From an optimization exercise on the open Yosys and OpenROAD flow, aimed at small area and a short achievable clock period; shortcuts taken in it are not production practice.
Function was checked by simulation only, so behaviour that the tests miss may differ from the original.
The series may have gaps, and a smaller design here may also do less where the tests do not look.
Power is estimated from default activity; no workload was simulated.

## config.mk

```make
export PLATFORM = sky130hd
export DESIGN_NAME = new_alu
export DESIGN_NICKNAME = new_alu
export VERILOG_FILES = /design/flow/design.v
export SDC_FILE = /design/flow/constraint.sdc
export NUM_CORES = 4
export LEC_CHECK = 0
export ABC_AREA = 1
export CAP_MARGIN = 20
export CORE_MARGIN = 2
export CORE_UTILIZATION = 70
export PLACE_DENSITY = 0.85
export SLEW_MARGIN = 20
```

## constraint.sdc

```tcl
create_clock -name core_clock -period 18.0 [get_ports {i_clk}]
set_input_delay 3.6000 -clock core_clock [delete_from_list [all_inputs] [get_ports {i_clk}]]
set_output_delay 3.6000 -clock core_clock [all_outputs]
set_load 0.01 [all_outputs]
```

## design.v

```verilog
module alu_core(i_op, i_arg_A, i_arg_B, res, ctl);
  input [3:0] i_op;
  input [7:0] i_arg_A;
  input [7:0] i_arg_B;
  output [7:0] res;
  output [4:0] ctl;
  wire new_n34, new_n36, new_n38, new_n39, new_n40, new_n41, new_n42,
    new_n43, new_n44, new_n45, new_n46, new_n47, new_n48, new_n49, new_n50,
    new_n51, new_n52, new_n53, new_n54, new_n55, new_n56, new_n57, new_n58,
    new_n59, new_n60, new_n61, new_n62, new_n63, new_n64, new_n65, new_n66,
    new_n67, new_n68, new_n69, new_n70, new_n71, new_n72, new_n73, new_n74,
    new_n75, new_n76, new_n77, new_n78, new_n79, new_n80, new_n81, new_n82,
    new_n83, new_n84, new_n85, new_n86, new_n87, new_n88, new_n89, new_n90,
    new_n91, new_n92, new_n93, new_n94, new_n95, new_n96, new_n97, new_n98,
    new_n99, new_n100, new_n101, new_n102, new_n103, new_n104, new_n105,
    new_n106, new_n107, new_n108, new_n109, new_n110, new_n111, new_n112,
    new_n113, new_n114, new_n115, new_n116, new_n117, new_n118, new_n119,
    new_n120, new_n121, new_n122, new_n123, new_n124, new_n125, new_n126,
    new_n127, new_n128, new_n129, new_n130, new_n131, new_n132, new_n133,
    new_n134, new_n135, new_n136, new_n137, new_n138, new_n139, new_n140,
    new_n141, new_n142, new_n143, new_n144, new_n145, new_n146, new_n147,
    new_n148, new_n149, new_n150, new_n151, new_n152, new_n153, new_n154,
    new_n155, new_n156, new_n157, new_n158, new_n159, new_n160, new_n161,
    new_n162, new_n163, new_n164, new_n165, new_n166, new_n167, new_n168,
    new_n169, new_n170, new_n171, new_n172, new_n173, new_n174, new_n175,
    new_n176, new_n177, new_n178, new_n179, new_n180, new_n181, new_n182,
    new_n183, new_n184, new_n185, new_n186, new_n187, new_n188, new_n189,
    new_n190, new_n191, new_n192, new_n193, new_n194, new_n195, new_n196,
    new_n197, new_n198, new_n199, new_n200, new_n201, new_n202, new_n203,
    new_n204, new_n205, new_n206, new_n207, new_n208, new_n209, new_n210,
    new_n211, new_n212, new_n213, new_n214, new_n215, new_n216, new_n217,
    new_n218, new_n219, new_n220, new_n221, new_n222, new_n223, new_n224,
    new_n225, new_n226, new_n227, new_n228, new_n229, new_n230, new_n231,
    new_n232, new_n233, new_n234, new_n235, new_n236, new_n237, new_n238,
    new_n239, new_n240, new_n241, new_n242, new_n243, new_n244, new_n245,
    new_n246, new_n247, new_n248, new_n249, new_n250, new_n251, new_n252,
    new_n253, new_n254, new_n255, new_n256, new_n257, new_n258, new_n259,
    new_n260, new_n261, new_n262, new_n263, new_n264, new_n265, new_n266,
    new_n267, new_n268, new_n269, new_n270, new_n271, new_n272, new_n273,
    new_n274, new_n275, new_n276, new_n277, new_n278, new_n279, new_n280,
    new_n281, new_n282, new_n283, new_n284, new_n285, new_n286, new_n287,
    new_n288, new_n289, new_n290, new_n291, new_n292, new_n293, new_n294,
    new_n295, new_n296, new_n297, new_n298, new_n299, new_n300, new_n301,
    new_n302, new_n303, new_n304, new_n305, new_n306, new_n307, new_n308,
    new_n309, new_n310, new_n311, new_n312, new_n313, new_n314, new_n315,
    new_n316, new_n317, new_n318, new_n319, new_n320, new_n321, new_n322,
    new_n323, new_n324, new_n325, new_n326, new_n327, new_n328, new_n329,
    new_n330, new_n331, new_n332, new_n333, new_n334, new_n335, new_n336,
    new_n337, new_n338, new_n339, new_n340, new_n341, new_n342, new_n343,
    new_n344, new_n345, new_n346, new_n347, new_n348, new_n349, new_n350,
    new_n351, new_n352, new_n353, new_n354, new_n355, new_n356, new_n357,
    new_n358, new_n359, new_n360, new_n361, new_n362, new_n363, new_n364,
    new_n365, new_n366, new_n367, new_n368, new_n369, new_n370, new_n371,
    new_n372, new_n373, new_n374, new_n375, new_n376, new_n377, new_n378,
    new_n379, new_n380, new_n381, new_n382, new_n383, new_n384, new_n385,
    new_n386, new_n387, new_n388, new_n389, new_n390, new_n391, new_n392,
    new_n393, new_n394, new_n395, new_n396, new_n397, new_n398, new_n399,
    new_n400, new_n401, new_n402, new_n403, new_n404, new_n405, new_n406,
    new_n407, new_n408, new_n409, new_n410, new_n411, new_n412, new_n413,
    new_n414, new_n415, new_n416, new_n417, new_n418, new_n419, new_n420,
    new_n421, new_n422, new_n423, new_n424, new_n425, new_n426, new_n427,
    new_n428, new_n429, new_n430, new_n431, new_n432, new_n433, new_n434,
    new_n435, new_n436, new_n437, new_n438, new_n439, new_n440, new_n441,
    new_n442, new_n443, new_n444, new_n445, new_n446, new_n447, new_n448,
    new_n449, new_n450, new_n451, new_n452, new_n453, new_n454, new_n455,
    new_n456, new_n457, new_n458, new_n459, new_n460, new_n461, new_n462,
    new_n463, new_n464, new_n465, new_n466, new_n467, new_n468, new_n469,
    new_n470, new_n471, new_n472, new_n473, new_n474, new_n475, new_n476,
    new_n477, new_n478, new_n479, new_n480, new_n481, new_n482, new_n483,
    new_n484, new_n485, new_n486, new_n487, new_n488, new_n489, new_n490,
    new_n491, new_n492, new_n493, new_n494, new_n495, new_n496, new_n497,
    new_n498, new_n499, new_n500, new_n501, new_n502, new_n503, new_n504,
    new_n505, new_n506, new_n507, new_n508, new_n509, new_n510, new_n511,
    new_n512, new_n513, new_n514, new_n515, new_n516, new_n517, new_n518,
    new_n519, new_n520, new_n521, new_n522, new_n523, new_n524, new_n525,
    new_n526, new_n527, new_n528, new_n529, new_n530, new_n531, new_n532,
    new_n533, new_n534, new_n535, new_n536, new_n537, new_n538, new_n539,
    new_n540, new_n541, new_n542, new_n543, new_n544, new_n545, new_n546,
    new_n547, new_n548, new_n549, new_n550, new_n551, new_n552, new_n553,
    new_n554, new_n555, new_n556, new_n557, new_n558, new_n559, new_n560,
    new_n561, new_n562, new_n563, new_n564, new_n565, new_n566, new_n567,
    new_n568, new_n569, new_n570, new_n571, new_n572, new_n573, new_n574,
    new_n575, new_n576, new_n577, new_n578, new_n579, new_n580, new_n581,
    new_n582, new_n583, new_n584, new_n585, new_n586, new_n587, new_n588,
    new_n589, new_n590, new_n591, new_n592, new_n593, new_n594, new_n595,
    new_n596, new_n597, new_n598, new_n599, new_n600, new_n601, new_n602,
    new_n603, new_n604, new_n605, new_n606, new_n607, new_n608, new_n609,
    new_n610, new_n611, new_n612, new_n613, new_n614, new_n615, new_n616,
    new_n617, new_n618, new_n619, new_n620, new_n621, new_n622, new_n623,
    new_n624, new_n625, new_n626, new_n627, new_n628, new_n629, new_n630,
    new_n631, new_n632, new_n633, new_n634, new_n635, new_n636, new_n637,
    new_n638, new_n639, new_n640, new_n641, new_n642, new_n643, new_n644,
    new_n645, new_n646, new_n647, new_n648, new_n649, new_n650, new_n651,
    new_n652, new_n653, new_n654, new_n655, new_n656, new_n657, new_n658,
    new_n659, new_n660, new_n661, new_n662, new_n663, new_n664, new_n665,
    new_n666, new_n667, new_n668, new_n669, new_n670, new_n671, new_n672,
    new_n673, new_n674, new_n675, new_n676, new_n677, new_n678, new_n679,
    new_n680, new_n681, new_n682, new_n683, new_n684, new_n685, new_n686,
    new_n687, new_n688, new_n689, new_n690, new_n691, new_n692, new_n693,
    new_n694, new_n695, new_n696, new_n697, new_n698, new_n699, new_n700,
    new_n701, new_n702, new_n703, new_n704, new_n705, new_n706, new_n707,
    new_n708, new_n709, new_n710, new_n711, new_n712, new_n713, new_n714,
    new_n715, new_n716, new_n717, new_n718, new_n719, new_n720, new_n721,
    new_n722, new_n723, new_n724, new_n725, new_n726, new_n727, new_n728,
    new_n729, new_n730, new_n731, new_n732, new_n733, new_n734, new_n735,
    new_n736, new_n737, new_n738, new_n739, new_n740, new_n741, new_n742,
    new_n743, new_n744, new_n745, new_n746, new_n747, new_n748, new_n749,
    new_n750, new_n751, new_n752, new_n753, new_n754, new_n755, new_n756,
    new_n757, new_n758, new_n759, new_n760, new_n761, new_n762, new_n763,
    new_n764, new_n765, new_n766, new_n767, new_n768, new_n769, new_n771,
    new_n772, new_n773, new_n774, new_n775, new_n776, new_n777, new_n778,
    new_n779, new_n780, new_n781, new_n782, new_n783, new_n784, new_n785,
    new_n786, new_n787, new_n788, new_n789, new_n790, new_n791, new_n792,
    new_n793, new_n794, new_n795, new_n796, new_n797, new_n798, new_n799,
    new_n800, new_n801, new_n802, new_n803, new_n804, new_n805, new_n806,
    new_n808, new_n809, new_n810, new_n811, new_n812, new_n813, new_n814,
    new_n815, new_n816, new_n817, new_n818, new_n819, new_n820, new_n821,
    new_n822, new_n823, new_n824, new_n825, new_n826, new_n827, new_n828,
    new_n829, new_n830, new_n831, new_n832, new_n833, new_n835, new_n836,
    new_n837, new_n838, new_n839, new_n840, new_n841, new_n842, new_n843,
    new_n844, new_n845, new_n846, new_n847, new_n848, new_n849, new_n850,
    new_n851, new_n852, new_n853, new_n854, new_n855, new_n857, new_n858,
    new_n859, new_n860, new_n861, new_n862, new_n863, new_n864, new_n865,
    new_n866, new_n867, new_n868, new_n869, new_n870, new_n871, new_n872,
    new_n873, new_n874, new_n875, new_n876, new_n877, new_n878, new_n880,
    new_n881, new_n882, new_n883, new_n884, new_n885, new_n886, new_n887,
    new_n888, new_n889, new_n890, new_n891, new_n893, new_n894, new_n895,
    new_n896, new_n897, new_n898, new_n899, new_n900, new_n901, new_n902,
    new_n904, new_n905, new_n906, new_n907, new_n908, new_n909, new_n910,
    new_n911, new_n912, new_n913, new_n914, new_n915, new_n916, new_n917,
    new_n918, new_n919, new_n920, new_n921, new_n922, new_n923, new_n924,
    new_n925, new_n926, new_n927, new_n929, new_n930, new_n931, new_n932,
    new_n933, new_n934, new_n935, new_n936, new_n937, new_n938, new_n939,
    new_n940, new_n941, new_n942, new_n943, new_n944, new_n945, new_n946,
    new_n947, new_n948, new_n949, new_n950, new_n952, new_n953, new_n954,
    new_n955, new_n956, new_n957, new_n958, new_n959, new_n960, new_n961,
    new_n962, new_n963, new_n964, new_n965, new_n966, new_n967, new_n969,
    new_n970, new_n971, new_n972, new_n973, new_n974, new_n975, new_n976,
    new_n977, new_n978, new_n979, new_n980;
  assign new_n34 = i_op[2] & i_op[3];
  assign ctl[3] = ~i_op[2] & i_op[3];
  assign new_n36 = ~i_op[0] & i_op[1];
  assign ctl[2] = ctl[3] & new_n36;
  assign new_n38 = i_op[0] & i_op[1];
  assign new_n39 = ~i_op[3] & new_n38;
  assign new_n40 = ~ctl[2] & ~new_n39;
  assign new_n41 = i_arg_A[7] & ~new_n40;
  assign new_n42 = i_arg_A[0] & new_n41;
  assign new_n43 = i_arg_A[1] & new_n42;
  assign new_n44 = ~i_arg_A[1] & ~new_n42;
  assign new_n45 = ~new_n43 & ~new_n44;
  assign new_n46 = i_arg_B[0] & ~new_n45;
  assign new_n47 = ~i_op[0] & i_arg_B[7];
  assign new_n48 = ctl[3] & new_n47;
  assign new_n49 = ~i_arg_B[0] & ~i_arg_B[1];
  assign new_n50 = new_n48 & ~new_n49;
  assign new_n51 = i_arg_B[0] & i_arg_B[1];
  assign new_n52 = new_n50 & ~new_n51;
  assign new_n53 = i_arg_B[1] & ~new_n48;
  assign new_n54 = ~new_n52 & ~new_n53;
  assign new_n55 = ~i_arg_A[0] & ~i_arg_A[1];
  assign new_n56 = new_n41 & ~new_n55;
  assign new_n57 = i_arg_A[2] & ~new_n56;
  assign new_n58 = ~i_arg_A[2] & new_n56;
  assign new_n59 = ~new_n57 & ~new_n58;
  assign new_n60 = ~i_arg_B[2] & new_n49;
  assign new_n61 = new_n48 & ~new_n60;
  assign new_n62 = i_arg_B[3] & ~new_n61;
  assign new_n63 = ~i_arg_B[3] & new_n61;
  assign new_n64 = ~new_n62 & ~new_n63;
  assign new_n65 = i_arg_B[3] & new_n48;
  assign new_n66 = ~new_n61 & ~new_n65;
  assign new_n67 = i_arg_B[4] & ~new_n66;
  assign new_n68 = ~i_arg_B[4] & new_n66;
  assign new_n69 = ~new_n67 & ~new_n68;
  assign new_n70 = ~new_n64 & new_n69;
  assign new_n71 = new_n64 & ~new_n69;
  assign new_n72 = ~new_n70 & ~new_n71;
  assign new_n73 = i_arg_B[2] & ~new_n50;
  assign new_n74 = ~i_arg_B[2] & new_n50;
  assign new_n75 = ~new_n73 & ~new_n74;
  assign new_n76 = ~new_n64 & ~new_n75;
  assign new_n77 = new_n64 & new_n75;
  assign new_n78 = ~new_n76 & ~new_n77;
  assign new_n79 = ~i_arg_B[0] & new_n75;
  assign new_n80 = ~new_n54 & ~new_n79;
  assign new_n81 = new_n78 & new_n80;
  assign new_n82 = ~new_n76 & ~new_n81;
  assign new_n83 = new_n72 & ~new_n82;
  assign new_n84 = ~new_n70 & ~new_n83;
  assign new_n85 = ~i_arg_B[3] & ~i_arg_B[4];
  assign new_n86 = new_n60 & new_n85;
  assign new_n87 = new_n48 & ~new_n86;
  assign new_n88 = ~i_arg_B[5] & ~new_n87;
  assign new_n89 = i_arg_B[5] & new_n87;
  assign new_n90 = ~new_n88 & ~new_n89;
  assign new_n91 = new_n69 & new_n90;
  assign new_n92 = ~new_n69 & ~new_n90;
  assign new_n93 = ~new_n91 & ~new_n92;
  assign new_n94 = ~new_n84 & new_n93;
  assign new_n95 = new_n84 & ~new_n93;
  assign new_n96 = ~new_n94 & ~new_n95;
  assign new_n97 = ~new_n78 & ~new_n80;
  assign new_n98 = ~new_n81 & ~new_n97;
  assign new_n99 = new_n48 & ~new_n88;
  assign new_n100 = i_arg_B[6] & new_n99;
  assign new_n101 = ~i_arg_B[6] & ~new_n99;
  assign new_n102 = ~new_n100 & ~new_n101;
  assign new_n103 = new_n92 & ~new_n102;
  assign new_n104 = new_n84 & new_n103;
  assign new_n105 = ~new_n72 & new_n82;
  assign new_n106 = ~new_n83 & ~new_n105;
  assign new_n107 = ~i_arg_A[2] & new_n55;
  assign new_n108 = ~i_arg_A[3] & new_n107;
  assign new_n109 = ~i_arg_A[4] & new_n108;
  assign new_n110 = ~i_arg_A[5] & new_n109;
  assign new_n111 = ~i_arg_A[6] & i_arg_A[7];
  assign new_n112 = new_n110 & new_n111;
  assign new_n113 = ctl[2] & new_n112;
  assign new_n114 = i_arg_B[0] & ~new_n54;
  assign new_n115 = ~new_n49 & ~new_n114;
  assign new_n116 = new_n113 & ~new_n115;
  assign new_n117 = new_n41 & ~new_n110;
  assign new_n118 = ~i_arg_A[6] & ~new_n117;
  assign new_n119 = i_arg_A[6] & new_n117;
  assign new_n120 = ~new_n118 & ~new_n119;
  assign new_n121 = i_arg_B[0] & ~new_n120;
  assign new_n122 = ~new_n113 & new_n115;
  assign new_n123 = ~new_n116 & ~new_n122;
  assign new_n124 = ~new_n121 & new_n123;
  assign new_n125 = ~new_n116 & ~new_n124;
  assign new_n126 = ~i_arg_B[0] & i_arg_B[1];
  assign new_n127 = new_n75 & new_n126;
  assign new_n128 = ~new_n75 & ~new_n126;
  assign new_n129 = ~new_n127 & ~new_n128;
  assign new_n130 = ~new_n98 & new_n129;
  assign new_n131 = ~new_n125 & new_n130;
  assign new_n132 = ~new_n106 & new_n131;
  assign new_n133 = new_n104 & new_n132;
  assign new_n134 = ~new_n90 & ~new_n102;
  assign new_n135 = new_n71 & new_n134;
  assign new_n136 = new_n75 & new_n135;
  assign new_n137 = new_n54 & new_n113;
  assign new_n138 = ~new_n49 & ~new_n137;
  assign new_n139 = new_n136 & ~new_n138;
  assign new_n140 = i_arg_B[0] & new_n139;
  assign new_n141 = new_n54 & ~new_n121;
  assign new_n142 = ~new_n121 & new_n138;
  assign new_n143 = new_n136 & new_n142;
  assign new_n144 = ~new_n141 & new_n143;
  assign new_n145 = new_n113 & ~new_n144;
  assign new_n146 = ~new_n140 & new_n145;
  assign new_n147 = ~new_n133 & new_n146;
  assign new_n148 = new_n121 & ~new_n123;
  assign new_n149 = ~new_n124 & ~new_n148;
  assign new_n150 = new_n133 & new_n149;
  assign new_n151 = ~new_n147 & ~new_n150;
  assign new_n152 = ~new_n98 & ~new_n151;
  assign new_n153 = ~new_n54 & ~new_n113;
  assign new_n154 = new_n143 & ~new_n153;
  assign new_n155 = ~new_n133 & ~new_n154;
  assign new_n156 = i_arg_B[0] & ~new_n155;
  assign new_n157 = new_n120 & ~new_n156;
  assign new_n158 = ~new_n120 & new_n156;
  assign new_n159 = ~new_n157 & ~new_n158;
  assign new_n160 = new_n129 & ~new_n159;
  assign new_n161 = ~new_n129 & new_n159;
  assign new_n162 = ~new_n160 & ~new_n161;
  assign new_n163 = new_n41 & ~new_n109;
  assign new_n164 = i_arg_A[5] & ~new_n163;
  assign new_n165 = ~i_arg_A[5] & new_n163;
  assign new_n166 = ~new_n164 & ~new_n165;
  assign new_n167 = ~new_n115 & ~new_n166;
  assign new_n168 = new_n41 & ~new_n108;
  assign new_n169 = i_arg_A[4] & ~new_n168;
  assign new_n170 = ~i_arg_A[4] & new_n168;
  assign new_n171 = ~new_n169 & ~new_n170;
  assign new_n172 = i_arg_B[0] & new_n171;
  assign new_n173 = new_n115 & new_n166;
  assign new_n174 = ~new_n167 & ~new_n173;
  assign new_n175 = ~new_n172 & new_n174;
  assign new_n176 = ~new_n167 & ~new_n175;
  assign new_n177 = new_n162 & ~new_n176;
  assign new_n178 = ~new_n160 & ~new_n177;
  assign new_n179 = new_n98 & new_n151;
  assign new_n180 = ~new_n152 & ~new_n179;
  assign new_n181 = ~new_n178 & new_n180;
  assign new_n182 = ~new_n152 & ~new_n181;
  assign new_n183 = new_n104 & ~new_n106;
  assign new_n184 = ~new_n182 & new_n183;
  assign new_n185 = new_n75 & ~new_n151;
  assign new_n186 = new_n54 & ~new_n159;
  assign new_n187 = i_arg_B[0] & new_n166;
  assign new_n188 = ~new_n54 & new_n159;
  assign new_n189 = ~new_n186 & ~new_n188;
  assign new_n190 = ~new_n187 & new_n189;
  assign new_n191 = ~new_n186 & ~new_n190;
  assign new_n192 = ~new_n75 & new_n151;
  assign new_n193 = ~new_n185 & ~new_n192;
  assign new_n194 = ~new_n191 & new_n193;
  assign new_n195 = ~new_n185 & ~new_n194;
  assign new_n196 = new_n135 & ~new_n195;
  assign new_n197 = new_n64 & ~new_n151;
  assign new_n198 = new_n75 & ~new_n159;
  assign new_n199 = ~new_n75 & new_n159;
  assign new_n200 = ~new_n198 & ~new_n199;
  assign new_n201 = new_n54 & ~new_n166;
  assign new_n202 = ~new_n54 & new_n166;
  assign new_n203 = ~new_n201 & ~new_n202;
  assign new_n204 = ~new_n172 & new_n203;
  assign new_n205 = ~new_n201 & ~new_n204;
  assign new_n206 = new_n200 & ~new_n205;
  assign new_n207 = ~new_n198 & ~new_n206;
  assign new_n208 = ~new_n64 & new_n151;
  assign new_n209 = ~new_n197 & ~new_n208;
  assign new_n210 = ~new_n207 & new_n209;
  assign new_n211 = ~new_n197 & ~new_n210;
  assign new_n212 = new_n103 & ~new_n211;
  assign new_n213 = ~new_n151 & ~new_n212;
  assign new_n214 = new_n103 & new_n197;
  assign new_n215 = ~new_n207 & new_n214;
  assign new_n216 = ~new_n213 & ~new_n215;
  assign new_n217 = ~new_n196 & ~new_n216;
  assign new_n218 = new_n135 & new_n185;
  assign new_n219 = ~new_n191 & new_n218;
  assign new_n220 = ~new_n217 & ~new_n219;
  assign new_n221 = ~new_n184 & ~new_n220;
  assign new_n222 = new_n152 & new_n183;
  assign new_n223 = ~new_n178 & new_n222;
  assign new_n224 = ~new_n221 & ~new_n223;
  assign new_n225 = ~new_n96 & ~new_n224;
  assign new_n226 = new_n159 & ~new_n212;
  assign new_n227 = ~new_n200 & new_n205;
  assign new_n228 = ~new_n206 & ~new_n227;
  assign new_n229 = new_n212 & ~new_n228;
  assign new_n230 = ~new_n196 & ~new_n229;
  assign new_n231 = ~new_n226 & new_n230;
  assign new_n232 = new_n187 & ~new_n189;
  assign new_n233 = ~new_n190 & ~new_n232;
  assign new_n234 = new_n196 & new_n233;
  assign new_n235 = ~new_n231 & ~new_n234;
  assign new_n236 = ~new_n184 & ~new_n235;
  assign new_n237 = ~new_n162 & new_n176;
  assign new_n238 = ~new_n177 & ~new_n237;
  assign new_n239 = new_n184 & new_n238;
  assign new_n240 = ~new_n236 & ~new_n239;
  assign new_n241 = ~new_n106 & ~new_n240;
  assign new_n242 = ~new_n166 & ~new_n212;
  assign new_n243 = new_n172 & ~new_n203;
  assign new_n244 = ~new_n204 & ~new_n243;
  assign new_n245 = new_n212 & new_n244;
  assign new_n246 = ~new_n196 & ~new_n245;
  assign new_n247 = ~new_n242 & new_n246;
  assign new_n248 = ~i_arg_B[0] & ~new_n166;
  assign new_n249 = ~new_n187 & ~new_n248;
  assign new_n250 = new_n196 & new_n249;
  assign new_n251 = ~new_n184 & ~new_n250;
  assign new_n252 = ~new_n247 & new_n251;
  assign new_n253 = new_n172 & ~new_n174;
  assign new_n254 = ~new_n175 & ~new_n253;
  assign new_n255 = new_n184 & new_n254;
  assign new_n256 = ~new_n252 & ~new_n255;
  assign new_n257 = ~new_n98 & ~new_n256;
  assign new_n258 = new_n98 & new_n256;
  assign new_n259 = ~new_n257 & ~new_n258;
  assign new_n260 = ~new_n196 & new_n212;
  assign new_n261 = ~new_n184 & ~new_n260;
  assign new_n262 = i_arg_B[0] & ~new_n261;
  assign new_n263 = new_n171 & new_n262;
  assign new_n264 = ~new_n171 & ~new_n262;
  assign new_n265 = ~new_n263 & ~new_n264;
  assign new_n266 = new_n129 & ~new_n265;
  assign new_n267 = ~new_n129 & new_n265;
  assign new_n268 = ~new_n266 & ~new_n267;
  assign new_n269 = new_n41 & ~new_n107;
  assign new_n270 = i_arg_A[3] & ~new_n269;
  assign new_n271 = ~i_arg_A[3] & new_n269;
  assign new_n272 = ~new_n270 & ~new_n271;
  assign new_n273 = ~new_n115 & ~new_n272;
  assign new_n274 = i_arg_B[0] & new_n59;
  assign new_n275 = new_n115 & new_n272;
  assign new_n276 = ~new_n273 & ~new_n275;
  assign new_n277 = ~new_n274 & new_n276;
  assign new_n278 = ~new_n273 & ~new_n277;
  assign new_n279 = new_n268 & ~new_n278;
  assign new_n280 = ~new_n266 & ~new_n279;
  assign new_n281 = new_n259 & ~new_n280;
  assign new_n282 = ~new_n257 & ~new_n281;
  assign new_n283 = new_n106 & new_n240;
  assign new_n284 = ~new_n241 & ~new_n283;
  assign new_n285 = ~new_n282 & new_n284;
  assign new_n286 = ~new_n241 & ~new_n285;
  assign new_n287 = ~new_n225 & new_n286;
  assign new_n288 = new_n96 & new_n224;
  assign new_n289 = ~new_n91 & ~new_n94;
  assign new_n290 = new_n90 & ~new_n289;
  assign new_n291 = ~new_n90 & new_n289;
  assign new_n292 = ~new_n290 & ~new_n291;
  assign new_n293 = new_n102 & new_n292;
  assign new_n294 = ~new_n102 & ~new_n292;
  assign new_n295 = ~new_n293 & ~new_n294;
  assign new_n296 = ~new_n102 & ~new_n290;
  assign new_n297 = ~new_n295 & new_n296;
  assign new_n298 = ~new_n288 & new_n297;
  assign new_n299 = ~new_n287 & new_n298;
  assign new_n300 = ~new_n69 & ~new_n224;
  assign new_n301 = new_n64 & ~new_n240;
  assign new_n302 = new_n75 & ~new_n256;
  assign new_n303 = ~new_n75 & new_n256;
  assign new_n304 = ~new_n302 & ~new_n303;
  assign new_n305 = new_n54 & ~new_n265;
  assign new_n306 = i_arg_B[0] & new_n272;
  assign new_n307 = ~new_n54 & new_n265;
  assign new_n308 = ~new_n305 & ~new_n307;
  assign new_n309 = ~new_n306 & new_n308;
  assign new_n310 = ~new_n305 & ~new_n309;
  assign new_n311 = new_n304 & ~new_n310;
  assign new_n312 = ~new_n302 & ~new_n311;
  assign new_n313 = ~new_n64 & new_n240;
  assign new_n314 = ~new_n301 & ~new_n313;
  assign new_n315 = ~new_n312 & new_n314;
  assign new_n316 = ~new_n301 & ~new_n315;
  assign new_n317 = ~new_n300 & new_n316;
  assign new_n318 = new_n69 & new_n224;
  assign new_n319 = new_n134 & ~new_n318;
  assign new_n320 = ~new_n317 & new_n319;
  assign new_n321 = ~new_n90 & ~new_n224;
  assign new_n322 = ~new_n69 & ~new_n240;
  assign new_n323 = new_n69 & new_n240;
  assign new_n324 = ~new_n322 & ~new_n323;
  assign new_n325 = new_n64 & ~new_n256;
  assign new_n326 = ~new_n64 & new_n256;
  assign new_n327 = new_n75 & ~new_n265;
  assign new_n328 = new_n54 & ~new_n272;
  assign new_n329 = ~new_n54 & new_n272;
  assign new_n330 = ~new_n328 & ~new_n329;
  assign new_n331 = ~new_n274 & new_n330;
  assign new_n332 = ~new_n328 & ~new_n331;
  assign new_n333 = ~new_n75 & new_n265;
  assign new_n334 = ~new_n332 & ~new_n333;
  assign new_n335 = ~new_n327 & ~new_n334;
  assign new_n336 = ~new_n326 & ~new_n335;
  assign new_n337 = ~new_n325 & ~new_n336;
  assign new_n338 = new_n324 & ~new_n337;
  assign new_n339 = ~new_n322 & ~new_n338;
  assign new_n340 = ~new_n321 & new_n339;
  assign new_n341 = new_n90 & new_n224;
  assign new_n342 = ~new_n102 & ~new_n341;
  assign new_n343 = ~new_n340 & new_n342;
  assign new_n344 = ~new_n320 & new_n343;
  assign new_n345 = ~new_n299 & ~new_n344;
  assign new_n346 = i_arg_B[0] & ~new_n345;
  assign new_n347 = new_n59 & new_n346;
  assign new_n348 = ~new_n59 & ~new_n346;
  assign new_n349 = ~new_n347 & ~new_n348;
  assign new_n350 = ~new_n54 & new_n349;
  assign new_n351 = ~new_n46 & ~new_n350;
  assign new_n352 = new_n54 & ~new_n349;
  assign new_n353 = ~i_arg_B[0] & ~new_n272;
  assign new_n354 = ~new_n306 & ~new_n353;
  assign new_n355 = new_n320 & ~new_n354;
  assign new_n356 = new_n272 & ~new_n343;
  assign new_n357 = new_n274 & ~new_n330;
  assign new_n358 = ~new_n331 & ~new_n357;
  assign new_n359 = new_n343 & ~new_n358;
  assign new_n360 = ~new_n320 & ~new_n359;
  assign new_n361 = ~new_n356 & new_n360;
  assign new_n362 = ~new_n355 & ~new_n361;
  assign new_n363 = ~new_n299 & ~new_n362;
  assign new_n364 = new_n274 & ~new_n276;
  assign new_n365 = ~new_n277 & ~new_n364;
  assign new_n366 = new_n299 & new_n365;
  assign new_n367 = ~new_n363 & ~new_n366;
  assign new_n368 = new_n75 & ~new_n367;
  assign new_n369 = ~new_n352 & ~new_n368;
  assign new_n370 = ~new_n351 & new_n369;
  assign new_n371 = ~new_n75 & new_n367;
  assign new_n372 = new_n265 & ~new_n343;
  assign new_n373 = ~new_n327 & ~new_n333;
  assign new_n374 = new_n332 & ~new_n373;
  assign new_n375 = ~new_n332 & new_n373;
  assign new_n376 = ~new_n374 & ~new_n375;
  assign new_n377 = new_n343 & ~new_n376;
  assign new_n378 = ~new_n320 & ~new_n377;
  assign new_n379 = ~new_n372 & new_n378;
  assign new_n380 = new_n306 & ~new_n308;
  assign new_n381 = ~new_n309 & ~new_n380;
  assign new_n382 = new_n320 & new_n381;
  assign new_n383 = ~new_n379 & ~new_n382;
  assign new_n384 = ~new_n299 & ~new_n383;
  assign new_n385 = ~new_n268 & new_n278;
  assign new_n386 = ~new_n279 & ~new_n385;
  assign new_n387 = new_n299 & new_n386;
  assign new_n388 = ~new_n384 & ~new_n387;
  assign new_n389 = ~new_n64 & new_n388;
  assign new_n390 = ~new_n371 & ~new_n389;
  assign new_n391 = ~new_n370 & new_n390;
  assign new_n392 = new_n64 & ~new_n388;
  assign new_n393 = new_n256 & ~new_n343;
  assign new_n394 = ~new_n325 & ~new_n326;
  assign new_n395 = new_n335 & ~new_n394;
  assign new_n396 = ~new_n335 & new_n394;
  assign new_n397 = ~new_n395 & ~new_n396;
  assign new_n398 = new_n343 & ~new_n397;
  assign new_n399 = ~new_n320 & ~new_n398;
  assign new_n400 = ~new_n393 & new_n399;
  assign new_n401 = ~new_n304 & new_n310;
  assign new_n402 = ~new_n311 & ~new_n401;
  assign new_n403 = new_n320 & new_n402;
  assign new_n404 = ~new_n400 & ~new_n403;
  assign new_n405 = ~new_n299 & ~new_n404;
  assign new_n406 = ~new_n259 & new_n280;
  assign new_n407 = ~new_n281 & ~new_n406;
  assign new_n408 = new_n299 & new_n407;
  assign new_n409 = ~new_n405 & ~new_n408;
  assign new_n410 = ~new_n69 & ~new_n409;
  assign new_n411 = ~new_n392 & ~new_n410;
  assign new_n412 = ~new_n391 & new_n411;
  assign new_n413 = ~new_n240 & ~new_n343;
  assign new_n414 = ~new_n324 & new_n337;
  assign new_n415 = ~new_n338 & ~new_n414;
  assign new_n416 = new_n343 & new_n415;
  assign new_n417 = ~new_n413 & ~new_n416;
  assign new_n418 = ~new_n320 & ~new_n417;
  assign new_n419 = new_n312 & ~new_n314;
  assign new_n420 = ~new_n315 & ~new_n419;
  assign new_n421 = new_n320 & new_n420;
  assign new_n422 = ~new_n418 & ~new_n421;
  assign new_n423 = ~new_n299 & ~new_n422;
  assign new_n424 = new_n282 & ~new_n284;
  assign new_n425 = ~new_n285 & ~new_n424;
  assign new_n426 = new_n299 & new_n425;
  assign new_n427 = ~new_n423 & ~new_n426;
  assign new_n428 = ~new_n90 & ~new_n427;
  assign new_n429 = ~new_n225 & ~new_n288;
  assign new_n430 = ~new_n286 & ~new_n429;
  assign new_n431 = new_n286 & new_n429;
  assign new_n432 = ~new_n430 & ~new_n431;
  assign new_n433 = new_n299 & new_n432;
  assign new_n434 = ~new_n224 & ~new_n343;
  assign new_n435 = new_n321 & new_n342;
  assign new_n436 = ~new_n339 & new_n435;
  assign new_n437 = ~new_n434 & ~new_n436;
  assign new_n438 = ~new_n320 & ~new_n437;
  assign new_n439 = new_n300 & new_n319;
  assign new_n440 = ~new_n316 & new_n439;
  assign new_n441 = ~new_n299 & ~new_n440;
  assign new_n442 = ~new_n438 & new_n441;
  assign new_n443 = ~new_n433 & ~new_n442;
  assign new_n444 = new_n102 & ~new_n443;
  assign new_n445 = ~new_n102 & new_n443;
  assign new_n446 = ~new_n444 & ~new_n445;
  assign new_n447 = ~new_n428 & new_n446;
  assign new_n448 = new_n90 & new_n427;
  assign new_n449 = new_n69 & new_n409;
  assign new_n450 = ~new_n448 & ~new_n449;
  assign new_n451 = new_n447 & new_n450;
  assign new_n452 = ~new_n412 & new_n451;
  assign new_n453 = new_n428 & ~new_n444;
  assign new_n454 = ~new_n445 & ~new_n453;
  assign new_n455 = ~new_n452 & new_n454;
  assign new_n456 = ~new_n75 & new_n349;
  assign new_n457 = i_arg_B[0] & new_n55;
  assign new_n458 = ~i_arg_A[0] & i_arg_B[0];
  assign new_n459 = new_n45 & ~new_n458;
  assign new_n460 = ~new_n54 & ~new_n459;
  assign new_n461 = ~new_n457 & ~new_n460;
  assign new_n462 = ~new_n456 & new_n461;
  assign new_n463 = new_n64 & ~new_n367;
  assign new_n464 = new_n75 & ~new_n349;
  assign new_n465 = ~new_n463 & ~new_n464;
  assign new_n466 = ~new_n462 & new_n465;
  assign new_n467 = ~new_n64 & new_n367;
  assign new_n468 = new_n69 & new_n388;
  assign new_n469 = ~new_n467 & ~new_n468;
  assign new_n470 = ~new_n466 & new_n469;
  assign new_n471 = ~new_n69 & ~new_n388;
  assign new_n472 = ~new_n90 & ~new_n409;
  assign new_n473 = ~new_n471 & ~new_n472;
  assign new_n474 = ~new_n470 & new_n473;
  assign new_n475 = new_n90 & new_n409;
  assign new_n476 = new_n102 & new_n427;
  assign new_n477 = ~new_n475 & ~new_n476;
  assign new_n478 = ~new_n474 & new_n477;
  assign new_n479 = ~new_n102 & ~new_n427;
  assign new_n480 = ~new_n443 & ~new_n479;
  assign new_n481 = ~new_n478 & new_n480;
  assign new_n482 = new_n455 & ~new_n481;
  assign new_n483 = ~new_n98 & ~new_n367;
  assign new_n484 = new_n115 & ~new_n459;
  assign new_n485 = ~new_n457 & ~new_n484;
  assign new_n486 = new_n129 & ~new_n349;
  assign new_n487 = ~new_n485 & ~new_n486;
  assign new_n488 = ~new_n129 & new_n349;
  assign new_n489 = ~new_n487 & ~new_n488;
  assign new_n490 = ~new_n483 & ~new_n489;
  assign new_n491 = new_n98 & new_n367;
  assign new_n492 = new_n106 & new_n388;
  assign new_n493 = ~new_n491 & ~new_n492;
  assign new_n494 = ~new_n490 & new_n493;
  assign new_n495 = ~new_n106 & ~new_n388;
  assign new_n496 = ~new_n96 & ~new_n409;
  assign new_n497 = ~new_n495 & ~new_n496;
  assign new_n498 = ~new_n494 & new_n497;
  assign new_n499 = new_n96 & new_n409;
  assign new_n500 = new_n295 & new_n427;
  assign new_n501 = ~new_n499 & ~new_n500;
  assign new_n502 = ~new_n498 & new_n501;
  assign new_n503 = ~new_n295 & ~new_n427;
  assign new_n504 = ~new_n90 & ~new_n94;
  assign new_n505 = new_n102 & ~new_n504;
  assign new_n506 = ~new_n296 & ~new_n505;
  assign new_n507 = new_n443 & ~new_n506;
  assign new_n508 = ~new_n503 & ~new_n507;
  assign new_n509 = ~new_n502 & new_n508;
  assign new_n510 = ~new_n443 & new_n506;
  assign new_n511 = ~new_n505 & ~new_n510;
  assign new_n512 = ~new_n509 & new_n511;
  assign new_n513 = ~new_n482 & ~new_n512;
  assign new_n514 = ~i_arg_B[5] & ~i_arg_B[6];
  assign new_n515 = new_n85 & new_n514;
  assign new_n516 = new_n60 & new_n515;
  assign new_n517 = ctl[2] & ~new_n516;
  assign new_n518 = new_n155 & ~new_n196;
  assign new_n519 = new_n261 & new_n518;
  assign new_n520 = ~new_n320 & new_n519;
  assign new_n521 = i_arg_A[7] & i_arg_B[7];
  assign new_n522 = ~i_arg_A[7] & ~i_arg_B[7];
  assign new_n523 = ~new_n521 & ~new_n522;
  assign new_n524 = ~new_n516 & ~new_n523;
  assign new_n525 = ~new_n520 & new_n524;
  assign new_n526 = new_n517 & ~new_n525;
  assign new_n527 = ~i_arg_B[7] & new_n515;
  assign new_n528 = new_n60 & new_n527;
  assign new_n529 = ~i_op[2] & ~i_op[3];
  assign new_n530 = new_n36 & new_n529;
  assign new_n531 = ~new_n528 & new_n530;
  assign new_n532 = ~new_n526 & ~new_n531;
  assign new_n533 = i_arg_B[7] & new_n113;
  assign new_n534 = ~new_n525 & new_n533;
  assign new_n535 = new_n532 & ~new_n534;
  assign new_n536 = ~new_n513 & ~new_n535;
  assign new_n537 = new_n516 & new_n534;
  assign new_n538 = i_op[0] & ~i_op[1];
  assign new_n539 = ~i_op[3] & new_n538;
  assign new_n540 = ~i_op[2] & ~new_n523;
  assign new_n541 = new_n539 & ~new_n540;
  assign new_n542 = ~i_arg_B[0] & new_n541;
  assign new_n543 = ~i_op[0] & ~i_op[1];
  assign new_n544 = i_op[2] & ~i_op[3];
  assign new_n545 = new_n543 & new_n544;
  assign new_n546 = i_arg_B[0] & ~new_n541;
  assign new_n547 = ~new_n545 & ~new_n546;
  assign new_n548 = ~new_n542 & new_n547;
  assign new_n549 = i_arg_A[0] & ~new_n548;
  assign new_n550 = ~i_arg_A[0] & new_n548;
  assign new_n551 = ~new_n549 & ~new_n550;
  assign new_n552 = i_arg_B[5] & ~new_n541;
  assign new_n553 = ~i_arg_B[5] & new_n541;
  assign new_n554 = ~new_n552 & ~new_n553;
  assign new_n555 = ~new_n545 & ~new_n554;
  assign new_n556 = ~i_arg_B[4] & new_n545;
  assign new_n557 = ~new_n555 & ~new_n556;
  assign new_n558 = ~i_arg_A[5] & new_n557;
  assign new_n559 = i_arg_A[5] & ~new_n557;
  assign new_n560 = ~new_n558 & ~new_n559;
  assign new_n561 = i_arg_B[4] & ~new_n541;
  assign new_n562 = ~i_arg_B[4] & new_n541;
  assign new_n563 = ~new_n561 & ~new_n562;
  assign new_n564 = ~new_n545 & ~new_n563;
  assign new_n565 = ~i_arg_B[3] & new_n545;
  assign new_n566 = ~new_n564 & ~new_n565;
  assign new_n567 = i_arg_A[4] & ~new_n566;
  assign new_n568 = ~i_arg_A[4] & new_n566;
  assign new_n569 = ~new_n567 & ~new_n568;
  assign new_n570 = i_arg_B[6] & ~new_n541;
  assign new_n571 = ~i_arg_B[6] & new_n541;
  assign new_n572 = ~new_n570 & ~new_n571;
  assign new_n573 = ~new_n545 & ~new_n572;
  assign new_n574 = ~i_arg_B[5] & new_n545;
  assign new_n575 = ~new_n573 & ~new_n574;
  assign new_n576 = i_arg_A[6] & ~new_n575;
  assign new_n577 = ~i_arg_A[6] & new_n575;
  assign new_n578 = ~new_n576 & ~new_n577;
  assign new_n579 = new_n569 & new_n578;
  assign new_n580 = new_n560 & new_n579;
  assign new_n581 = i_arg_B[3] & ~new_n541;
  assign new_n582 = ~i_arg_B[3] & new_n541;
  assign new_n583 = ~new_n581 & ~new_n582;
  assign new_n584 = ~new_n545 & ~new_n583;
  assign new_n585 = ~i_arg_B[2] & new_n545;
  assign new_n586 = ~new_n584 & ~new_n585;
  assign new_n587 = ~i_arg_A[3] & new_n586;
  assign new_n588 = i_arg_A[3] & ~new_n586;
  assign new_n589 = i_arg_B[2] & ~new_n541;
  assign new_n590 = ~i_arg_B[2] & new_n541;
  assign new_n591 = ~new_n589 & ~new_n590;
  assign new_n592 = ~new_n545 & ~new_n591;
  assign new_n593 = ~i_arg_B[1] & new_n545;
  assign new_n594 = ~new_n592 & ~new_n593;
  assign new_n595 = i_arg_A[2] & ~new_n594;
  assign new_n596 = ~new_n588 & ~new_n595;
  assign new_n597 = ~new_n587 & ~new_n596;
  assign new_n598 = ~i_arg_A[2] & new_n594;
  assign new_n599 = ~new_n595 & ~new_n598;
  assign new_n600 = ~i_arg_B[1] & ~new_n541;
  assign new_n601 = i_arg_B[1] & new_n541;
  assign new_n602 = ~new_n600 & ~new_n601;
  assign new_n603 = ~new_n545 & ~new_n602;
  assign new_n604 = i_arg_B[0] & new_n545;
  assign new_n605 = ~new_n603 & ~new_n604;
  assign new_n606 = ~i_arg_A[1] & ~new_n605;
  assign new_n607 = new_n599 & ~new_n606;
  assign new_n608 = ~new_n587 & ~new_n588;
  assign new_n609 = i_arg_A[1] & new_n605;
  assign new_n610 = ~new_n549 & ~new_n609;
  assign new_n611 = new_n608 & ~new_n610;
  assign new_n612 = new_n607 & new_n611;
  assign new_n613 = ~new_n597 & ~new_n612;
  assign new_n614 = new_n580 & ~new_n613;
  assign new_n615 = ~new_n558 & new_n567;
  assign new_n616 = ~new_n559 & ~new_n615;
  assign new_n617 = ~new_n577 & ~new_n616;
  assign new_n618 = ~new_n576 & ~new_n617;
  assign new_n619 = ~new_n614 & new_n618;
  assign new_n620 = new_n539 & new_n540;
  assign new_n621 = ~new_n619 & new_n620;
  assign new_n622 = i_op[0] & i_arg_A[7];
  assign new_n623 = ~i_op[1] & new_n544;
  assign new_n624 = ~new_n622 & new_n623;
  assign new_n625 = ~new_n621 & ~new_n624;
  assign new_n626 = new_n551 & ~new_n625;
  assign new_n627 = ~new_n551 & new_n625;
  assign new_n628 = ~new_n626 & ~new_n627;
  assign new_n629 = new_n610 & ~new_n626;
  assign new_n630 = new_n607 & ~new_n629;
  assign new_n631 = new_n596 & ~new_n630;
  assign new_n632 = ~new_n587 & ~new_n631;
  assign new_n633 = new_n580 & new_n632;
  assign new_n634 = new_n618 & ~new_n633;
  assign new_n635 = ~i_arg_B[6] & new_n545;
  assign new_n636 = i_arg_B[7] & ~new_n545;
  assign new_n637 = ~new_n539 & new_n636;
  assign new_n638 = ~new_n635 & ~new_n637;
  assign new_n639 = new_n634 & ~new_n638;
  assign new_n640 = ~new_n634 & new_n638;
  assign new_n641 = ~new_n639 & ~new_n640;
  assign new_n642 = i_arg_A[7] & ~new_n539;
  assign new_n643 = new_n641 & ~new_n642;
  assign new_n644 = ~new_n641 & new_n642;
  assign new_n645 = ~new_n643 & ~new_n644;
  assign new_n646 = i_arg_A[7] & ~new_n645;
  assign new_n647 = ~i_arg_B[6] & ~new_n646;
  assign new_n648 = ~i_arg_A[7] & ~new_n641;
  assign new_n649 = i_arg_B[6] & ~new_n648;
  assign new_n650 = ~new_n647 & ~new_n649;
  assign new_n651 = new_n545 & ~new_n650;
  assign new_n652 = i_arg_B[7] & ~new_n645;
  assign new_n653 = ~new_n648 & ~new_n652;
  assign new_n654 = ~i_arg_A[7] & i_arg_B[7];
  assign new_n655 = ~new_n653 & ~new_n654;
  assign new_n656 = new_n36 & new_n544;
  assign new_n657 = ~new_n655 & new_n656;
  assign new_n658 = ~new_n528 & new_n657;
  assign new_n659 = ~new_n651 & ~new_n658;
  assign new_n660 = new_n628 & ~new_n659;
  assign new_n661 = ~new_n523 & new_n619;
  assign new_n662 = new_n523 & new_n645;
  assign new_n663 = ~new_n661 & ~new_n662;
  assign new_n664 = new_n628 & ~new_n663;
  assign new_n665 = ~new_n628 & ~new_n661;
  assign new_n666 = new_n529 & ~new_n665;
  assign new_n667 = ~new_n664 & new_n666;
  assign new_n668 = new_n544 & new_n653;
  assign new_n669 = ~new_n521 & ~new_n645;
  assign new_n670 = ctl[3] & ~new_n522;
  assign new_n671 = ~new_n669 & new_n670;
  assign new_n672 = ~new_n668 & ~new_n671;
  assign new_n673 = ~new_n667 & new_n672;
  assign new_n674 = new_n538 & ~new_n673;
  assign new_n675 = ctl[3] & new_n38;
  assign new_n676 = new_n515 & new_n675;
  assign new_n677 = i_arg_B[2] & ~new_n676;
  assign new_n678 = ~i_arg_B[2] & new_n676;
  assign new_n679 = ~new_n677 & ~new_n678;
  assign new_n680 = i_arg_B[1] & ~new_n676;
  assign new_n681 = ~i_arg_B[1] & new_n676;
  assign new_n682 = ~new_n680 & ~new_n681;
  assign new_n683 = i_arg_B[0] & ~new_n676;
  assign new_n684 = ~i_arg_B[0] & new_n676;
  assign new_n685 = ~new_n683 & ~new_n684;
  assign new_n686 = i_arg_A[5] & ~new_n676;
  assign new_n687 = ~i_arg_A[5] & new_n676;
  assign new_n688 = ~new_n686 & ~new_n687;
  assign new_n689 = new_n685 & new_n688;
  assign new_n690 = i_arg_A[4] & ~new_n676;
  assign new_n691 = ~i_arg_A[4] & new_n676;
  assign new_n692 = ~new_n690 & ~new_n691;
  assign new_n693 = ~new_n685 & new_n692;
  assign new_n694 = ~new_n689 & ~new_n693;
  assign new_n695 = ~new_n682 & new_n694;
  assign new_n696 = i_arg_A[7] & ~new_n676;
  assign new_n697 = ~i_arg_A[7] & new_n676;
  assign new_n698 = ~new_n696 & ~new_n697;
  assign new_n699 = new_n685 & new_n698;
  assign new_n700 = i_arg_A[6] & ~new_n676;
  assign new_n701 = ~i_arg_A[6] & new_n676;
  assign new_n702 = ~new_n700 & ~new_n701;
  assign new_n703 = ~new_n685 & new_n702;
  assign new_n704 = ~new_n699 & ~new_n703;
  assign new_n705 = new_n682 & new_n704;
  assign new_n706 = ~new_n695 & ~new_n705;
  assign new_n707 = ~new_n682 & new_n704;
  assign new_n708 = ~new_n685 & ~new_n698;
  assign new_n709 = new_n685 & new_n702;
  assign new_n710 = ~new_n685 & new_n688;
  assign new_n711 = ~new_n709 & ~new_n710;
  assign new_n712 = ~new_n682 & new_n711;
  assign new_n713 = ~new_n708 & ~new_n712;
  assign new_n714 = ~new_n707 & new_n713;
  assign new_n715 = new_n706 & new_n714;
  assign new_n716 = ~new_n679 & ~new_n715;
  assign new_n717 = new_n682 & new_n711;
  assign new_n718 = new_n685 & new_n692;
  assign new_n719 = i_arg_A[3] & ~new_n676;
  assign new_n720 = ~i_arg_A[3] & new_n676;
  assign new_n721 = ~new_n719 & ~new_n720;
  assign new_n722 = ~new_n685 & new_n721;
  assign new_n723 = ~new_n718 & ~new_n722;
  assign new_n724 = ~new_n682 & new_n723;
  assign new_n725 = ~new_n717 & ~new_n724;
  assign new_n726 = ~new_n679 & ~new_n725;
  assign new_n727 = ~new_n682 & new_n708;
  assign new_n728 = new_n679 & new_n727;
  assign new_n729 = ~new_n726 & ~new_n728;
  assign new_n730 = ~new_n716 & new_n729;
  assign new_n731 = ~i_arg_B[7] & new_n676;
  assign new_n732 = new_n730 & new_n731;
  assign new_n733 = i_arg_B[5] & i_arg_B[6];
  assign new_n734 = i_arg_B[7] & new_n733;
  assign new_n735 = i_arg_B[3] & i_arg_B[4];
  assign new_n736 = new_n529 & new_n735;
  assign new_n737 = new_n543 & new_n736;
  assign new_n738 = new_n734 & new_n737;
  assign new_n739 = ~new_n732 & ~new_n738;
  assign new_n740 = new_n679 & new_n706;
  assign new_n741 = i_arg_A[1] & ~new_n676;
  assign new_n742 = ~i_arg_A[1] & new_n676;
  assign new_n743 = ~new_n741 & ~new_n742;
  assign new_n744 = new_n685 & new_n743;
  assign new_n745 = i_arg_B[2] & new_n458;
  assign new_n746 = i_arg_A[0] & new_n49;
  assign new_n747 = ~new_n745 & ~new_n746;
  assign new_n748 = ~new_n744 & new_n747;
  assign new_n749 = ~new_n682 & ~new_n748;
  assign new_n750 = new_n685 & new_n721;
  assign new_n751 = i_arg_A[2] & ~new_n676;
  assign new_n752 = ~i_arg_A[2] & new_n676;
  assign new_n753 = ~new_n751 & ~new_n752;
  assign new_n754 = ~new_n685 & new_n753;
  assign new_n755 = ~new_n750 & ~new_n754;
  assign new_n756 = new_n682 & ~new_n755;
  assign new_n757 = ~new_n749 & ~new_n756;
  assign new_n758 = ~new_n679 & ~new_n757;
  assign new_n759 = ~new_n740 & ~new_n758;
  assign new_n760 = ~new_n739 & new_n759;
  assign new_n761 = i_arg_A[0] & new_n39;
  assign new_n762 = ctl[3] & new_n543;
  assign new_n763 = i_arg_B[0] & new_n762;
  assign new_n764 = ~new_n761 & ~new_n763;
  assign new_n765 = ~new_n760 & new_n764;
  assign new_n766 = ~new_n674 & new_n765;
  assign new_n767 = ~new_n660 & new_n766;
  assign new_n768 = ~new_n537 & new_n767;
  assign new_n769 = ~new_n536 & new_n768;
  assign res[0] = ~new_n34 & ~new_n769;
  assign new_n771 = ~new_n455 & ~new_n532;
  assign new_n772 = i_arg_B[0] & ~i_arg_B[1];
  assign new_n773 = ~i_arg_B[2] & new_n527;
  assign new_n774 = new_n772 & new_n773;
  assign new_n775 = new_n657 & ~new_n774;
  assign new_n776 = ~new_n651 & ~new_n775;
  assign new_n777 = ~new_n606 & ~new_n609;
  assign new_n778 = ~new_n549 & ~new_n626;
  assign new_n779 = new_n777 & ~new_n778;
  assign new_n780 = ~new_n777 & new_n778;
  assign new_n781 = ~new_n779 & ~new_n780;
  assign new_n782 = ~new_n776 & new_n781;
  assign new_n783 = ~new_n663 & new_n781;
  assign new_n784 = ~i_op[2] & new_n539;
  assign new_n785 = ~new_n661 & ~new_n781;
  assign new_n786 = new_n784 & ~new_n785;
  assign new_n787 = ~new_n783 & new_n786;
  assign new_n788 = new_n682 & new_n708;
  assign new_n789 = ~new_n712 & ~new_n788;
  assign new_n790 = new_n679 & new_n789;
  assign new_n791 = new_n682 & ~new_n723;
  assign new_n792 = ~new_n685 & ~new_n743;
  assign new_n793 = new_n685 & ~new_n753;
  assign new_n794 = ~new_n682 & ~new_n793;
  assign new_n795 = ~new_n792 & new_n794;
  assign new_n796 = ~new_n791 & ~new_n795;
  assign new_n797 = ~new_n679 & ~new_n796;
  assign new_n798 = ~new_n790 & ~new_n797;
  assign new_n799 = ~new_n739 & new_n798;
  assign new_n800 = new_n39 & new_n45;
  assign new_n801 = ~new_n54 & new_n762;
  assign new_n802 = ~new_n800 & ~new_n801;
  assign new_n803 = ~new_n799 & new_n802;
  assign new_n804 = ~new_n787 & new_n803;
  assign new_n805 = ~new_n782 & new_n804;
  assign new_n806 = ~new_n771 & new_n805;
  assign res[1] = ~new_n34 & ~new_n806;
  assign new_n808 = ~new_n345 & ~new_n532;
  assign new_n809 = ~new_n606 & ~new_n629;
  assign new_n810 = ~new_n599 & ~new_n809;
  assign new_n811 = ~new_n630 & ~new_n810;
  assign new_n812 = new_n126 & new_n773;
  assign new_n813 = new_n657 & ~new_n812;
  assign new_n814 = ~new_n651 & ~new_n813;
  assign new_n815 = new_n811 & ~new_n814;
  assign new_n816 = ~new_n663 & new_n811;
  assign new_n817 = ~new_n661 & ~new_n811;
  assign new_n818 = new_n784 & ~new_n817;
  assign new_n819 = ~new_n816 & new_n818;
  assign new_n820 = new_n679 & ~new_n707;
  assign new_n821 = ~new_n682 & ~new_n755;
  assign new_n822 = new_n682 & ~new_n694;
  assign new_n823 = ~new_n821 & ~new_n822;
  assign new_n824 = ~new_n679 & ~new_n823;
  assign new_n825 = ~new_n820 & ~new_n824;
  assign new_n826 = ~new_n739 & new_n825;
  assign new_n827 = ~new_n75 & new_n762;
  assign new_n828 = new_n39 & ~new_n59;
  assign new_n829 = ~new_n827 & ~new_n828;
  assign new_n830 = ~new_n826 & new_n829;
  assign new_n831 = ~new_n819 & new_n830;
  assign new_n832 = ~new_n815 & new_n831;
  assign new_n833 = ~new_n808 & new_n832;
  assign res[2] = ~new_n34 & ~new_n833;
  assign new_n835 = new_n320 & ~new_n532;
  assign new_n836 = new_n51 & new_n773;
  assign new_n837 = new_n657 & ~new_n836;
  assign new_n838 = ~new_n651 & ~new_n837;
  assign new_n839 = ~new_n595 & ~new_n630;
  assign new_n840 = new_n608 & new_n839;
  assign new_n841 = ~new_n608 & ~new_n839;
  assign new_n842 = ~new_n840 & ~new_n841;
  assign new_n843 = ~new_n838 & ~new_n842;
  assign new_n844 = ~new_n663 & ~new_n842;
  assign new_n845 = ~new_n661 & new_n842;
  assign new_n846 = new_n784 & ~new_n845;
  assign new_n847 = ~new_n844 & new_n846;
  assign new_n848 = ~new_n729 & new_n738;
  assign new_n849 = ~new_n64 & new_n762;
  assign new_n850 = new_n39 & ~new_n272;
  assign new_n851 = ~new_n849 & ~new_n850;
  assign new_n852 = ~new_n848 & new_n851;
  assign new_n853 = ~new_n847 & new_n852;
  assign new_n854 = ~new_n843 & new_n853;
  assign new_n855 = ~new_n835 & new_n854;
  assign res[3] = ~new_n34 & ~new_n855;
  assign new_n857 = ~new_n261 & ~new_n532;
  assign new_n858 = new_n569 & new_n632;
  assign new_n859 = ~new_n569 & ~new_n632;
  assign new_n860 = ~new_n858 & ~new_n859;
  assign new_n861 = i_arg_B[2] & new_n527;
  assign new_n862 = new_n49 & new_n861;
  assign new_n863 = new_n657 & ~new_n862;
  assign new_n864 = ~new_n651 & ~new_n863;
  assign new_n865 = new_n860 & ~new_n864;
  assign new_n866 = ~new_n663 & new_n860;
  assign new_n867 = ~new_n661 & ~new_n860;
  assign new_n868 = new_n784 & ~new_n867;
  assign new_n869 = ~new_n866 & new_n868;
  assign new_n870 = ~new_n679 & new_n738;
  assign new_n871 = ~new_n706 & new_n870;
  assign new_n872 = new_n69 & new_n762;
  assign new_n873 = new_n39 & ~new_n171;
  assign new_n874 = ~new_n872 & ~new_n873;
  assign new_n875 = ~new_n871 & new_n874;
  assign new_n876 = ~new_n869 & new_n875;
  assign new_n877 = ~new_n865 & new_n876;
  assign new_n878 = ~new_n857 & new_n877;
  assign res[4] = ~new_n34 & ~new_n878;
  assign new_n880 = new_n772 & new_n861;
  assign new_n881 = new_n657 & ~new_n880;
  assign new_n882 = ~new_n651 & ~new_n881;
  assign new_n883 = ~new_n567 & ~new_n858;
  assign new_n884 = new_n560 & ~new_n883;
  assign new_n885 = ~new_n560 & new_n883;
  assign new_n886 = ~new_n884 & ~new_n885;
  assign new_n887 = ~new_n882 & new_n886;
  assign new_n888 = ~new_n663 & new_n886;
  assign new_n889 = ~new_n661 & ~new_n886;
  assign new_n890 = new_n784 & ~new_n889;
  assign new_n891 = ~new_n888 & new_n890;
  assign ctl[4] = new_n517 & new_n523;
  assign new_n893 = ~new_n531 & ~ctl[4];
  assign new_n894 = new_n196 & ~new_n893;
  assign new_n895 = ~new_n789 & new_n870;
  assign new_n896 = new_n39 & ~new_n166;
  assign new_n897 = new_n90 & new_n762;
  assign new_n898 = ~new_n896 & ~new_n897;
  assign new_n899 = ~new_n895 & new_n898;
  assign new_n900 = ~new_n894 & new_n899;
  assign new_n901 = ~new_n891 & new_n900;
  assign new_n902 = ~new_n887 & new_n901;
  assign res[5] = ~new_n34 & ~new_n902;
  assign new_n904 = ~new_n155 & new_n526;
  assign new_n905 = new_n126 & new_n861;
  assign new_n906 = new_n657 & ~new_n905;
  assign new_n907 = ~new_n651 & ~new_n906;
  assign new_n908 = ~new_n558 & ~new_n883;
  assign new_n909 = ~new_n559 & ~new_n908;
  assign new_n910 = new_n578 & new_n909;
  assign new_n911 = ~new_n578 & ~new_n909;
  assign new_n912 = ~new_n910 & ~new_n911;
  assign new_n913 = ~new_n907 & ~new_n912;
  assign new_n914 = ~new_n663 & ~new_n912;
  assign new_n915 = ~new_n661 & new_n912;
  assign new_n916 = new_n784 & ~new_n915;
  assign new_n917 = ~new_n914 & new_n916;
  assign new_n918 = ~new_n155 & new_n531;
  assign new_n919 = new_n707 & new_n870;
  assign new_n920 = new_n102 & new_n762;
  assign new_n921 = new_n39 & new_n120;
  assign new_n922 = ~new_n920 & ~new_n921;
  assign new_n923 = ~new_n919 & new_n922;
  assign new_n924 = ~new_n918 & new_n923;
  assign new_n925 = ~new_n917 & new_n924;
  assign new_n926 = ~new_n913 & new_n925;
  assign new_n927 = ~new_n904 & new_n926;
  assign res[6] = ~new_n34 & ~new_n927;
  assign new_n929 = new_n139 & new_n526;
  assign new_n930 = new_n51 & new_n861;
  assign new_n931 = new_n657 & ~new_n930;
  assign new_n932 = ~new_n651 & ~new_n931;
  assign new_n933 = new_n645 & ~new_n932;
  assign new_n934 = new_n523 & ~new_n646;
  assign new_n935 = new_n522 & ~new_n619;
  assign new_n936 = new_n521 & new_n619;
  assign new_n937 = new_n784 & ~new_n936;
  assign new_n938 = ~new_n935 & new_n937;
  assign new_n939 = ~new_n934 & new_n938;
  assign new_n940 = new_n727 & new_n870;
  assign new_n941 = new_n523 & new_n531;
  assign new_n942 = i_arg_A[7] & new_n39;
  assign new_n943 = ~i_op[1] & new_n48;
  assign new_n944 = new_n516 & new_n943;
  assign new_n945 = ~new_n942 & ~new_n944;
  assign new_n946 = ~new_n941 & new_n945;
  assign new_n947 = ~new_n940 & new_n946;
  assign new_n948 = ~new_n939 & new_n947;
  assign new_n949 = ~new_n933 & new_n948;
  assign new_n950 = ~new_n929 & new_n949;
  assign res[7] = ~new_n34 & ~new_n950;
  assign new_n952 = i_op[1] & ~new_n34;
  assign new_n953 = ~new_n529 & new_n952;
  assign new_n954 = ~new_n545 & ~new_n784;
  assign new_n955 = ~new_n953 & new_n954;
  assign new_n956 = new_n36 & new_n655;
  assign new_n957 = new_n38 & new_n112;
  assign new_n958 = ~new_n956 & ~new_n957;
  assign new_n959 = new_n544 & ~new_n958;
  assign new_n960 = new_n545 & new_n650;
  assign new_n961 = new_n662 & new_n784;
  assign new_n962 = i_arg_B[7] & new_n675;
  assign new_n963 = ctl[2] & new_n528;
  assign new_n964 = ~new_n962 & ~new_n963;
  assign new_n965 = ~new_n961 & new_n964;
  assign new_n966 = ~new_n960 & new_n965;
  assign new_n967 = ~new_n959 & new_n966;
  assign ctl[0] = ~new_n955 & ~new_n967;
  assign new_n969 = ~i_op[0] & new_n529;
  assign new_n970 = new_n955 & ~new_n969;
  assign new_n971 = ctl[2] & new_n525;
  assign new_n972 = i_op[1] & ~new_n516;
  assign new_n973 = ~i_arg_B[7] & new_n969;
  assign new_n974 = ~new_n972 & new_n973;
  assign new_n975 = ~new_n730 & new_n731;
  assign new_n976 = ~new_n974 & ~new_n975;
  assign new_n977 = ~new_n961 & new_n976;
  assign new_n978 = ~new_n960 & new_n977;
  assign new_n979 = ~new_n959 & new_n978;
  assign new_n980 = ~new_n971 & new_n979;
  assign ctl[1] = ~new_n970 & ~new_n980;
endmodule
module new_alu(i_op, i_arg_A, i_arg_B, i_clk, i_reset, o_result, o_status, o_op_rdy, o_alu_error);
	input  logic [3:0] i_op;
	input  logic [7:0] i_arg_A;
	input  logic [7:0] i_arg_B;
	input  logic       i_clk;
	input  logic       i_reset;
	output logic [7:0] o_result;
	output logic [3:0] o_status;
	output logic       o_op_rdy;
	output logic       o_alu_error;
	logic [7:0] res;
	logic [4:0] ctl;
	alu_core core(.i_op(i_op), .i_arg_A(i_arg_A), .i_arg_B(i_arg_B), .res(res), .ctl(ctl));
	logic [7:0] r_res;
	logic r_neg, r_st3, r_st0;
	logic [1:0] r_cls;
	always_ff @(posedge i_clk) begin
		if (!i_reset) begin
			r_res <= 8'd0;
			r_neg <= 1'b0;
			r_st3 <= 1'b0;
			r_st0 <= 1'b0;
			r_cls <= 2'b01;
		end else begin
			r_res <= res;
			r_neg <= ctl[4];
			r_cls <= ctl[3:2];
			r_st3 <= ctl[1];
			r_st0 <= ctl[0];
		end
	end
	logic [7:0] low;
	always_comb
		for (int i = 0; i < 8; i++) begin
			low[i] = 1'b0;
			for (int j = 0; j < i; j++)
				low[i] = low[i] | r_res[j];
		end
	assign o_result = r_res ^ ({8{r_neg}} & low);
	logic par;
	assign par = ^o_result;
	assign o_status = {r_st3,
	                   par | (r_cls == 2'b11 && o_result == 8'hFF),
	                   r_cls[1] ? ~par : (~r_cls[0] && o_result == 8'd0),
	                   r_st0};
	assign o_alu_error = r_st0;
	assign o_op_rdy = ~r_st0;
endmodule
```

## flow/run.sh

```bash
#!/bin/bash
# The standard layout (standard.sh), with two changes:
# - Yosys's full/half-adder cell extraction is off (ADDER_MAP_FILE empty), so
#   that ABC maps the adders' logic together with the rest of the logic;
# - the port buffers are sky130_fd_sc_hd__buf_2 cells (BUFFER_PORTS_ARGS).
set -euo pipefail
bash standard.sh ADDER_MAP_FILE= "BUFFER_PORTS_ARGS=-buffer_cell sky130_fd_sc_hd__buf_2" finish > standard.log 2>&1
```

## standard.sh

```bash
#!/bin/bash
# synth_recipe.tcl (not shown) runs the flow's synth.tcl, then flattens the netlist and writes it again
# the make line also repeats each setting of config.mk as NAME=value (left out here)
make -C /OpenROAD-flow-scripts/flow DESIGN_CONFIG=/design/flow/config.mk WORK_HOME=/design/flow/orfs CLKGATE_MAP_FILE= SYNTH_SCRIPT=/design/flow/synth_recipe.tcl "${@:-finish}"
```

==> run_1/met4.png <==
Scale: 6 px per um. Cells faint in the background.
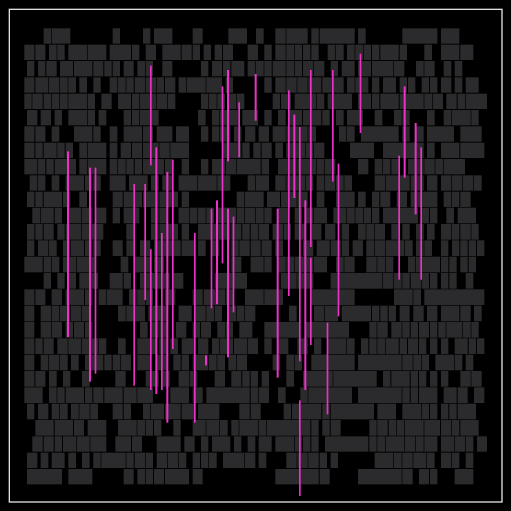
share of all routed wire	6.2%
longest straight run	41.5 um
nets with wire on the layer	36
wire length on this layer	846 um
via count of the routed design: 5388
final wirelength: 13730 um

==> run_1/final_clocks.png <==
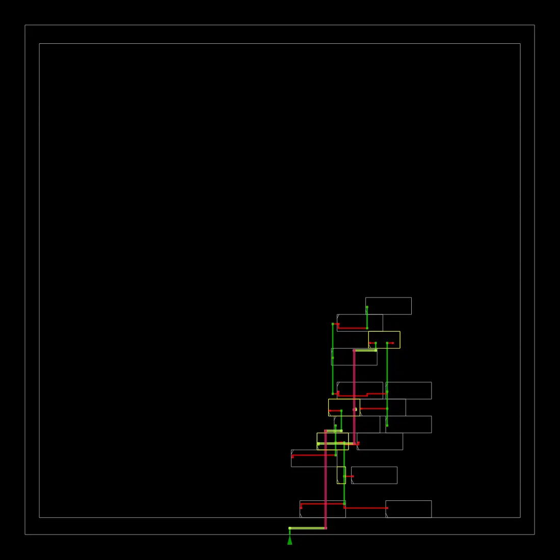
FFs & Latches: 13
clk pwr: 0.0252 mW
clock sink count: 13
CTS Buf Count: 3
clock buffer count: 4

==> run_1/port_nets.png <==
Scale: 6 px per um.
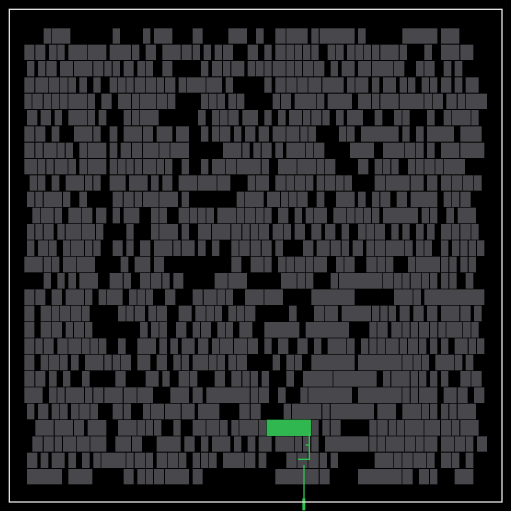
color	port	bits	direction	edge	end cells	wire
green	o_alu_error	1	output	south	1	12.5 um
IO Pins: 36
Port Buf Inserts: 35

==> run_1/met1.png <==
Scale: 4 px per um.
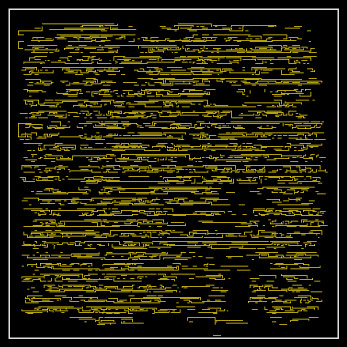
share of all routed wire	38%
nets with wire on the layer	779
main direction	horizontal
longest straight run	29.0 um
wire length on this layer	5200 um
met1 Usage GRT: 49.51%

==> flow_summary.toml, run 1 <==
[logic_synthesis]
synth-seq-area-share_pct = 6.132
synth_area_leaders = "nand2_1, nand3_1, inv_1, dfxtp_1, nor2_1"
ys_warn_count = 1
yosysMostFrequentCell = "nand2_1"
synth-async-reset-ratio_pct = 0
synth_edf_count = 0
ys_types = 54
synth.top_cell.area_share_pct = 20.17
avgSynthCellArea_um2 = 5.441

[sta]
hold_viol = 0
setup-violations-final = 0
slew_headroom_pct = 51.94

[global_route]
overflow = 0
grt_pass1_vias = 4762
grt_util_all_layers_pct = 40.84

[critical_path]
cp_slowest_stage_delay_ns = 0.57
cp.arrival_ns = 8.24
startpoint_type = "primary input"
critPathCaptureType = "register"

[clocking]
cts_tree = "done"
cts_hold_buf = 0
clock_path_buffers = 2

[layout]
finalInstanceArea_um2 = 4492
n_fill_cell = 512
n_antenna_cell = 0
drive_above_1_share_pct = 17.62

[outcome]
outcome = "complete, no violations"

[power]
switching_share_pct = 54.62
internal_power_mw = 0.09743
power.switching_mw = 0.1173
comb_power_share_pct = 73.4
power_leakage_nw = 2.374

[placement]
dp_hpwl_um = 11290
dpl_cell_area_um2 = 4447

[routing]
viasPerCell = 6.116
drt_iter0_markers = 494

[floorplan]
std_cell_rows = 28
fp.dieArea_um2 = 6702
die_w_um = 81.87
==> run 1: cells in the final DEF (no fill, tap or decap), types with 7 or more instances in the layout <==
cell type | Yosys | routed
nor2_1 | 68 | 68
o21ai_1 | 25 | 25
o22ai_1 | 8 | 8
nand3_2 | 9 | 9
o211ai_1 | 15 | 15
inv_1 | 92 | 92
or2_2 | 11 | 11
nand2_4 | 7 | 7
a21oi_1 | 26 | 26
o21ai_2 | 7 | 7
xor2_1 | 29 | 29
inv_2 | 19 | 19
o21ai_0 | 30 | 30
or2_1 | 7 | 7
nand2_1 | 228 | 228
nand2_2 | 24 | 24
nand3_1 | 71 | 71
xnor2_1 | 15 | 15
dfxtp_1 | 13 | 13
buf_2 | 3 | 35
==> run 1: final timing paths <==
check | from | endpoint | depth (start not counted)
max | i_op[2] | r_res[0] | 41
min | i_reset | r_cls[0] | 2
==> run 1: cell type report <==
class | instances | area [um^2] | area share [%]
Sequential cell | 13 | 260.3 | 5.794
Inverter | 113 | 426.7 | 9.499
Timing Repair Buffer | 36 | 182.7 | 4.067
Tap cell | 75 | 93.84 | 2.089
Clock buffer | 4 | 45.04 | 1.003
Multi-Input combinational cell | 640 | 3483 | 77.55
==> run 1: metal layers <==
layer | share of wire (%) | global-route usage, %
met1 | 38 | 49.51
met2 | 45 | 66.99
met3 | 11 | 7.802
met4 | 6.2 | 23.50
met5 | 0 | 0
==> run 1: through the flow <==
stage	worst slack, ns	power [mW]	hold WS [ns]	cells	util, %
floorplan	10.87	0.1499	3.669	780	-
global placement	9.991	0.1804	3.804	877	75.55
global route	9.450	0.2322	3.575	881	76.32
finish	9.936	0.2147	3.567	881	76.32
CTS	10.08	0.2101	3.568	881	76.32
detailed placement	9.843	0.1847	3.818	877	75.55
==> run 1: critical path: cells and delay by family <==
| family | cells | cell delay (ns) |
|---|---|---|
| xor gates and xnor gates | 1 | 0.57 |
| buffers and inverters | 4 | 0.42 |
| and+or+nand+nor | 32 | 2.99 |
| AOI/OAI and AO/OA | 4 | 0.62 |
==> run 1: flip-flops by register name, summed over array words and instances, names as in the netlist <==
signal,flops
r_st0,1
r_st3,1
r_res,8
r_cls,2
r_neg,1
==> run 1: power groups by stage <==
stage	combinational (mW)	sequential, mW	clock [mW]
after detailed placement	0.152	0.0325	0
after global placement	0.148	0.0324	0
after global routing	0.173	0.0321	0.0268
after floorplan	0.118	0.0322	0
after CTS	0.153	0.0319	0.0255
final	0.158	0.0318	0.0252
==> run 1: cells by family after synthesis <==
kind of cell | Yosys count | share of synthesized area, %
compound gates | 143 | 21.52
buf+inv | 127 | 11.91
simple gates | 447 | 48.94
xor+xnor | 49 | 11.26
flops | 13 | 6.132
mux | 1 | 0.2359
--- run 2 (diff from run 1) ---
--- a/config.mk
+++ b/config.mk
@@ -11,3 +11,2 @@
 export CORE_UTILIZATION = 70
-export PLACE_DENSITY = 0.85
 export SLEW_MARGIN = 20
==> run_2/final_clocks.png <==
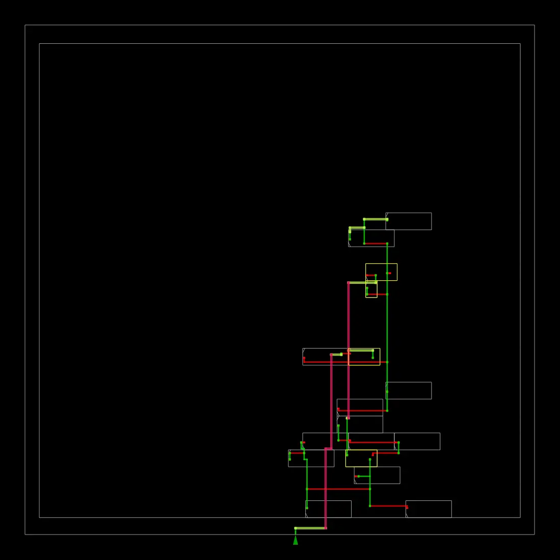
clk pwr: 0.0275 mW
clock buffer count: 3

==> run 2 against run 1 <==
Compared with the run above:
- still clean on timing, DRC and antenna
- utilization about the same
- design area about the same
- maximum frequency decreased by 0.44%
- cell count unchanged
- via count increased by 1.1%
- sequential power about the same
- synthesized cell count unchanged
- worst hold slack got worse by 0.0059 ns
- critical path depth unchanged
- worst setup slack got worse by 0.036 ns
- sequential cell count unchanged
- highest routed layer unchanged
==> flow_summary.toml, run 2 <==
[logic_synthesis]
synth.top_cell.area_share_pct = 20.17
synth_area_leaders = "nand2_1, nand3_1, inv_1, dfxtp_1, nor2_1"
avgSynthCellArea_um2 = 5.441
ys_types = 54
synth-async-reset-ratio_pct = 0
synth-seq-area-share_pct = 6.132
ys_warn_count = 1
synth_edf_count = 0

[sta]
period_minus_slack_ns = 8.099
hold_viol = 0
setup_ws_ns = 9.901
hold-worst-slack_ns = 3.561
slew_headroom_pct = 51.39
setup-violations-final = 0

[critical_path]
cp.arrival_ns = 8.29
crit_slowest_cell = "xor2_2"
criticalPathCategory = "in -> reg"
critPathCaptureType = "register"
crit_path_start = "i_op[2]"
startpoint_type = "primary input"
cp_slowest_stage_delay_ns = 0.57

[power]
power_mw = 0.2164

[outcome]
outcome = "complete, no violations"

[layout]
top_register = "r_res"
seq_area_um2 = 260.3
finalInstanceArea_um2 = 4493
multiInputGateArea_um2 = 3483
final_common_cell = "nand2_1"
largest_reg_flops = 8
final_cell_mix = "nand2_1, inv_1, nand3_1"
n_fill_cell = 502
drive_above_1_share_pct = 17.74
n_antenna_cell = 0

[clocking]
clock_path_buffers = 2
cts_buffers = 3
root_buffer = "clkbuf_8"
cts_num_sinks = 13

[global_route]
overflow = 0
grt_pass1_wl_um = 21680
grt_pass1_vias = 4755
grt_util_all_layers_pct = 41.56

[floorplan]
die_w_um = 81.87
start_util_pct = 72.11
std_cell_rows = 28
fp.dieArea_um2 = 6702

[routing]
drt_iter0_markers = 569
via_count = 5445
viasPerCell = 6.180
drt_wl_total_um = 13990

[placement]
post-place-ws_ns = 9.805
dp_hpwl_um = 11390
placed_cells = 877
dpl_cell_area_um2 = 4447
==> run_2/port_nets.png <==
Scale: 6 px per um.
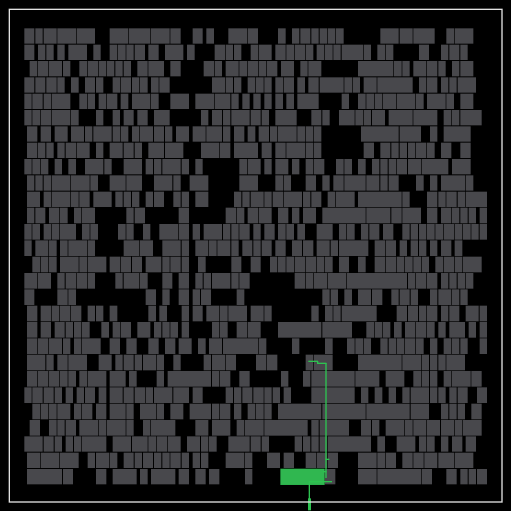
color	port	bits	direction	edge	end cells	wire
green	o_alu_error	1	output	south	1	29.8 um

-- run 2: cell types whose count changed in the layout (fill, tap and decap cells not counted) --
cell      change
clkbuf_1      -1
clkinv_2      +1
-- run 2: final cells by class --
cell class,count,share of cell area (%)
well taps,75,2.089
inverters,113,9.496
multi-input cells,640,77.53
flip-flops and latches,13,5.792
clock buffers,3,0.9190
clock inverters,1,0.1114
repair buffers,36,4.066
-- run 2: worst max-delay path, delay by kind of cell --
kind / cells / cell delay [ns]
AOI/OAI and AO/OA: 4 / 0.62
buffers and inverters: 4 / 0.43
xor gates and xnor gates: 1 / 0.57
and+or+nand+nor: 32 / 3.01
-- run 2: path summary, 6_finish.rpt --
path | endpoint | slack [ns] | cells past startpoint
worst max-delay path | r_res[0] | 9.90 | 41
worst min-delay path | r_cls[0] | 3.56 | 2
-- run 2: power breakdown --
part	total (mW)	internal (mW)	switching, mW
Clock	0.0275	0.0153	0.0121
Combinational	0.157	0.0512	0.106
Sequential	0.0320	0.0306	0.00137
-- run 2: per-layer routing --
layer | up-vias | GRT usage [%] | part of all wire, %
met5 | - | 0 | 0
met4 | 0 | 27.17 | 6.2
met3 | 90 | 9.341 | 10
met2 | 385 | 68.94 | 45
met1 | 2371 | 47.66 | 38
li1 | 2599 | - | -
-- run 2: cells by family after synthesis --
family	Yosys count	share of synthesized area [%]
mux	1	0.2359
buf+inv	127	11.91
xor+xnor	49	11.26
flops	13	6.132
compound gates	143	21.52
simple gates	447	48.94
## Run 3: large edit since run 2, in outline
design.v: 1136 -> 921 lines; modules unchanged: 1
  alu_core: edited, 1088 -> 873 lines
--- a/config.mk
+++ b/config.mk
@@ -9,4 +9,5 @@
 export CAP_MARGIN = 20
 export CORE_MARGIN = 2
-export CORE_UTILIZATION = 70
+export CORE_UTILIZATION = 60
+export PLACE_DENSITY = 0.85
 export SLEW_MARGIN = 20
==> run_3/port_nets.png <==
Scale: 6 px per um.
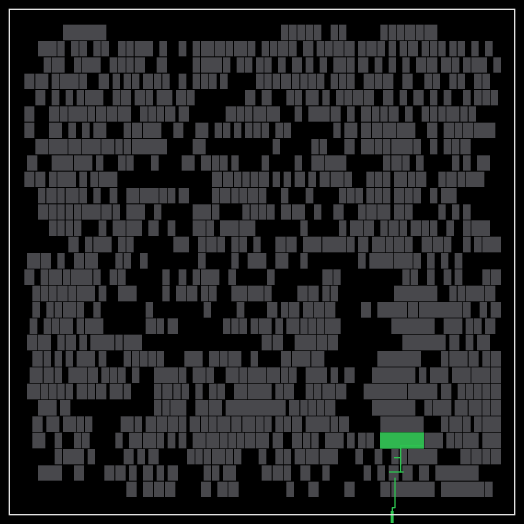
color	port	bits	direction	edge	end cells	wire
green	o_alu_error	1	output	south	1	17.5 um

==> run 3 against run 2 <==
Compared with the run above:
- total power is 15% lower
- sequential share of layout area is 0.60 points higher
- worst setup slack better by 0.011 ns
- worst hold slack better by 0.022 ns
- combinational power is 18% lower
- clock-buffer cell count is 1 higher
- synthesized cell count is 5.0% lower
- non-clock buffer count is 1 lower
- sequential cell count stayed put
- largest power group unchanged
==> flow_summary.toml, run 3 <==
[layout]
seq_area_um2 = 260.3
final_common_cell = "nand2_1"
finalInstanceArea_um2 = 4070
largestRegisters = "r_res: 8 flops, r_cls: 2 flops"
drive_above_1_share_pct = 14.06
multiInputGateArea_um2 = 3077
n_fill_cell = 625
largest_reg_flops = 8
n_antenna_cell = 0
final_cells = 845
top_register = "r_res"
final_cell_mix = "nand2_1, inv_1, nor2_1"

[floorplan]
pin_count = 36
start_util_pct = 61.13
die_w_um = 83.98
fp.dieArea_um2 = 7052
std_cell_rows = 29

[logic_synthesis]
synth_top_family_by_area = "simple AND/OR/NAND/NOR gates"
synth_area_um2 = 3837
synth-async-reset-ratio_pct = 0
muxShareOfSynthArea_pct = 0
avgSynthCellArea_um2 = 5.179
synth_edf_count = 0
synth_compound_area_share_pct = 18.49
synth-seq-area-share_pct = 6.782
yosysMostFrequentCell = "nand2_1"
synth.top_cell.area_share_pct = 23.87
synth-simple-area-share_pct = 55.27
ys_warn_count = 1
synth_xor_area_share_pct = 6.423
ys_types = 48

[clocking]
cts_hold_buf = 0
cts_tree = "done"
cts_num_sinks = 13
cts_buffers = 3
root_buffer = "clkbuf_8"

[routing]
drt_iter0_markers = 670
viasPerCell = 6.096
first_pass_iters = 6

[global_route]
grt_pass1_vias = 4684
overflow = 0
grt_pass1_wl_um = 21970
grt_util_all_layers_pct = 37.65

[placement]
placed_cells = 841
dpl_cell_area_um2 = 4025
io_buffers = 35
post-place-ws_ns = 9.906

[sta]
setup-violations-final = 0
period_minus_slack_ns = 8.088
hold_viol = 0
setup_ws_ns = 9.912
slew_headroom_pct = 40.96

[critical_path]
startpoint_type = "primary input"
critPathCaptureType = "register"
criticalPathCategory = "in -> reg"
cp.arrival_ns = 8.17

[outcome]
outcome = "complete, no violations"

[power]
power_mw = 0.1846
ir_drop_mv = 0.05870
power_leakage_nw = 2.175
==> run_3/met4.png <==
Scale: 6 px per um. Cells faint in the background.
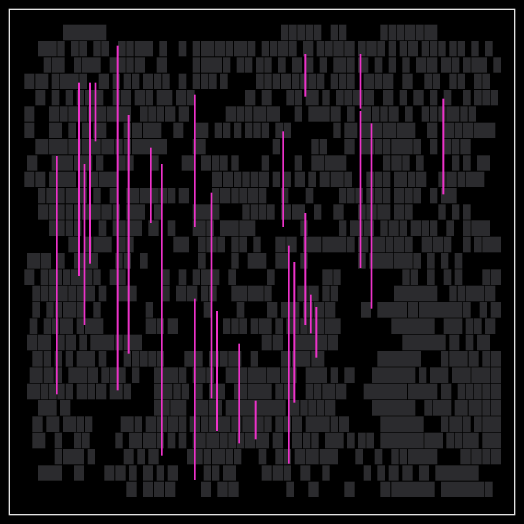
longest straight run	57.1 um
main direction	vertical
wire length on this layer	617 um
share of all routed wire	4.6%
via count of the routed design: 5151
final wirelength: 13400 um

-- run 3: cell count changes after synthesis, moves of 6 or more --
cell / delta
o21ai_1: -21
nand2_1: +16
o211ai_1: -12
o22ai_1: +11
xor2_1: -11
nand4_1: +9
nor3_1: +9
xnor2_1: -8
or2_2: -7
a221oi_1: +6
nand2_4: -6
o21ai_2: -6
-- run 3: layer usage --
layer  track usage, %  vias up  part of all wire (%)
met4            17.30        0                   4.6
met5                0        -                     0
met2            62.55      344                    45
met3            6.330       58                    10
met1            47.35     2266                    40
li1                 -     2483                     -
-- run 3: final cells by class --
type                            count  area share [%]
Multi-Input combinational cell    605           75.59
Inverter                          111           10.24
Sequential cell                    13           6.394
Timing Repair Buffer               35           4.304
Tap cell                           77           2.367
Clock buffer                        4           1.107
-- run 3: cells by family (layout without fill, tap and decap cells) --
kind of cell,Yosys count,in the layout
flip-flops,13,13
buffers and inverters,123,150
XOR/XNOR,26,26
AND/OR/NAND/NOR,467,467
AO/OA/AOI/OAI,112,112
-- run 3: path summary, 6_finish.rpt --
path	from	endpoint	slack [ns]	depth (start not counted)
hold / removal	i_reset	r_cls[0]	3.58	2
setup / recovery	i_arg_B[0]	r_res[5]	9.91	28
-- run 3: report_power, final --
part / internal [mW] / leakage [nW] / switching [mW]
logic: 0.0402 / 2.05 / 0.0886
clock network: 0.0155 / 0.0228 / 0.00864
registers: 0.0306 / 0.106 / 0.00104
total: 0.0863 / 2.18 / 0.0983
-- run 3: through the flow --
stage | hold slack [ns] | util, %
2_1_floorplan | 3.670 | -
3_3_place_gp | 3.822 | 64.12
3_5_place_dp | 3.826 | 64.12
4_1_cts | 3.579 | 64.84
5_1_grt | 3.593 | 64.84
6_report | 3.583 | 64.84
-- run 3: worst max-delay path, stage by stage --
cell,delay (ns)
buf_2,0.37
inv_2,0.22
nor2_1,0.35
nand2_1,0.15
nand2_1,0.15
nand2_1,0.13
nor2_1,0.23
nand3_1,0.10
nor2_1,0.14
nor2_2,0.07
nand4_1,0.14
nand3_1,0.22
nand2_1,0.12
nand2_1,0.06
inv_1,0.04
nand2_1,0.05
nand3_1,0.08
nand2_2,0.09
nor2_4,0.17
nand2_1,0.08
inv_2,0.08
o21ai_0,0.16
nand2_1,0.15
nand2_1,0.15
inv_1,0.11
nor2_1,0.05
a2111oi_0,0.77
a21oi_1,0.16
--- run 4 (diff from run 3) ---
--- a/config.mk
+++ b/config.mk
@@ -10,3 +10,3 @@
 export CORE_MARGIN = 2
-export CORE_UTILIZATION = 60
+export CORE_UTILIZATION = 70
 export PLACE_DENSITY = 0.85
==> run_4/pins.png <==
Scale: 4 px per um. Pins as bars across the die edge, other pins in gray.
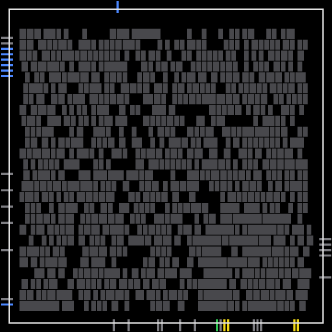
color	port	pins	direction	edge
green	o_alu_error	1	output	south
blue	i_arg_A	8	input	7 west, 1 north
yellow	o_status	4	output	south
all pins by edge	15 west, 15 south, 5 east, 1 north
die height: 78.04 um
Die X: 78.04 um

==> run 4 against run 3 <==
Compared with the run above:
- design area fell by 0.21%
- critical endpoint unchanged
- via count rose by 2.2%
- sequential power barely moved
- critical path depth rose by 2
- first-iteration DRC count fell by 8.4%
- wire length fell by 5.5%
- global-route usage rose by 3.3 points
- sequential share of layout area barely moved
- clock-buffer cell count did not move
- combinational power barely moved
- highest routed layer unchanged
- non-clock buffer count did not move
- sequential cell count did not move
==> flow_summary.toml, run 4 <==
[layout]
utilization_pct = 78.03
top_register = "r_res"
finalInstanceArea_um2 = 4061
drive_above_1_share_pct = 14.06
largest_reg_flops = 8
largestRegisters = "r_res: 8 flops, r_cls: 2 flops"
final_common_cell = "nand2_1"
final_cell_mix = "nand2_1, inv_1, nor2_1"
n_antenna_cell = 0
n_fill_cell = 445
seq_area_um2 = 260.3
multiInputGateArea_um2 = 3077

[logic_synthesis]
synthCells = 741
ys_warn_count = 1
synth_area_um2 = 3837
synth.top_cell.area_share_pct = 23.87
yosysMostFrequentCell = "nand2_1"
synth_area_leaders = "nand2_1, inv_1, nand3_1, nor2_1, dfxtp_1"
synth_edf_count = 0
avgSynthCellArea_um2 = 5.179
synth-seq-area-share_pct = 6.782
ys_types = 48

[critical_path]
startpoint_type = "primary input"
cp_slowest_stage_delay_ns = 0.52
cp.arrival_ns = 7.92
required_ns = 18.09
critPathCaptureType = "register"
criticalPathCategory = "in -> reg"

[sta]
hold_viol = 0
slew_headroom_pct = 47.96
setup-violations-final = 0
finalMaxSlewViolations = 0
period_minus_slack_ns = 7.825
hold-worst-slack_ns = 3.573

[placement]
dpl_cell_area_um2 = 4016
io_buffers = 35
placed_cells = 834
post-place-ws_ns = 10.28

[global_route]
grt_max_degree = 19
grt_pass1_wl_um = 20690
grt_pass1_vias = 4616
overflow = 0
grt_util_all_layers_pct = 40.93

[floorplan]
fp.dieArea_um2 = 6090
std_cell_rows = 26
start_util_pct = 73.73
pin_count = 36

[clocking]
cts_buffers = 3
cts_hold_buf = 0
root_buffer = "clkbuf_8"
cts_tree = "done"
cts_num_sinks = 13

[power]
ir_drop_mv = 0.03346
power_mw = 0.1850
power_leakage_nw = 2.175

[outcome]
outcome = "complete, no violations"

[routing]
first_pass_iters = 6
==> run_4/met1.png <==
Scale: 4 px per um.
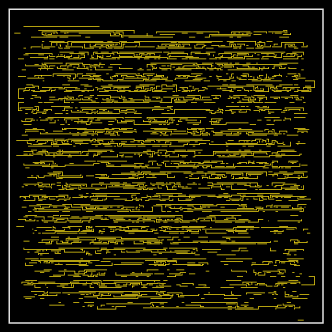
longest straight run	23.9 um
wire length on this layer	4800 um
main direction	horizontal
nets with wire on the layer	747
met1 Usage GRT: 52.81%
final wirelength: 12670 um
via count of the routed design: 5265

run 4: final timing paths:
check	startpoint	endpoint	slack (ns)	depth (start not counted)
max	i_arg_B[0]	r_res[5]	10.17	30
min	i_reset	r_cls[0]	3.57	2
run 4: worst max-delay path: cells and delay by family:
kind,cells,cell delay (ns)
simple gates,23,2.64
buf+inv,4,0.86
compound gates,3,0.79
run 4: layer usage:
metal  share of wire [%]  vias to the layer above  track usage [%]
met5                   0                        -                0
met4                 5.6                        0            19.47
met3                  13                       90            5.402
met2                  44                      423            67.41
met1                  38                     2266            52.81
li1                    -                     2486                -
run 4: area by class of cell:
cell class,count,area share [%]
clock buffers,4,1.109
inverters,111,10.26
multi-input cells,605,75.75
flip-flops and latches,13,6.408
well taps,70,2.156
repair buffers,35,4.313
run 4: cell families after synthesis:
| kind of cell | count (synthesis) | share of synthesized area [%] |
|---|---|---|
| xor+xnor | 26 | 6.423 |
| simple gates | 467 | 55.27 |
| compound gates | 112 | 18.49 |
| flops | 13 | 6.782 |
| buf+inv | 123 | 13.04 |
run 4: power breakdown:
part,switching (mW),internal [mW]
registers,0.00115,0.0306
logic,0.0883,0.0402
clock network,0.00918,0.0155
total,0.0986,0.0864
--- run 5 (diff from run 4) ---
--- a/config.mk
+++ b/config.mk
@@ -11,2 +11,3 @@
 export CORE_UTILIZATION = 70
+export CTS_BUF_LIST = sky130_fd_sc_hd__clkbuf_2
 export PLACE_DENSITY = 0.85
==> run_5/pins.png <==
Scale: 4 px per um. Pins as bars across the die edge, other pins in gray.
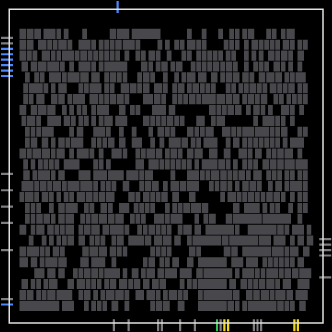
color	port	pins	direction	edge
yellow	o_status	4	output	south
green	o_alu_error	1	output	south
blue	i_arg_A	8	input	7 west, 1 north
all pins by edge	15 west, 15 south, 5 east, 1 north

==> run 5 against run 4 <==
Compared with the run above:
- maximum frequency increased by 0.68%
- via count grew 0.17%
- first-iteration DRC count increased by 0.81%
- highest routed layer unchanged
==> flow_summary.toml, run 5 <==
[floorplan]
pin_count = 36
start_util_pct = 73.73

[layout]
final_cells = 838
top_register = "r_res"
drive_above_1_share_pct = 14.19
largestRegisters = "r_res: 8 flops, r_cls: 2 flops"
final_common_cell = "nand2_1"
final_cell_mix = "nand2_1, inv_1, nor2_1"

[global_route]
overflow = 0
grt_util_all_layers_pct = 40.90
grt_pass1_wl_um = 20670
grt_max_degree = 19

[clocking]
clock_path_buffers = 2
root_buffer = "clkbuf_2"

[outcome]
outcome = "complete, no violations"

[critical_path]
crit_slowest_cell = "a2111oi_0"
cp_slowest_stage_delay_ns = 0.49
startpoint_type = "primary input"
required_ns = 18.13
cp.arrival_ns = 7.90

[logic_synthesis]
synth_area_um2 = 3837
synthCells = 741

[placement]
placed_cells = 834
dp_hpwl_um = 10270

[routing]
wl_met3_um = 1563
first_pass_iters = 14
maxUsedRoutingLayer = "met4"
viasPerCell = 6.294

[sta]
hold_viol = 0

[power]
ir_drop_mv = 0.03272
==> run_5/final_clocks.png <==
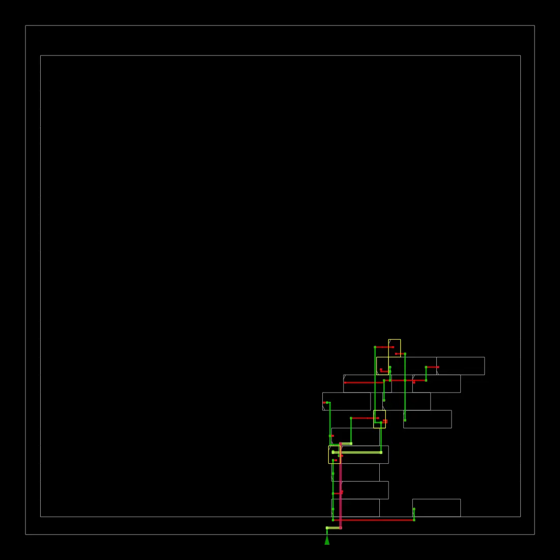
clock buffer count: 4
clk pwr: 0.0142 mW

==> run 5: cell counts after synthesis <==
No cell type changed its count.
==> run 5: metal layers <==
layer	up-vias	GRT usage, %
met5	-	0
met4	0	20.00
met3	95	5.402
met2	430	67.24
met1	2269	52.67
li1	2480	-
==> run 5: layout make-up <==
cell class | count | area (um^2)
fillers | 450 | 1169
flip-flops and latches | 13 | 260.3
inverters | 111 | 416.7
multi-input cells | 605 | 3077
clock buffers | 4 | 20.02
well taps | 70 | 87.58
repair buffers | 35 | 175.2
==> run 5: final timing paths <==
| check | startpoint | slack [ns] | endpoint | cells after the start |
|---|---|---|---|---|
| worst max-delay path | i_arg_B[0] | 10.23 | r_res[5] | 30 |
| worst min-delay path | i_reset | 3.54 | r_cls[0] | 2 |
==> run 5: worst max-delay path: cells and delay by family <==
family                 cells  cell delay [ns]
and+or+nand+nor           23             2.65
buffers and inverters      4             0.88
AOI/OAI and AO/OA          3             0.76
==> run 5: stage by stage <==
step | area, um^2 | utilization (%) | hold WS [ns] | setup slack (ns) | total power [mW]
final | 4036 | 77.55 | 3.544 | 10.23 | 0.1744
after CTS | 4036 | 77.55 | 3.535 | 10.53 | 0.1700
after global placement | 4016 | 77.16 | 3.818 | 10.23 | 0.1532
after detailed placement | 4016 | 77.16 | 3.816 | 10.28 | 0.1558
after floorplan | 3837 | - | 3.670 | 11.30 | 0.1264
after global routing | 4036 | 77.55 | 3.519 | 9.982 | 0.1893
==> run 5: cell families after synthesis <==
group / count (synthesis) / share of synthesized area [%]
AOI/OAI and AO/OA: 112 / 18.49
xor gates and xnor gates: 26 / 6.423
buffers and inverters: 123 / 13.04
DFF: 13 / 6.782
and+or+nand+nor: 467 / 55.27
==> run 5: power breakdown <==
| group | switching, mW | internal, mW |
|---|---|---|
| clock | 0.00825 | 0.00590 |
| combinational | 0.0884 | 0.0402 |
| sequential | 0.00112 | 0.0305 |
--- run 6 (diff from run 5) ---
--- a/config.mk
+++ b/config.mk
@@ -11,3 +11,3 @@
 export CORE_UTILIZATION = 70
-export CTS_BUF_LIST = sky130_fd_sc_hd__clkbuf_2
+export CTS_BUF_LIST = sky130_fd_sc_hd__clkbuf_4
 export PLACE_DENSITY = 0.85
==> run_6/pins.png <==
Scale: 4 px per um. Pins as bars across the die edge, other pins in gray.
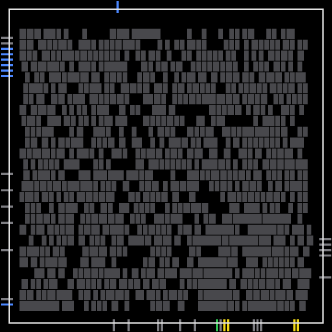
color	port	pins	direction	edge
blue	i_arg_A	8	input	7 west, 1 north
yellow	o_status	4	output	south
green	o_alu_error	1	output	south
all pins by edge	15 west, 15 south, 5 east, 1 north

==> run 6 against run 5 <==
Compared with the run above:
- wire length increased by 0.25%
- worst hold slack got worse by 0.0016 ns
- sequential share of layout area about the same
- total power increased by 2.3%
- clock-buffer cell count unchanged
- worst setup slack improved by 0.022 ns
- first-iteration DRC count increased by 3.2%
- sequential cell count unchanged
- critical path depth unchanged
- die area unchanged
- clock power increased by 29%
==> flow_summary.toml, run 6 <==
[sta]
period_minus_slack_ns = 7.750
finalMaxSlewViolations = 0
slew_headroom_pct = 46.97

[logic_synthesis]
ys_warn_count = 1
synth.top_cell.area_share_pct = 23.87
yosysMostFrequentCell = "nand2_1"
synthCells = 741

[layout]
finalInstanceArea_um2 = 4046
final_common_cell = "nand2_1"
largest_reg_flops = 8
top_register = "r_res"
n_antenna_cell = 0
final_cells = 838

[global_route]
met2_usage_pct = 67.41
grt_max_degree = 19
grt_pass1_vias = 4612
grt_util_all_layers_pct = 41.00
busiest_layer = "met2"

[critical_path]
crit_path_start = "i_arg_B[0]"
critPathCapture = "r_res[5]"

[outcome]
outcome = "complete, no violations"

[power]
ir_drop_mv = 0.03312
switching_share_pct = 54.73
power.switching_mw = 0.09768
internal_power_mw = 0.08080
power_mw = 0.1785
pwr-share-seq_pct = 17.7

[placement]
placed_cells = 834
dpl_cell_area_um2 = 4016

[clocking]
root_buffer = "clkbuf_4"
cts_num_sinks = 13
clock_path_buffers = 2
cts_tree = "done"

[floorplan]
start_util_pct = 73.73

[routing]
drt_wl_total_um = 12660
==> run_6/final_clocks.png <==
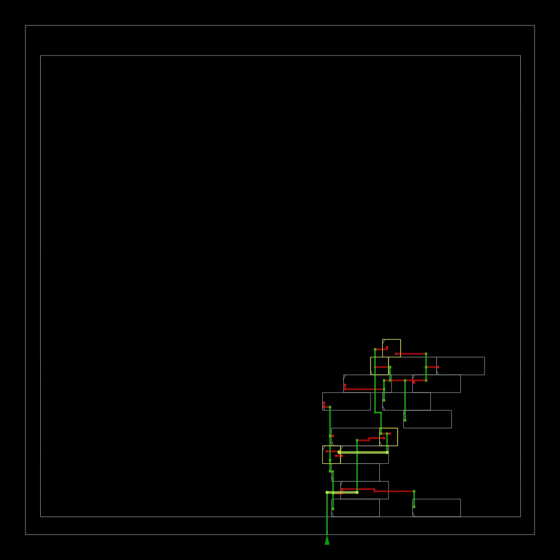
clk pwr: 0.0183 mW

==> run 6: layout make-up <==
cell class | instances | area [um^2]
Clock buffer | 4 | 30.03
Fill cell | 448 | 1159
Inverter | 111 | 416.7
Multi-Input combinational cell | 605 | 3077
Sequential cell | 13 | 260.3
Tap cell | 70 | 87.58
Timing Repair Buffer | 35 | 175.2
==> run 6: metrics by stage <==
step	utilization (%)	setup WS [ns]
global placement	77.16	10.23
floorplan	-	11.30
CTS	77.74	10.53
finish	77.74	10.25
detailed placement	77.16	10.28
global route	77.74	9.965
==> run 6: how the worst min path moves through the flow <==
stage / from / end / slack [ns] / cells past startpoint
6_report: i_reset / r_cls[0] / 3.54 / 2
3_3_place_gp: i_reset / r_cls[0] / 3.82 / 2
3_5_place_dp: i_reset / r_cls[0] / 3.82 / 2
2_1_floorplan: i_reset / r_cls[0] / 3.67 / 1
4_1_cts: i_reset / r_cls[0] / 3.54 / 2
5_1_grt: i_reset / r_cls[0] / 3.53 / 2
==> run 6: cells by family after synthesis <==
family / after synthesis / synth area share [%]
simple gates: 467 / 55.27
buf+inv: 123 / 13.04
xor+xnor: 26 / 6.423
flops: 13 / 6.782
compound gates: 112 / 18.49
==> run 6: critical path: cells and delay by family <==
kind,cells,cell delay [ns]
buf+inv,4,0.85
compound gates,3,0.76
simple gates,23,2.63
==> run 6: metal layers <==
metal,wire [um],part of all wire (%),vias up
li1,-,-,2491
met1,4822,38,2247
met2,5553,44,434
met3,1564,12,99
met4,717,5.7,0
met5,0,0,-
==> run 6: power by group through the flow <==
| stage | combinational, mW | clock, mW | sequential (mW) |
|---|---|---|---|
| after floorplan | 0.0943 | 0 | 0.0321 |
| after CTS | 0.124 | 0.0188 | 0.0316 |
| after global placement | 0.121 | 0 | 0.0322 |
| after detailed placement | 0.124 | 0 | 0.0323 |
| after global routing | 0.141 | 0.0211 | 0.0318 |
| final | 0.129 | 0.0183 | 0.0316 |
--- run 7 (diff from run 6) ---
==> flow/run.sh (replaced) <==
#!/bin/bash
# The standard layout (standard.sh), with two changes:
# - Yosys's full/half-adder cell extraction is off (ADDER_MAP_FILE empty), so
#   that ABC maps the adders' logic together with the rest of the logic;
# - the port buffers are sky130_fd_sc_hd__buf_1 cells (BUFFER_PORTS_ARGS).
set -euo pipefail
bash standard.sh ADDER_MAP_FILE= "BUFFER_PORTS_ARGS=-buffer_cell sky130_fd_sc_hd__buf_1" finish > standard.log 2>&1
--- a/config.mk
+++ b/config.mk
@@ -11,3 +11,2 @@
 export CORE_UTILIZATION = 70
-export CTS_BUF_LIST = sky130_fd_sc_hd__clkbuf_4
 export PLACE_DENSITY = 0.85
==> run_7/met4.png <==
Scale: 8 px per um. Cells faint in the background.
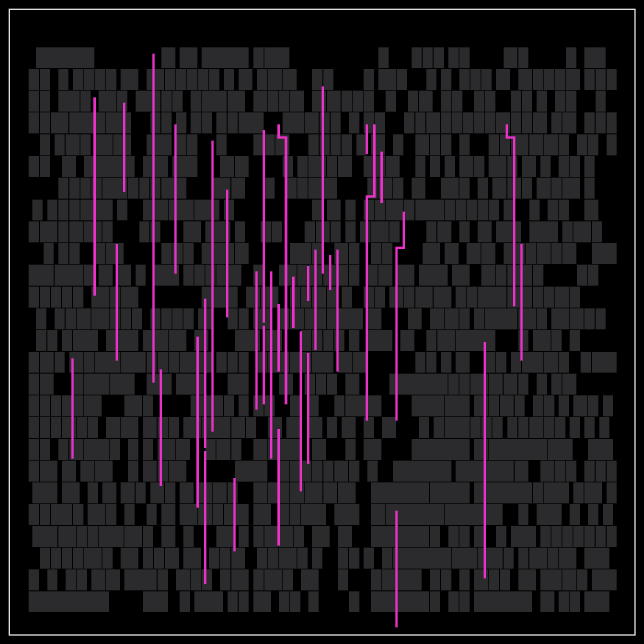
longest straight run	40.8 um
main direction	vertical
wire length on this layer	636 um
share of all routed wire	4.9%
nets with wire on the layer	35
via count of the routed design: 5291
final wirelength: 13060 um

==> run 7 against run 6 <==
Compared with the run above:
- still clean
- clock power grew 43%
- critical path type unchanged
- critical endpoint unchanged
- sequential power is essentially flat
- largest power group unchanged
- clock-buffer cell count shrank 1
- worst hold slack gained 0.042 ns
- critical path depth shrank 2
==> flow_summary.toml, run 7 <==
[outcome]
outcome = "complete, no violations"

[sta]
setup_ws_ns = 9.980
period_minus_slack_ns = 8.020
setup-violations-final = 0
finalMaxSlewViolations = 0

[logic_synthesis]
synth_area_leaders = "nand2_1, inv_1, nand3_1, nor2_1, dfxtp_1"
synth_compound_area_share_pct = 18.49
ys_warn_count = 1
synth.top_cell.area_share_pct = 23.87
synth_xor_area_share_pct = 6.423
ys_types = 48
synth-simple-area-share_pct = 55.27
synth_area_um2 = 3837
yosysMostFrequentCell = "nand2_1"
synth-async-reset-ratio_pct = 0
synth_edf_count = 0
synth-seq-area-share_pct = 6.782

[placement]
dp_hpwl_um = 10470
io_buffers = 35

[critical_path]
required_ns = 18.10
criticalPathCategory = "in -> reg"
crit_path_start = "i_arg_B[1]"
critPathCaptureType = "register"
startpoint_type = "primary input"

[power]
power_leakage_nw = 2.071
ir_drop_mv = 0.03839

[floorplan]
die_w_um = 78.04
std_cell_rows = 26

[layout]
final_cells = 839
final_cell_mix = "nand2_1, inv_1, nor2_1"
utilization_pct = 77.36
n_fill_cell = 432
final_common_cell = "nand2_1"

[clocking]
root_buffer = "clkbuf_8"

[global_route]
grt_pass1_vias = 4611
grt_max_degree = 19
grt_util_all_layers_pct = 42.56
==> run_7/final_clocks.png <==
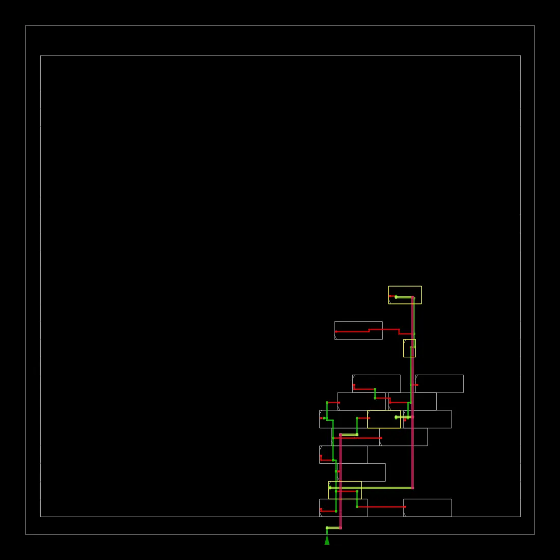
clock buffer count: 3
clk pwr: 0.0262 mW

-- run 7: cell types whose count changed in the layout (fill, tap and decap cells not counted) --
cell and change:
buf_1 +35, buf_4 +1, buf_2 -35, clkinv_2 +1, clkbuf_8 +3, clkbuf_4 -4
-- run 7: cell families (layout without fill, tap and decap cells) --
group                     after synthesis  in the layout
DFF                                    13             13
and+or+nand+nor                       467            467
AOI/OAI and AO/OA                     112            112
buffers and inverters                 123            151
xor gates and xnor gates               26             26
-- run 7: per-stage QoR --
stage                     hold slack [ns]  power [mW]  instance area [um^2]
after global placement              3.816      0.1523                  3980
after floorplan                     3.670      0.1264                  3837
after CTS                           3.580      0.1817                  4026
after global routing                3.611      0.2008                  4026
after detailed placement            3.833      0.1554                  3980
final                               3.584      0.1865                  4026
-- run 7: final cells by class --
cell class / count / area, um^2 / area share (%)
clock buffer: 3 / 41.29 / 1.025
clock inverter: 1 / 5.005 / 0.1243
inverter: 111 / 416.7 / 10.35
multi-input combinational: 605 / 3077 / 76.41
sequential: 13 / 260.3 / 6.464
tap: 70 / 87.58 / 2.175
timing repair buffer: 36 / 138.9 / 3.449
-- run 7: worst max-delay path: stages --
cell and delay (ns):
buf_1 0.54, nor2_8 0.15, o21bai_1 0.17, nand2_1 0.29
inv_1 0.30, nand2_1 0.13, nor2_1 0.16, nor2_1 0.07
nand2_1 0.06, nand2_1 0.06, nand4_1 0.12, nand3_1 0.23
nand2_1 0.12, nand2_1 0.06, inv_1 0.05, nand2_1 0.05
nand3_1 0.08, nand2_2 0.09, nor2_4 0.16, nand2_1 0.08
inv_2 0.08, o21ai_0 0.13, nand2_1 0.12, nand2_1 0.14
inv_1 0.11, nor2_1 0.06, a2111oi_0 0.73, a21oi_1 0.18
-- run 7: worst min-delay path by stage --
stage                 start        to  slack, ns  depth (start not counted)
finish              i_reset  r_cls[0]       3.58                          2
global route        i_reset  r_cls[0]       3.61                          2
CTS                 i_reset  r_cls[0]       3.58                          2
detailed placement  i_reset  r_cls[0]       3.83                          2
global placement    i_reset  r_cls[0]       3.82                          2
floorplan           i_reset  r_cls[0]       3.67                          1
-- run 7: per-layer routing --
metal | global-route usage (%) | share of wire [%] | wire length, um | up-vias
met4 | 18.07 | 4.9 | 636 | 0
li1 | - | - | - | 2489
met2 | 71.90 | 45 | 5925 | 401
met1 | 54.12 | 38 | 4983 | 2320
met3 | 5.977 | 12 | 1517 | 81
met5 | 0 | 0 | 0 | -
-- run 7: where the power goes --
group	switching [mW]	internal (mW)
Clock	0.0109	0.0153
Sequential	0.00118	0.0306
Combinational	0.0898	0.0387
## Run 8: large edit since run 7, in outline
design.v: 921 -> 887 lines; modules unchanged: 1
  alu_core: edited, 873 -> 839 lines
==> flow/run.sh (replaced) <==
#!/bin/bash
# The standard layout (standard.sh), with two changes:
# - Yosys's full/half-adder cell extraction is off (ADDER_MAP_FILE empty), so
#   that ABC maps the adders' logic together with the rest of the logic;
# - the port buffers are sky130_fd_sc_hd__buf_2 cells (BUFFER_PORTS_ARGS).
set -euo pipefail
bash standard.sh ADDER_MAP_FILE= "BUFFER_PORTS_ARGS=-buffer_cell sky130_fd_sc_hd__buf_2" finish > standard.log 2>&1
==> run_8/met4.png <==
Scale: 8 px per um. Cells faint in the background.
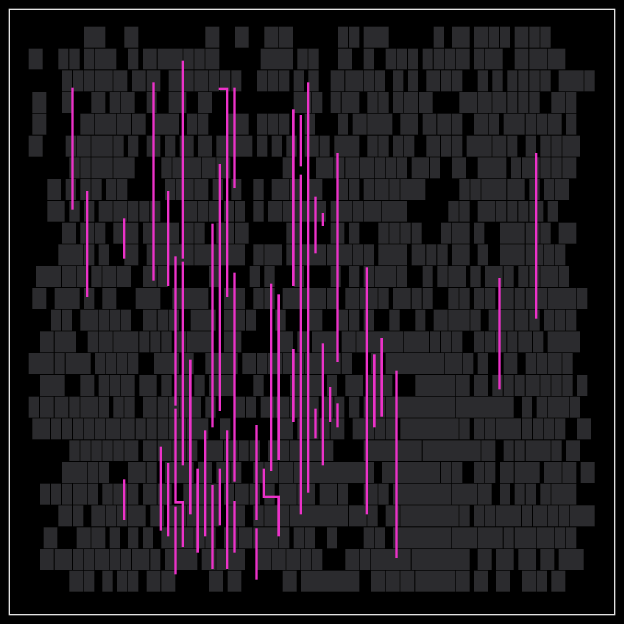
share of all routed wire	6.0%
wire length on this layer	756 um
final wirelength: 12520 um
via count of the routed design: 4940

==> run 8 against run 7 <==
Compared with the run above:
- still clean on timing, DRC and antenna
- clock power down 3%
- global-route usage shrank 0.29 points
- area after synthesis down 6.8%
- die area shrank 6.4%
- cell count decreased by 8.0%
- utilization shrank 1.8 points
- worst setup slack lost 0.29 ns
- sequential power up 2%
- total power up 10%
- worst hold slack improved by 0.0072 ns
- synthesized cell count fell by 8.2%
- design area decreased by 5.9%
- largest power group unchanged
==> flow_summary.toml, run 8 <==
[critical_path]
cp.arrival_ns = 8.44
critPathCaptureType = "register"
cp_common_cell = "nand2_1"
criticalPathCategory = "in -> reg"
crit_slowest_cell = "buf_2"
required_ns = 18.13
startpoint_type = "primary input"

[clocking]
clock_path_buffers = 2
cts_hold_buf = 0
cts_tree = "done"
root_buffer = "clkbuf_8"
cts_buffers = 3

[layout]
final_common_cell = "nand2_1"
final_cells = 772
largestRegisters = "r_res: 8 flops, r_cls: 2 flops"
largest_reg_flops = 8
utilization_pct = 75.60
top_register = "r_res"

[outcome]
outcome = "complete, no violations"

[global_route]
grt_max_degree = 25
grt_pass1_wl_um = 18770
grt_pass1_vias = 4099

[sta]
finalMaxSlewViolations = 0
hold-worst-slack_ns = 3.592
slew_headroom_pct = 45.96
period_minus_slack_ns = 8.311
hold_viol = 0

[power]
power_leakage_nw = 1.969
ir_drop_mv = 0.04354

[logic_synthesis]
avgSynthCellArea_um2 = 5.261
synthCells = 680
ys_warn_count = 1
synth-async-reset-ratio_pct = 0
synth.top_cell.area_share_pct = 22.35
synth-seq-area-share_pct = 7.275
synth_area_leaders = "nand2_1, inv_1, nand3_1, dfxtp_1, nor2_1"
yosysMostFrequentCell = "nand2_1"
synth_area_um2 = 3577

[placement]
placed_cells = 768
io_buffers = 35
dp_hpwl_um = 9902

[floorplan]
fp.dieArea_um2 = 5698
std_cell_rows = 26

[routing]
drt_iter0_markers = 608
first_pass_iters = 8
==> run_8/pins.png <==
Scale: 4 px per um. Pins as bars across the die edge, other pins in gray.
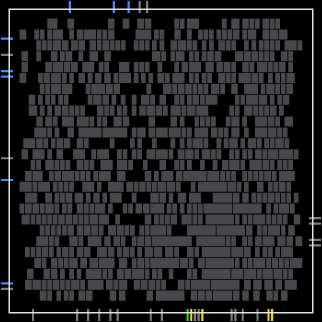
color	port	pins	direction	edge
green	o_alu_error	1	output	south
yellow	o_status	4	output	south
blue	i_arg_A	8	input	5 west, 3 north
Die X: 75.49 um
die height: 75.49 um

-- run 8: cell types whose count changed in the layout (fill, tap and decap cells not counted), moves of 11 or more --
cell / change
buf_1: -35
buf_2: +35
nand2_1: -31
a31oi_1: +13
o22ai_1: -12
nor2_1: -11
-- run 8: layer usage --
layer  track usage [%]  up-vias  share of wire (%)
li1                  -     2278                  -
met1             52.99     2110                 37
met2             69.18      449                 44
met3             7.937      103                 13
met4             21.25        0                6.0
met5                 0        -                  0
-- run 8: final timing paths --
check,startpoint,endpoint,depth (start not counted),slack (ns)
max,i_arg_B[0],r_res[1],42,9.69
min,i_reset,r_cls[0],2,3.59
-- run 8: layout make-up --
type | instances | area (um^2)
fillers | 460 | 1222
multi-input cells | 548 | 2836
flip-flops and latches | 13 | 260.3
inverters | 102 | 382.9
well taps | 70 | 87.58
clock buffers | 4 | 45.04
repair buffers | 35 | 175.2
-- run 8: cell families after synthesis --
logic type	synth area share, %
compound gates	21.02
xor+xnor	8.325
buf+inv	13.43
flops	7.275
simple gates	49.95
-- run 8: worst max-delay path, delay by kind of cell --
kind	cells	cell delay [ns]
buf+inv	6	1.07
compound gates	2	0.25
simple gates	34	3.48
-- run 8: metrics by stage --
step / power [mW] / worst slack (ns) / cell area (um^2)
finish: 0.2054 / 9.689 / 3787
global route: 0.2212 / 9.334 / 3787
CTS: 0.1994 / 9.915 / 3787
detailed placement: 0.1740 / 9.671 / 3742
global placement: 0.1693 / 9.820 / 3742
floorplan: 0.1406 / 10.82 / 3577
-- run 8: power breakdown --
| part | switching (mW) | internal [mW] |
|---|---|---|
| Clock | 0.00972 | 0.0156 |
| Sequential | 0.00142 | 0.0310 |
| Combinational | 0.101 | 0.0466 |
| Total | 0.112 | 0.0932 |
--- run 9 (diff from run 8) ---
--- a/config.mk
+++ b/config.mk
@@ -11,2 +11,3 @@
 export CORE_UTILIZATION = 70
+export CTS_BUF_LIST = sky130_fd_sc_hd__clkbuf_4
 export PLACE_DENSITY = 0.85
==> run_9/met4.png <==
Scale: 8 px per um. Cells faint in the background.
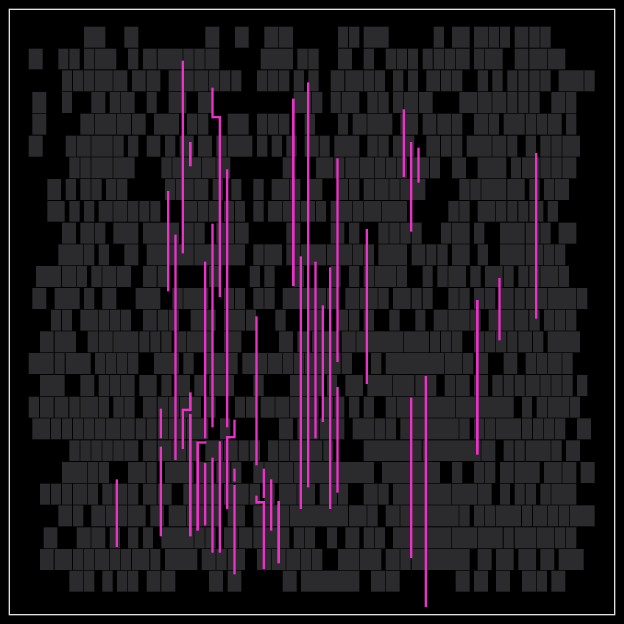
share of all routed wire	5.4%
nets with wire on the layer	41
main direction	vertical
longest straight run	50.3 um
via count of the routed design: 4896
final wirelength: 12500 um

==> run 9 against run 8 <==
Compared with the run above:
- sequential cell count is the same
- global-route usage rose by 0.16 points
- largest power group unchanged
- utilization fell by 0.30 points
- combinational power hardly changed
- design area fell by 0.40%
- total power decreased by 3.3%
- synthesized cell count unchanged
- wire length down 0.16%
- first-iteration DRC count increased by 5.9%
- worst setup slack improved by 0.013 ns
- critical endpoint is now r_res[0]
==> flow_summary.toml, run 9 <==
[outcome]
outcome = "complete, no violations"

[logic_synthesis]
synth_edf_count = 0
synth_compound_area_share_pct = 21.02
yosysMostFrequentCell = "nand2_1"
synth_area_leaders = "nand2_1, inv_1, nand3_1, dfxtp_1, nor2_1"
synth-async-reset-ratio_pct = 0
ys_warn_count = 1
synth-simple-area-share_pct = 49.95
muxShareOfSynthArea_pct = 0
synth_area_um2 = 3577

[critical_path]
startpoint_type = "primary input"
crit_slowest_cell = "buf_2"
criticalPathCategory = "in -> reg"
critPathCaptureType = "register"
cp_common_cell = "nand2_1"
crit_buf_inv = 6
cp.arrival_ns = 8.50
required_ns = 18.20
crit_family = "simple AND/OR/NAND/NOR gates"

[power]
internal_power_mw = 0.08757
pwr-share-clk_pct = 9.4
comb_power_share_pct = 74.3
switching_share_pct = 55.92
power.switching_mw = 0.1111
power_leakage_nw = 1.965
pwr-share-seq_pct = 16.3
ir_drop_mv = 0.03343

[layout]
final_cells = 772
largest_reg_flops = 8
finalInstanceArea_um2 = 3772
drive_above_1_share_pct = 13.25
largestRegisters = "r_res: 8 flops, r_cls: 2 flops"
n_antenna_cell = 0
final_cell_mix = "nand2_1, inv_1, nand3_1"

[placement]
dp_hpwl_um = 9902
io_buffers = 35
dpl_cell_area_um2 = 3742

[routing]
drt_iter0_markers = 644
viasPerCell = 6.342

[floorplan]
start_util_pct = 71.40
die_w_um = 75.49
std_cell_rows = 26

[worst_hold_path]
hp-start = "i_reset"
hold_depth = 2

[clocking]
root_buffer = "clkbuf_4"
cts_buffers = 3
clock_path_buffers = 2
cts_num_sinks = 13
cts_tree = "done"
cts_hold_buf = 0

[sta]
period_minus_slack_ns = 8.298
finalMaxSlewViolations = 0
setup_ws_ns = 9.702
setup-violations-final = 0
slew_headroom_pct = 47.55

[global_route]
grt_pass1_vias = 4096
grt_util_all_layers_pct = 42.43
==> run_9/pins.png <==
Scale: 4 px per um. Pins as bars across the die edge, other pins in gray.
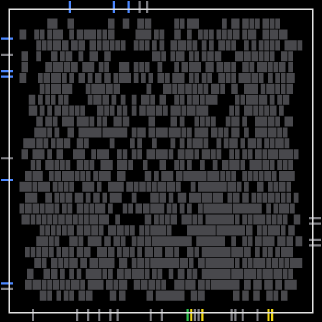
color	port	pins	direction	edge
blue	i_arg_A	8	input	5 west, 3 north
green	o_alu_error	1	output	south
yellow	o_status	4	output	south
all pins by edge	19 south, 8 west, 5 north, 4 east

## run 9: changes by cell type in the layout (fill, tap and decap cells not counted)
cell / change
clkbuf_1: -1
clkbuf_4: +4
clkbuf_8: -3
## run 9: power groups by stage
stage	logic, mW	registers (mW)	clock network, mW
floorplan	0.108	0.0327	0
global placement	0.136	0.0329	0
detailed placement	0.141	0.0330	0
CTS	0.142	0.0323	0.0190
global route	0.161	0.0325	0.0211
finish	0.148	0.0323	0.0187
## run 9: kinds of logic after synthesis
family / after synthesis
simple gates: 396
compound gates: 121
buf+inv: 119
xor+xnor: 31
flops: 13
## run 9: how the worst max path moves through the flow
stage / slack [ns] / depth (start not counted) / startpoint / to
floorplan: 10.82 / 42 / i_arg_B[3] / r_res[1]
global placement: 9.82 / 42 / i_arg_B[0] / r_res[1]
finish: 9.70 / 42 / i_arg_B[0] / r_res[0]
CTS: 9.95 / 42 / i_arg_B[0] / r_res[1]
global route: 9.37 / 42 / i_arg_B[0] / r_res[0]
detailed placement: 9.67 / 42 / i_arg_B[0] / r_res[1]
## run 9: through the flow
stage / total power [mW] / hold WS [ns]
after floorplan: 0.1406 / 3.669
after global placement: 0.1693 / 3.842
after detailed placement: 0.1740 / 3.838
after CTS: 0.1930 / 3.555
after global routing: 0.2150 / 3.561
final: 0.1987 / 3.560
## run 9: metal layers
metal	global-route usage [%]	part of all wire, %	wire, um	vias to the layer above
met2	68.50	44	5518	421
met5	0	0	0	-
met4	23.39	5.4	677	0
li1	-	-	-	2276
met3	8.201	14	1747	87
met1	52.99	36	4558	2112
## run 9: layout make-up
cell class	count	area [um^2]
Timing Repair Buffer	35	175.2
Inverter	102	382.9
Fill cell	466	1237
Tap cell	70	87.58
Multi-Input combinational cell	548	2836
Sequential cell	13	260.3
Clock buffer	4	30.03

[separate check: timing with driven ports]
No port has a modelled driver above. Below, the same layouts with a new extraction and two added sets of constraints. Step 1 sets driving cells, clkbuf_16 on the clock port and buf_2 on the other inputs (assumed; they add their load-dependent delay and slew). Step 2 also shifts input and output timing later by t, the mid clock arrival at the registers, as if the neighbouring blocks saw the same clock. Slacks: ideal ports / drivers / drivers and shift; pairs: ideal ports / drivers.
run	shift t [ns]	setup slack, ns	worst setup path at the end	worst register clock-pin slew, ns	cell pins on the clock port's net
run 1	0.258	9.936 / 9.939 / 9.682	input to register	0.05 / 0.05	1
run 2	0.272	9.901 / 9.901 / 9.629	input to register	0.06 / 0.06	1
run 3	0.252	9.912 / 9.896 / 9.644	input to register	0.05 / 0.05	1
run 4	0.253	10.175 / 10.173 / 9.920	input to register	0.05 / 0.05	1
run 5	0.268	10.228 / 10.223 / 9.955	input to register	0.11 / 0.11	1
run 6	0.280	10.250 / 10.245 / 9.965	input to register	0.07 / 0.07	1
run 7	0.267	9.980 / 9.975 / 9.708	input to register	0.05 / 0.05	1
run 8	0.258	9.689 / 9.687 / 9.429	input to register	0.05 / 0.05	1
run 9	0.291	9.702 / 9.703 / 9.412	input to register	0.07 / 0.07	1
After both steps every run listed still meets setup and hold. For run 9, which loses most, drivers alone change the setup slack by +0.001 ns; drivers and shift together by -0.290 ns.
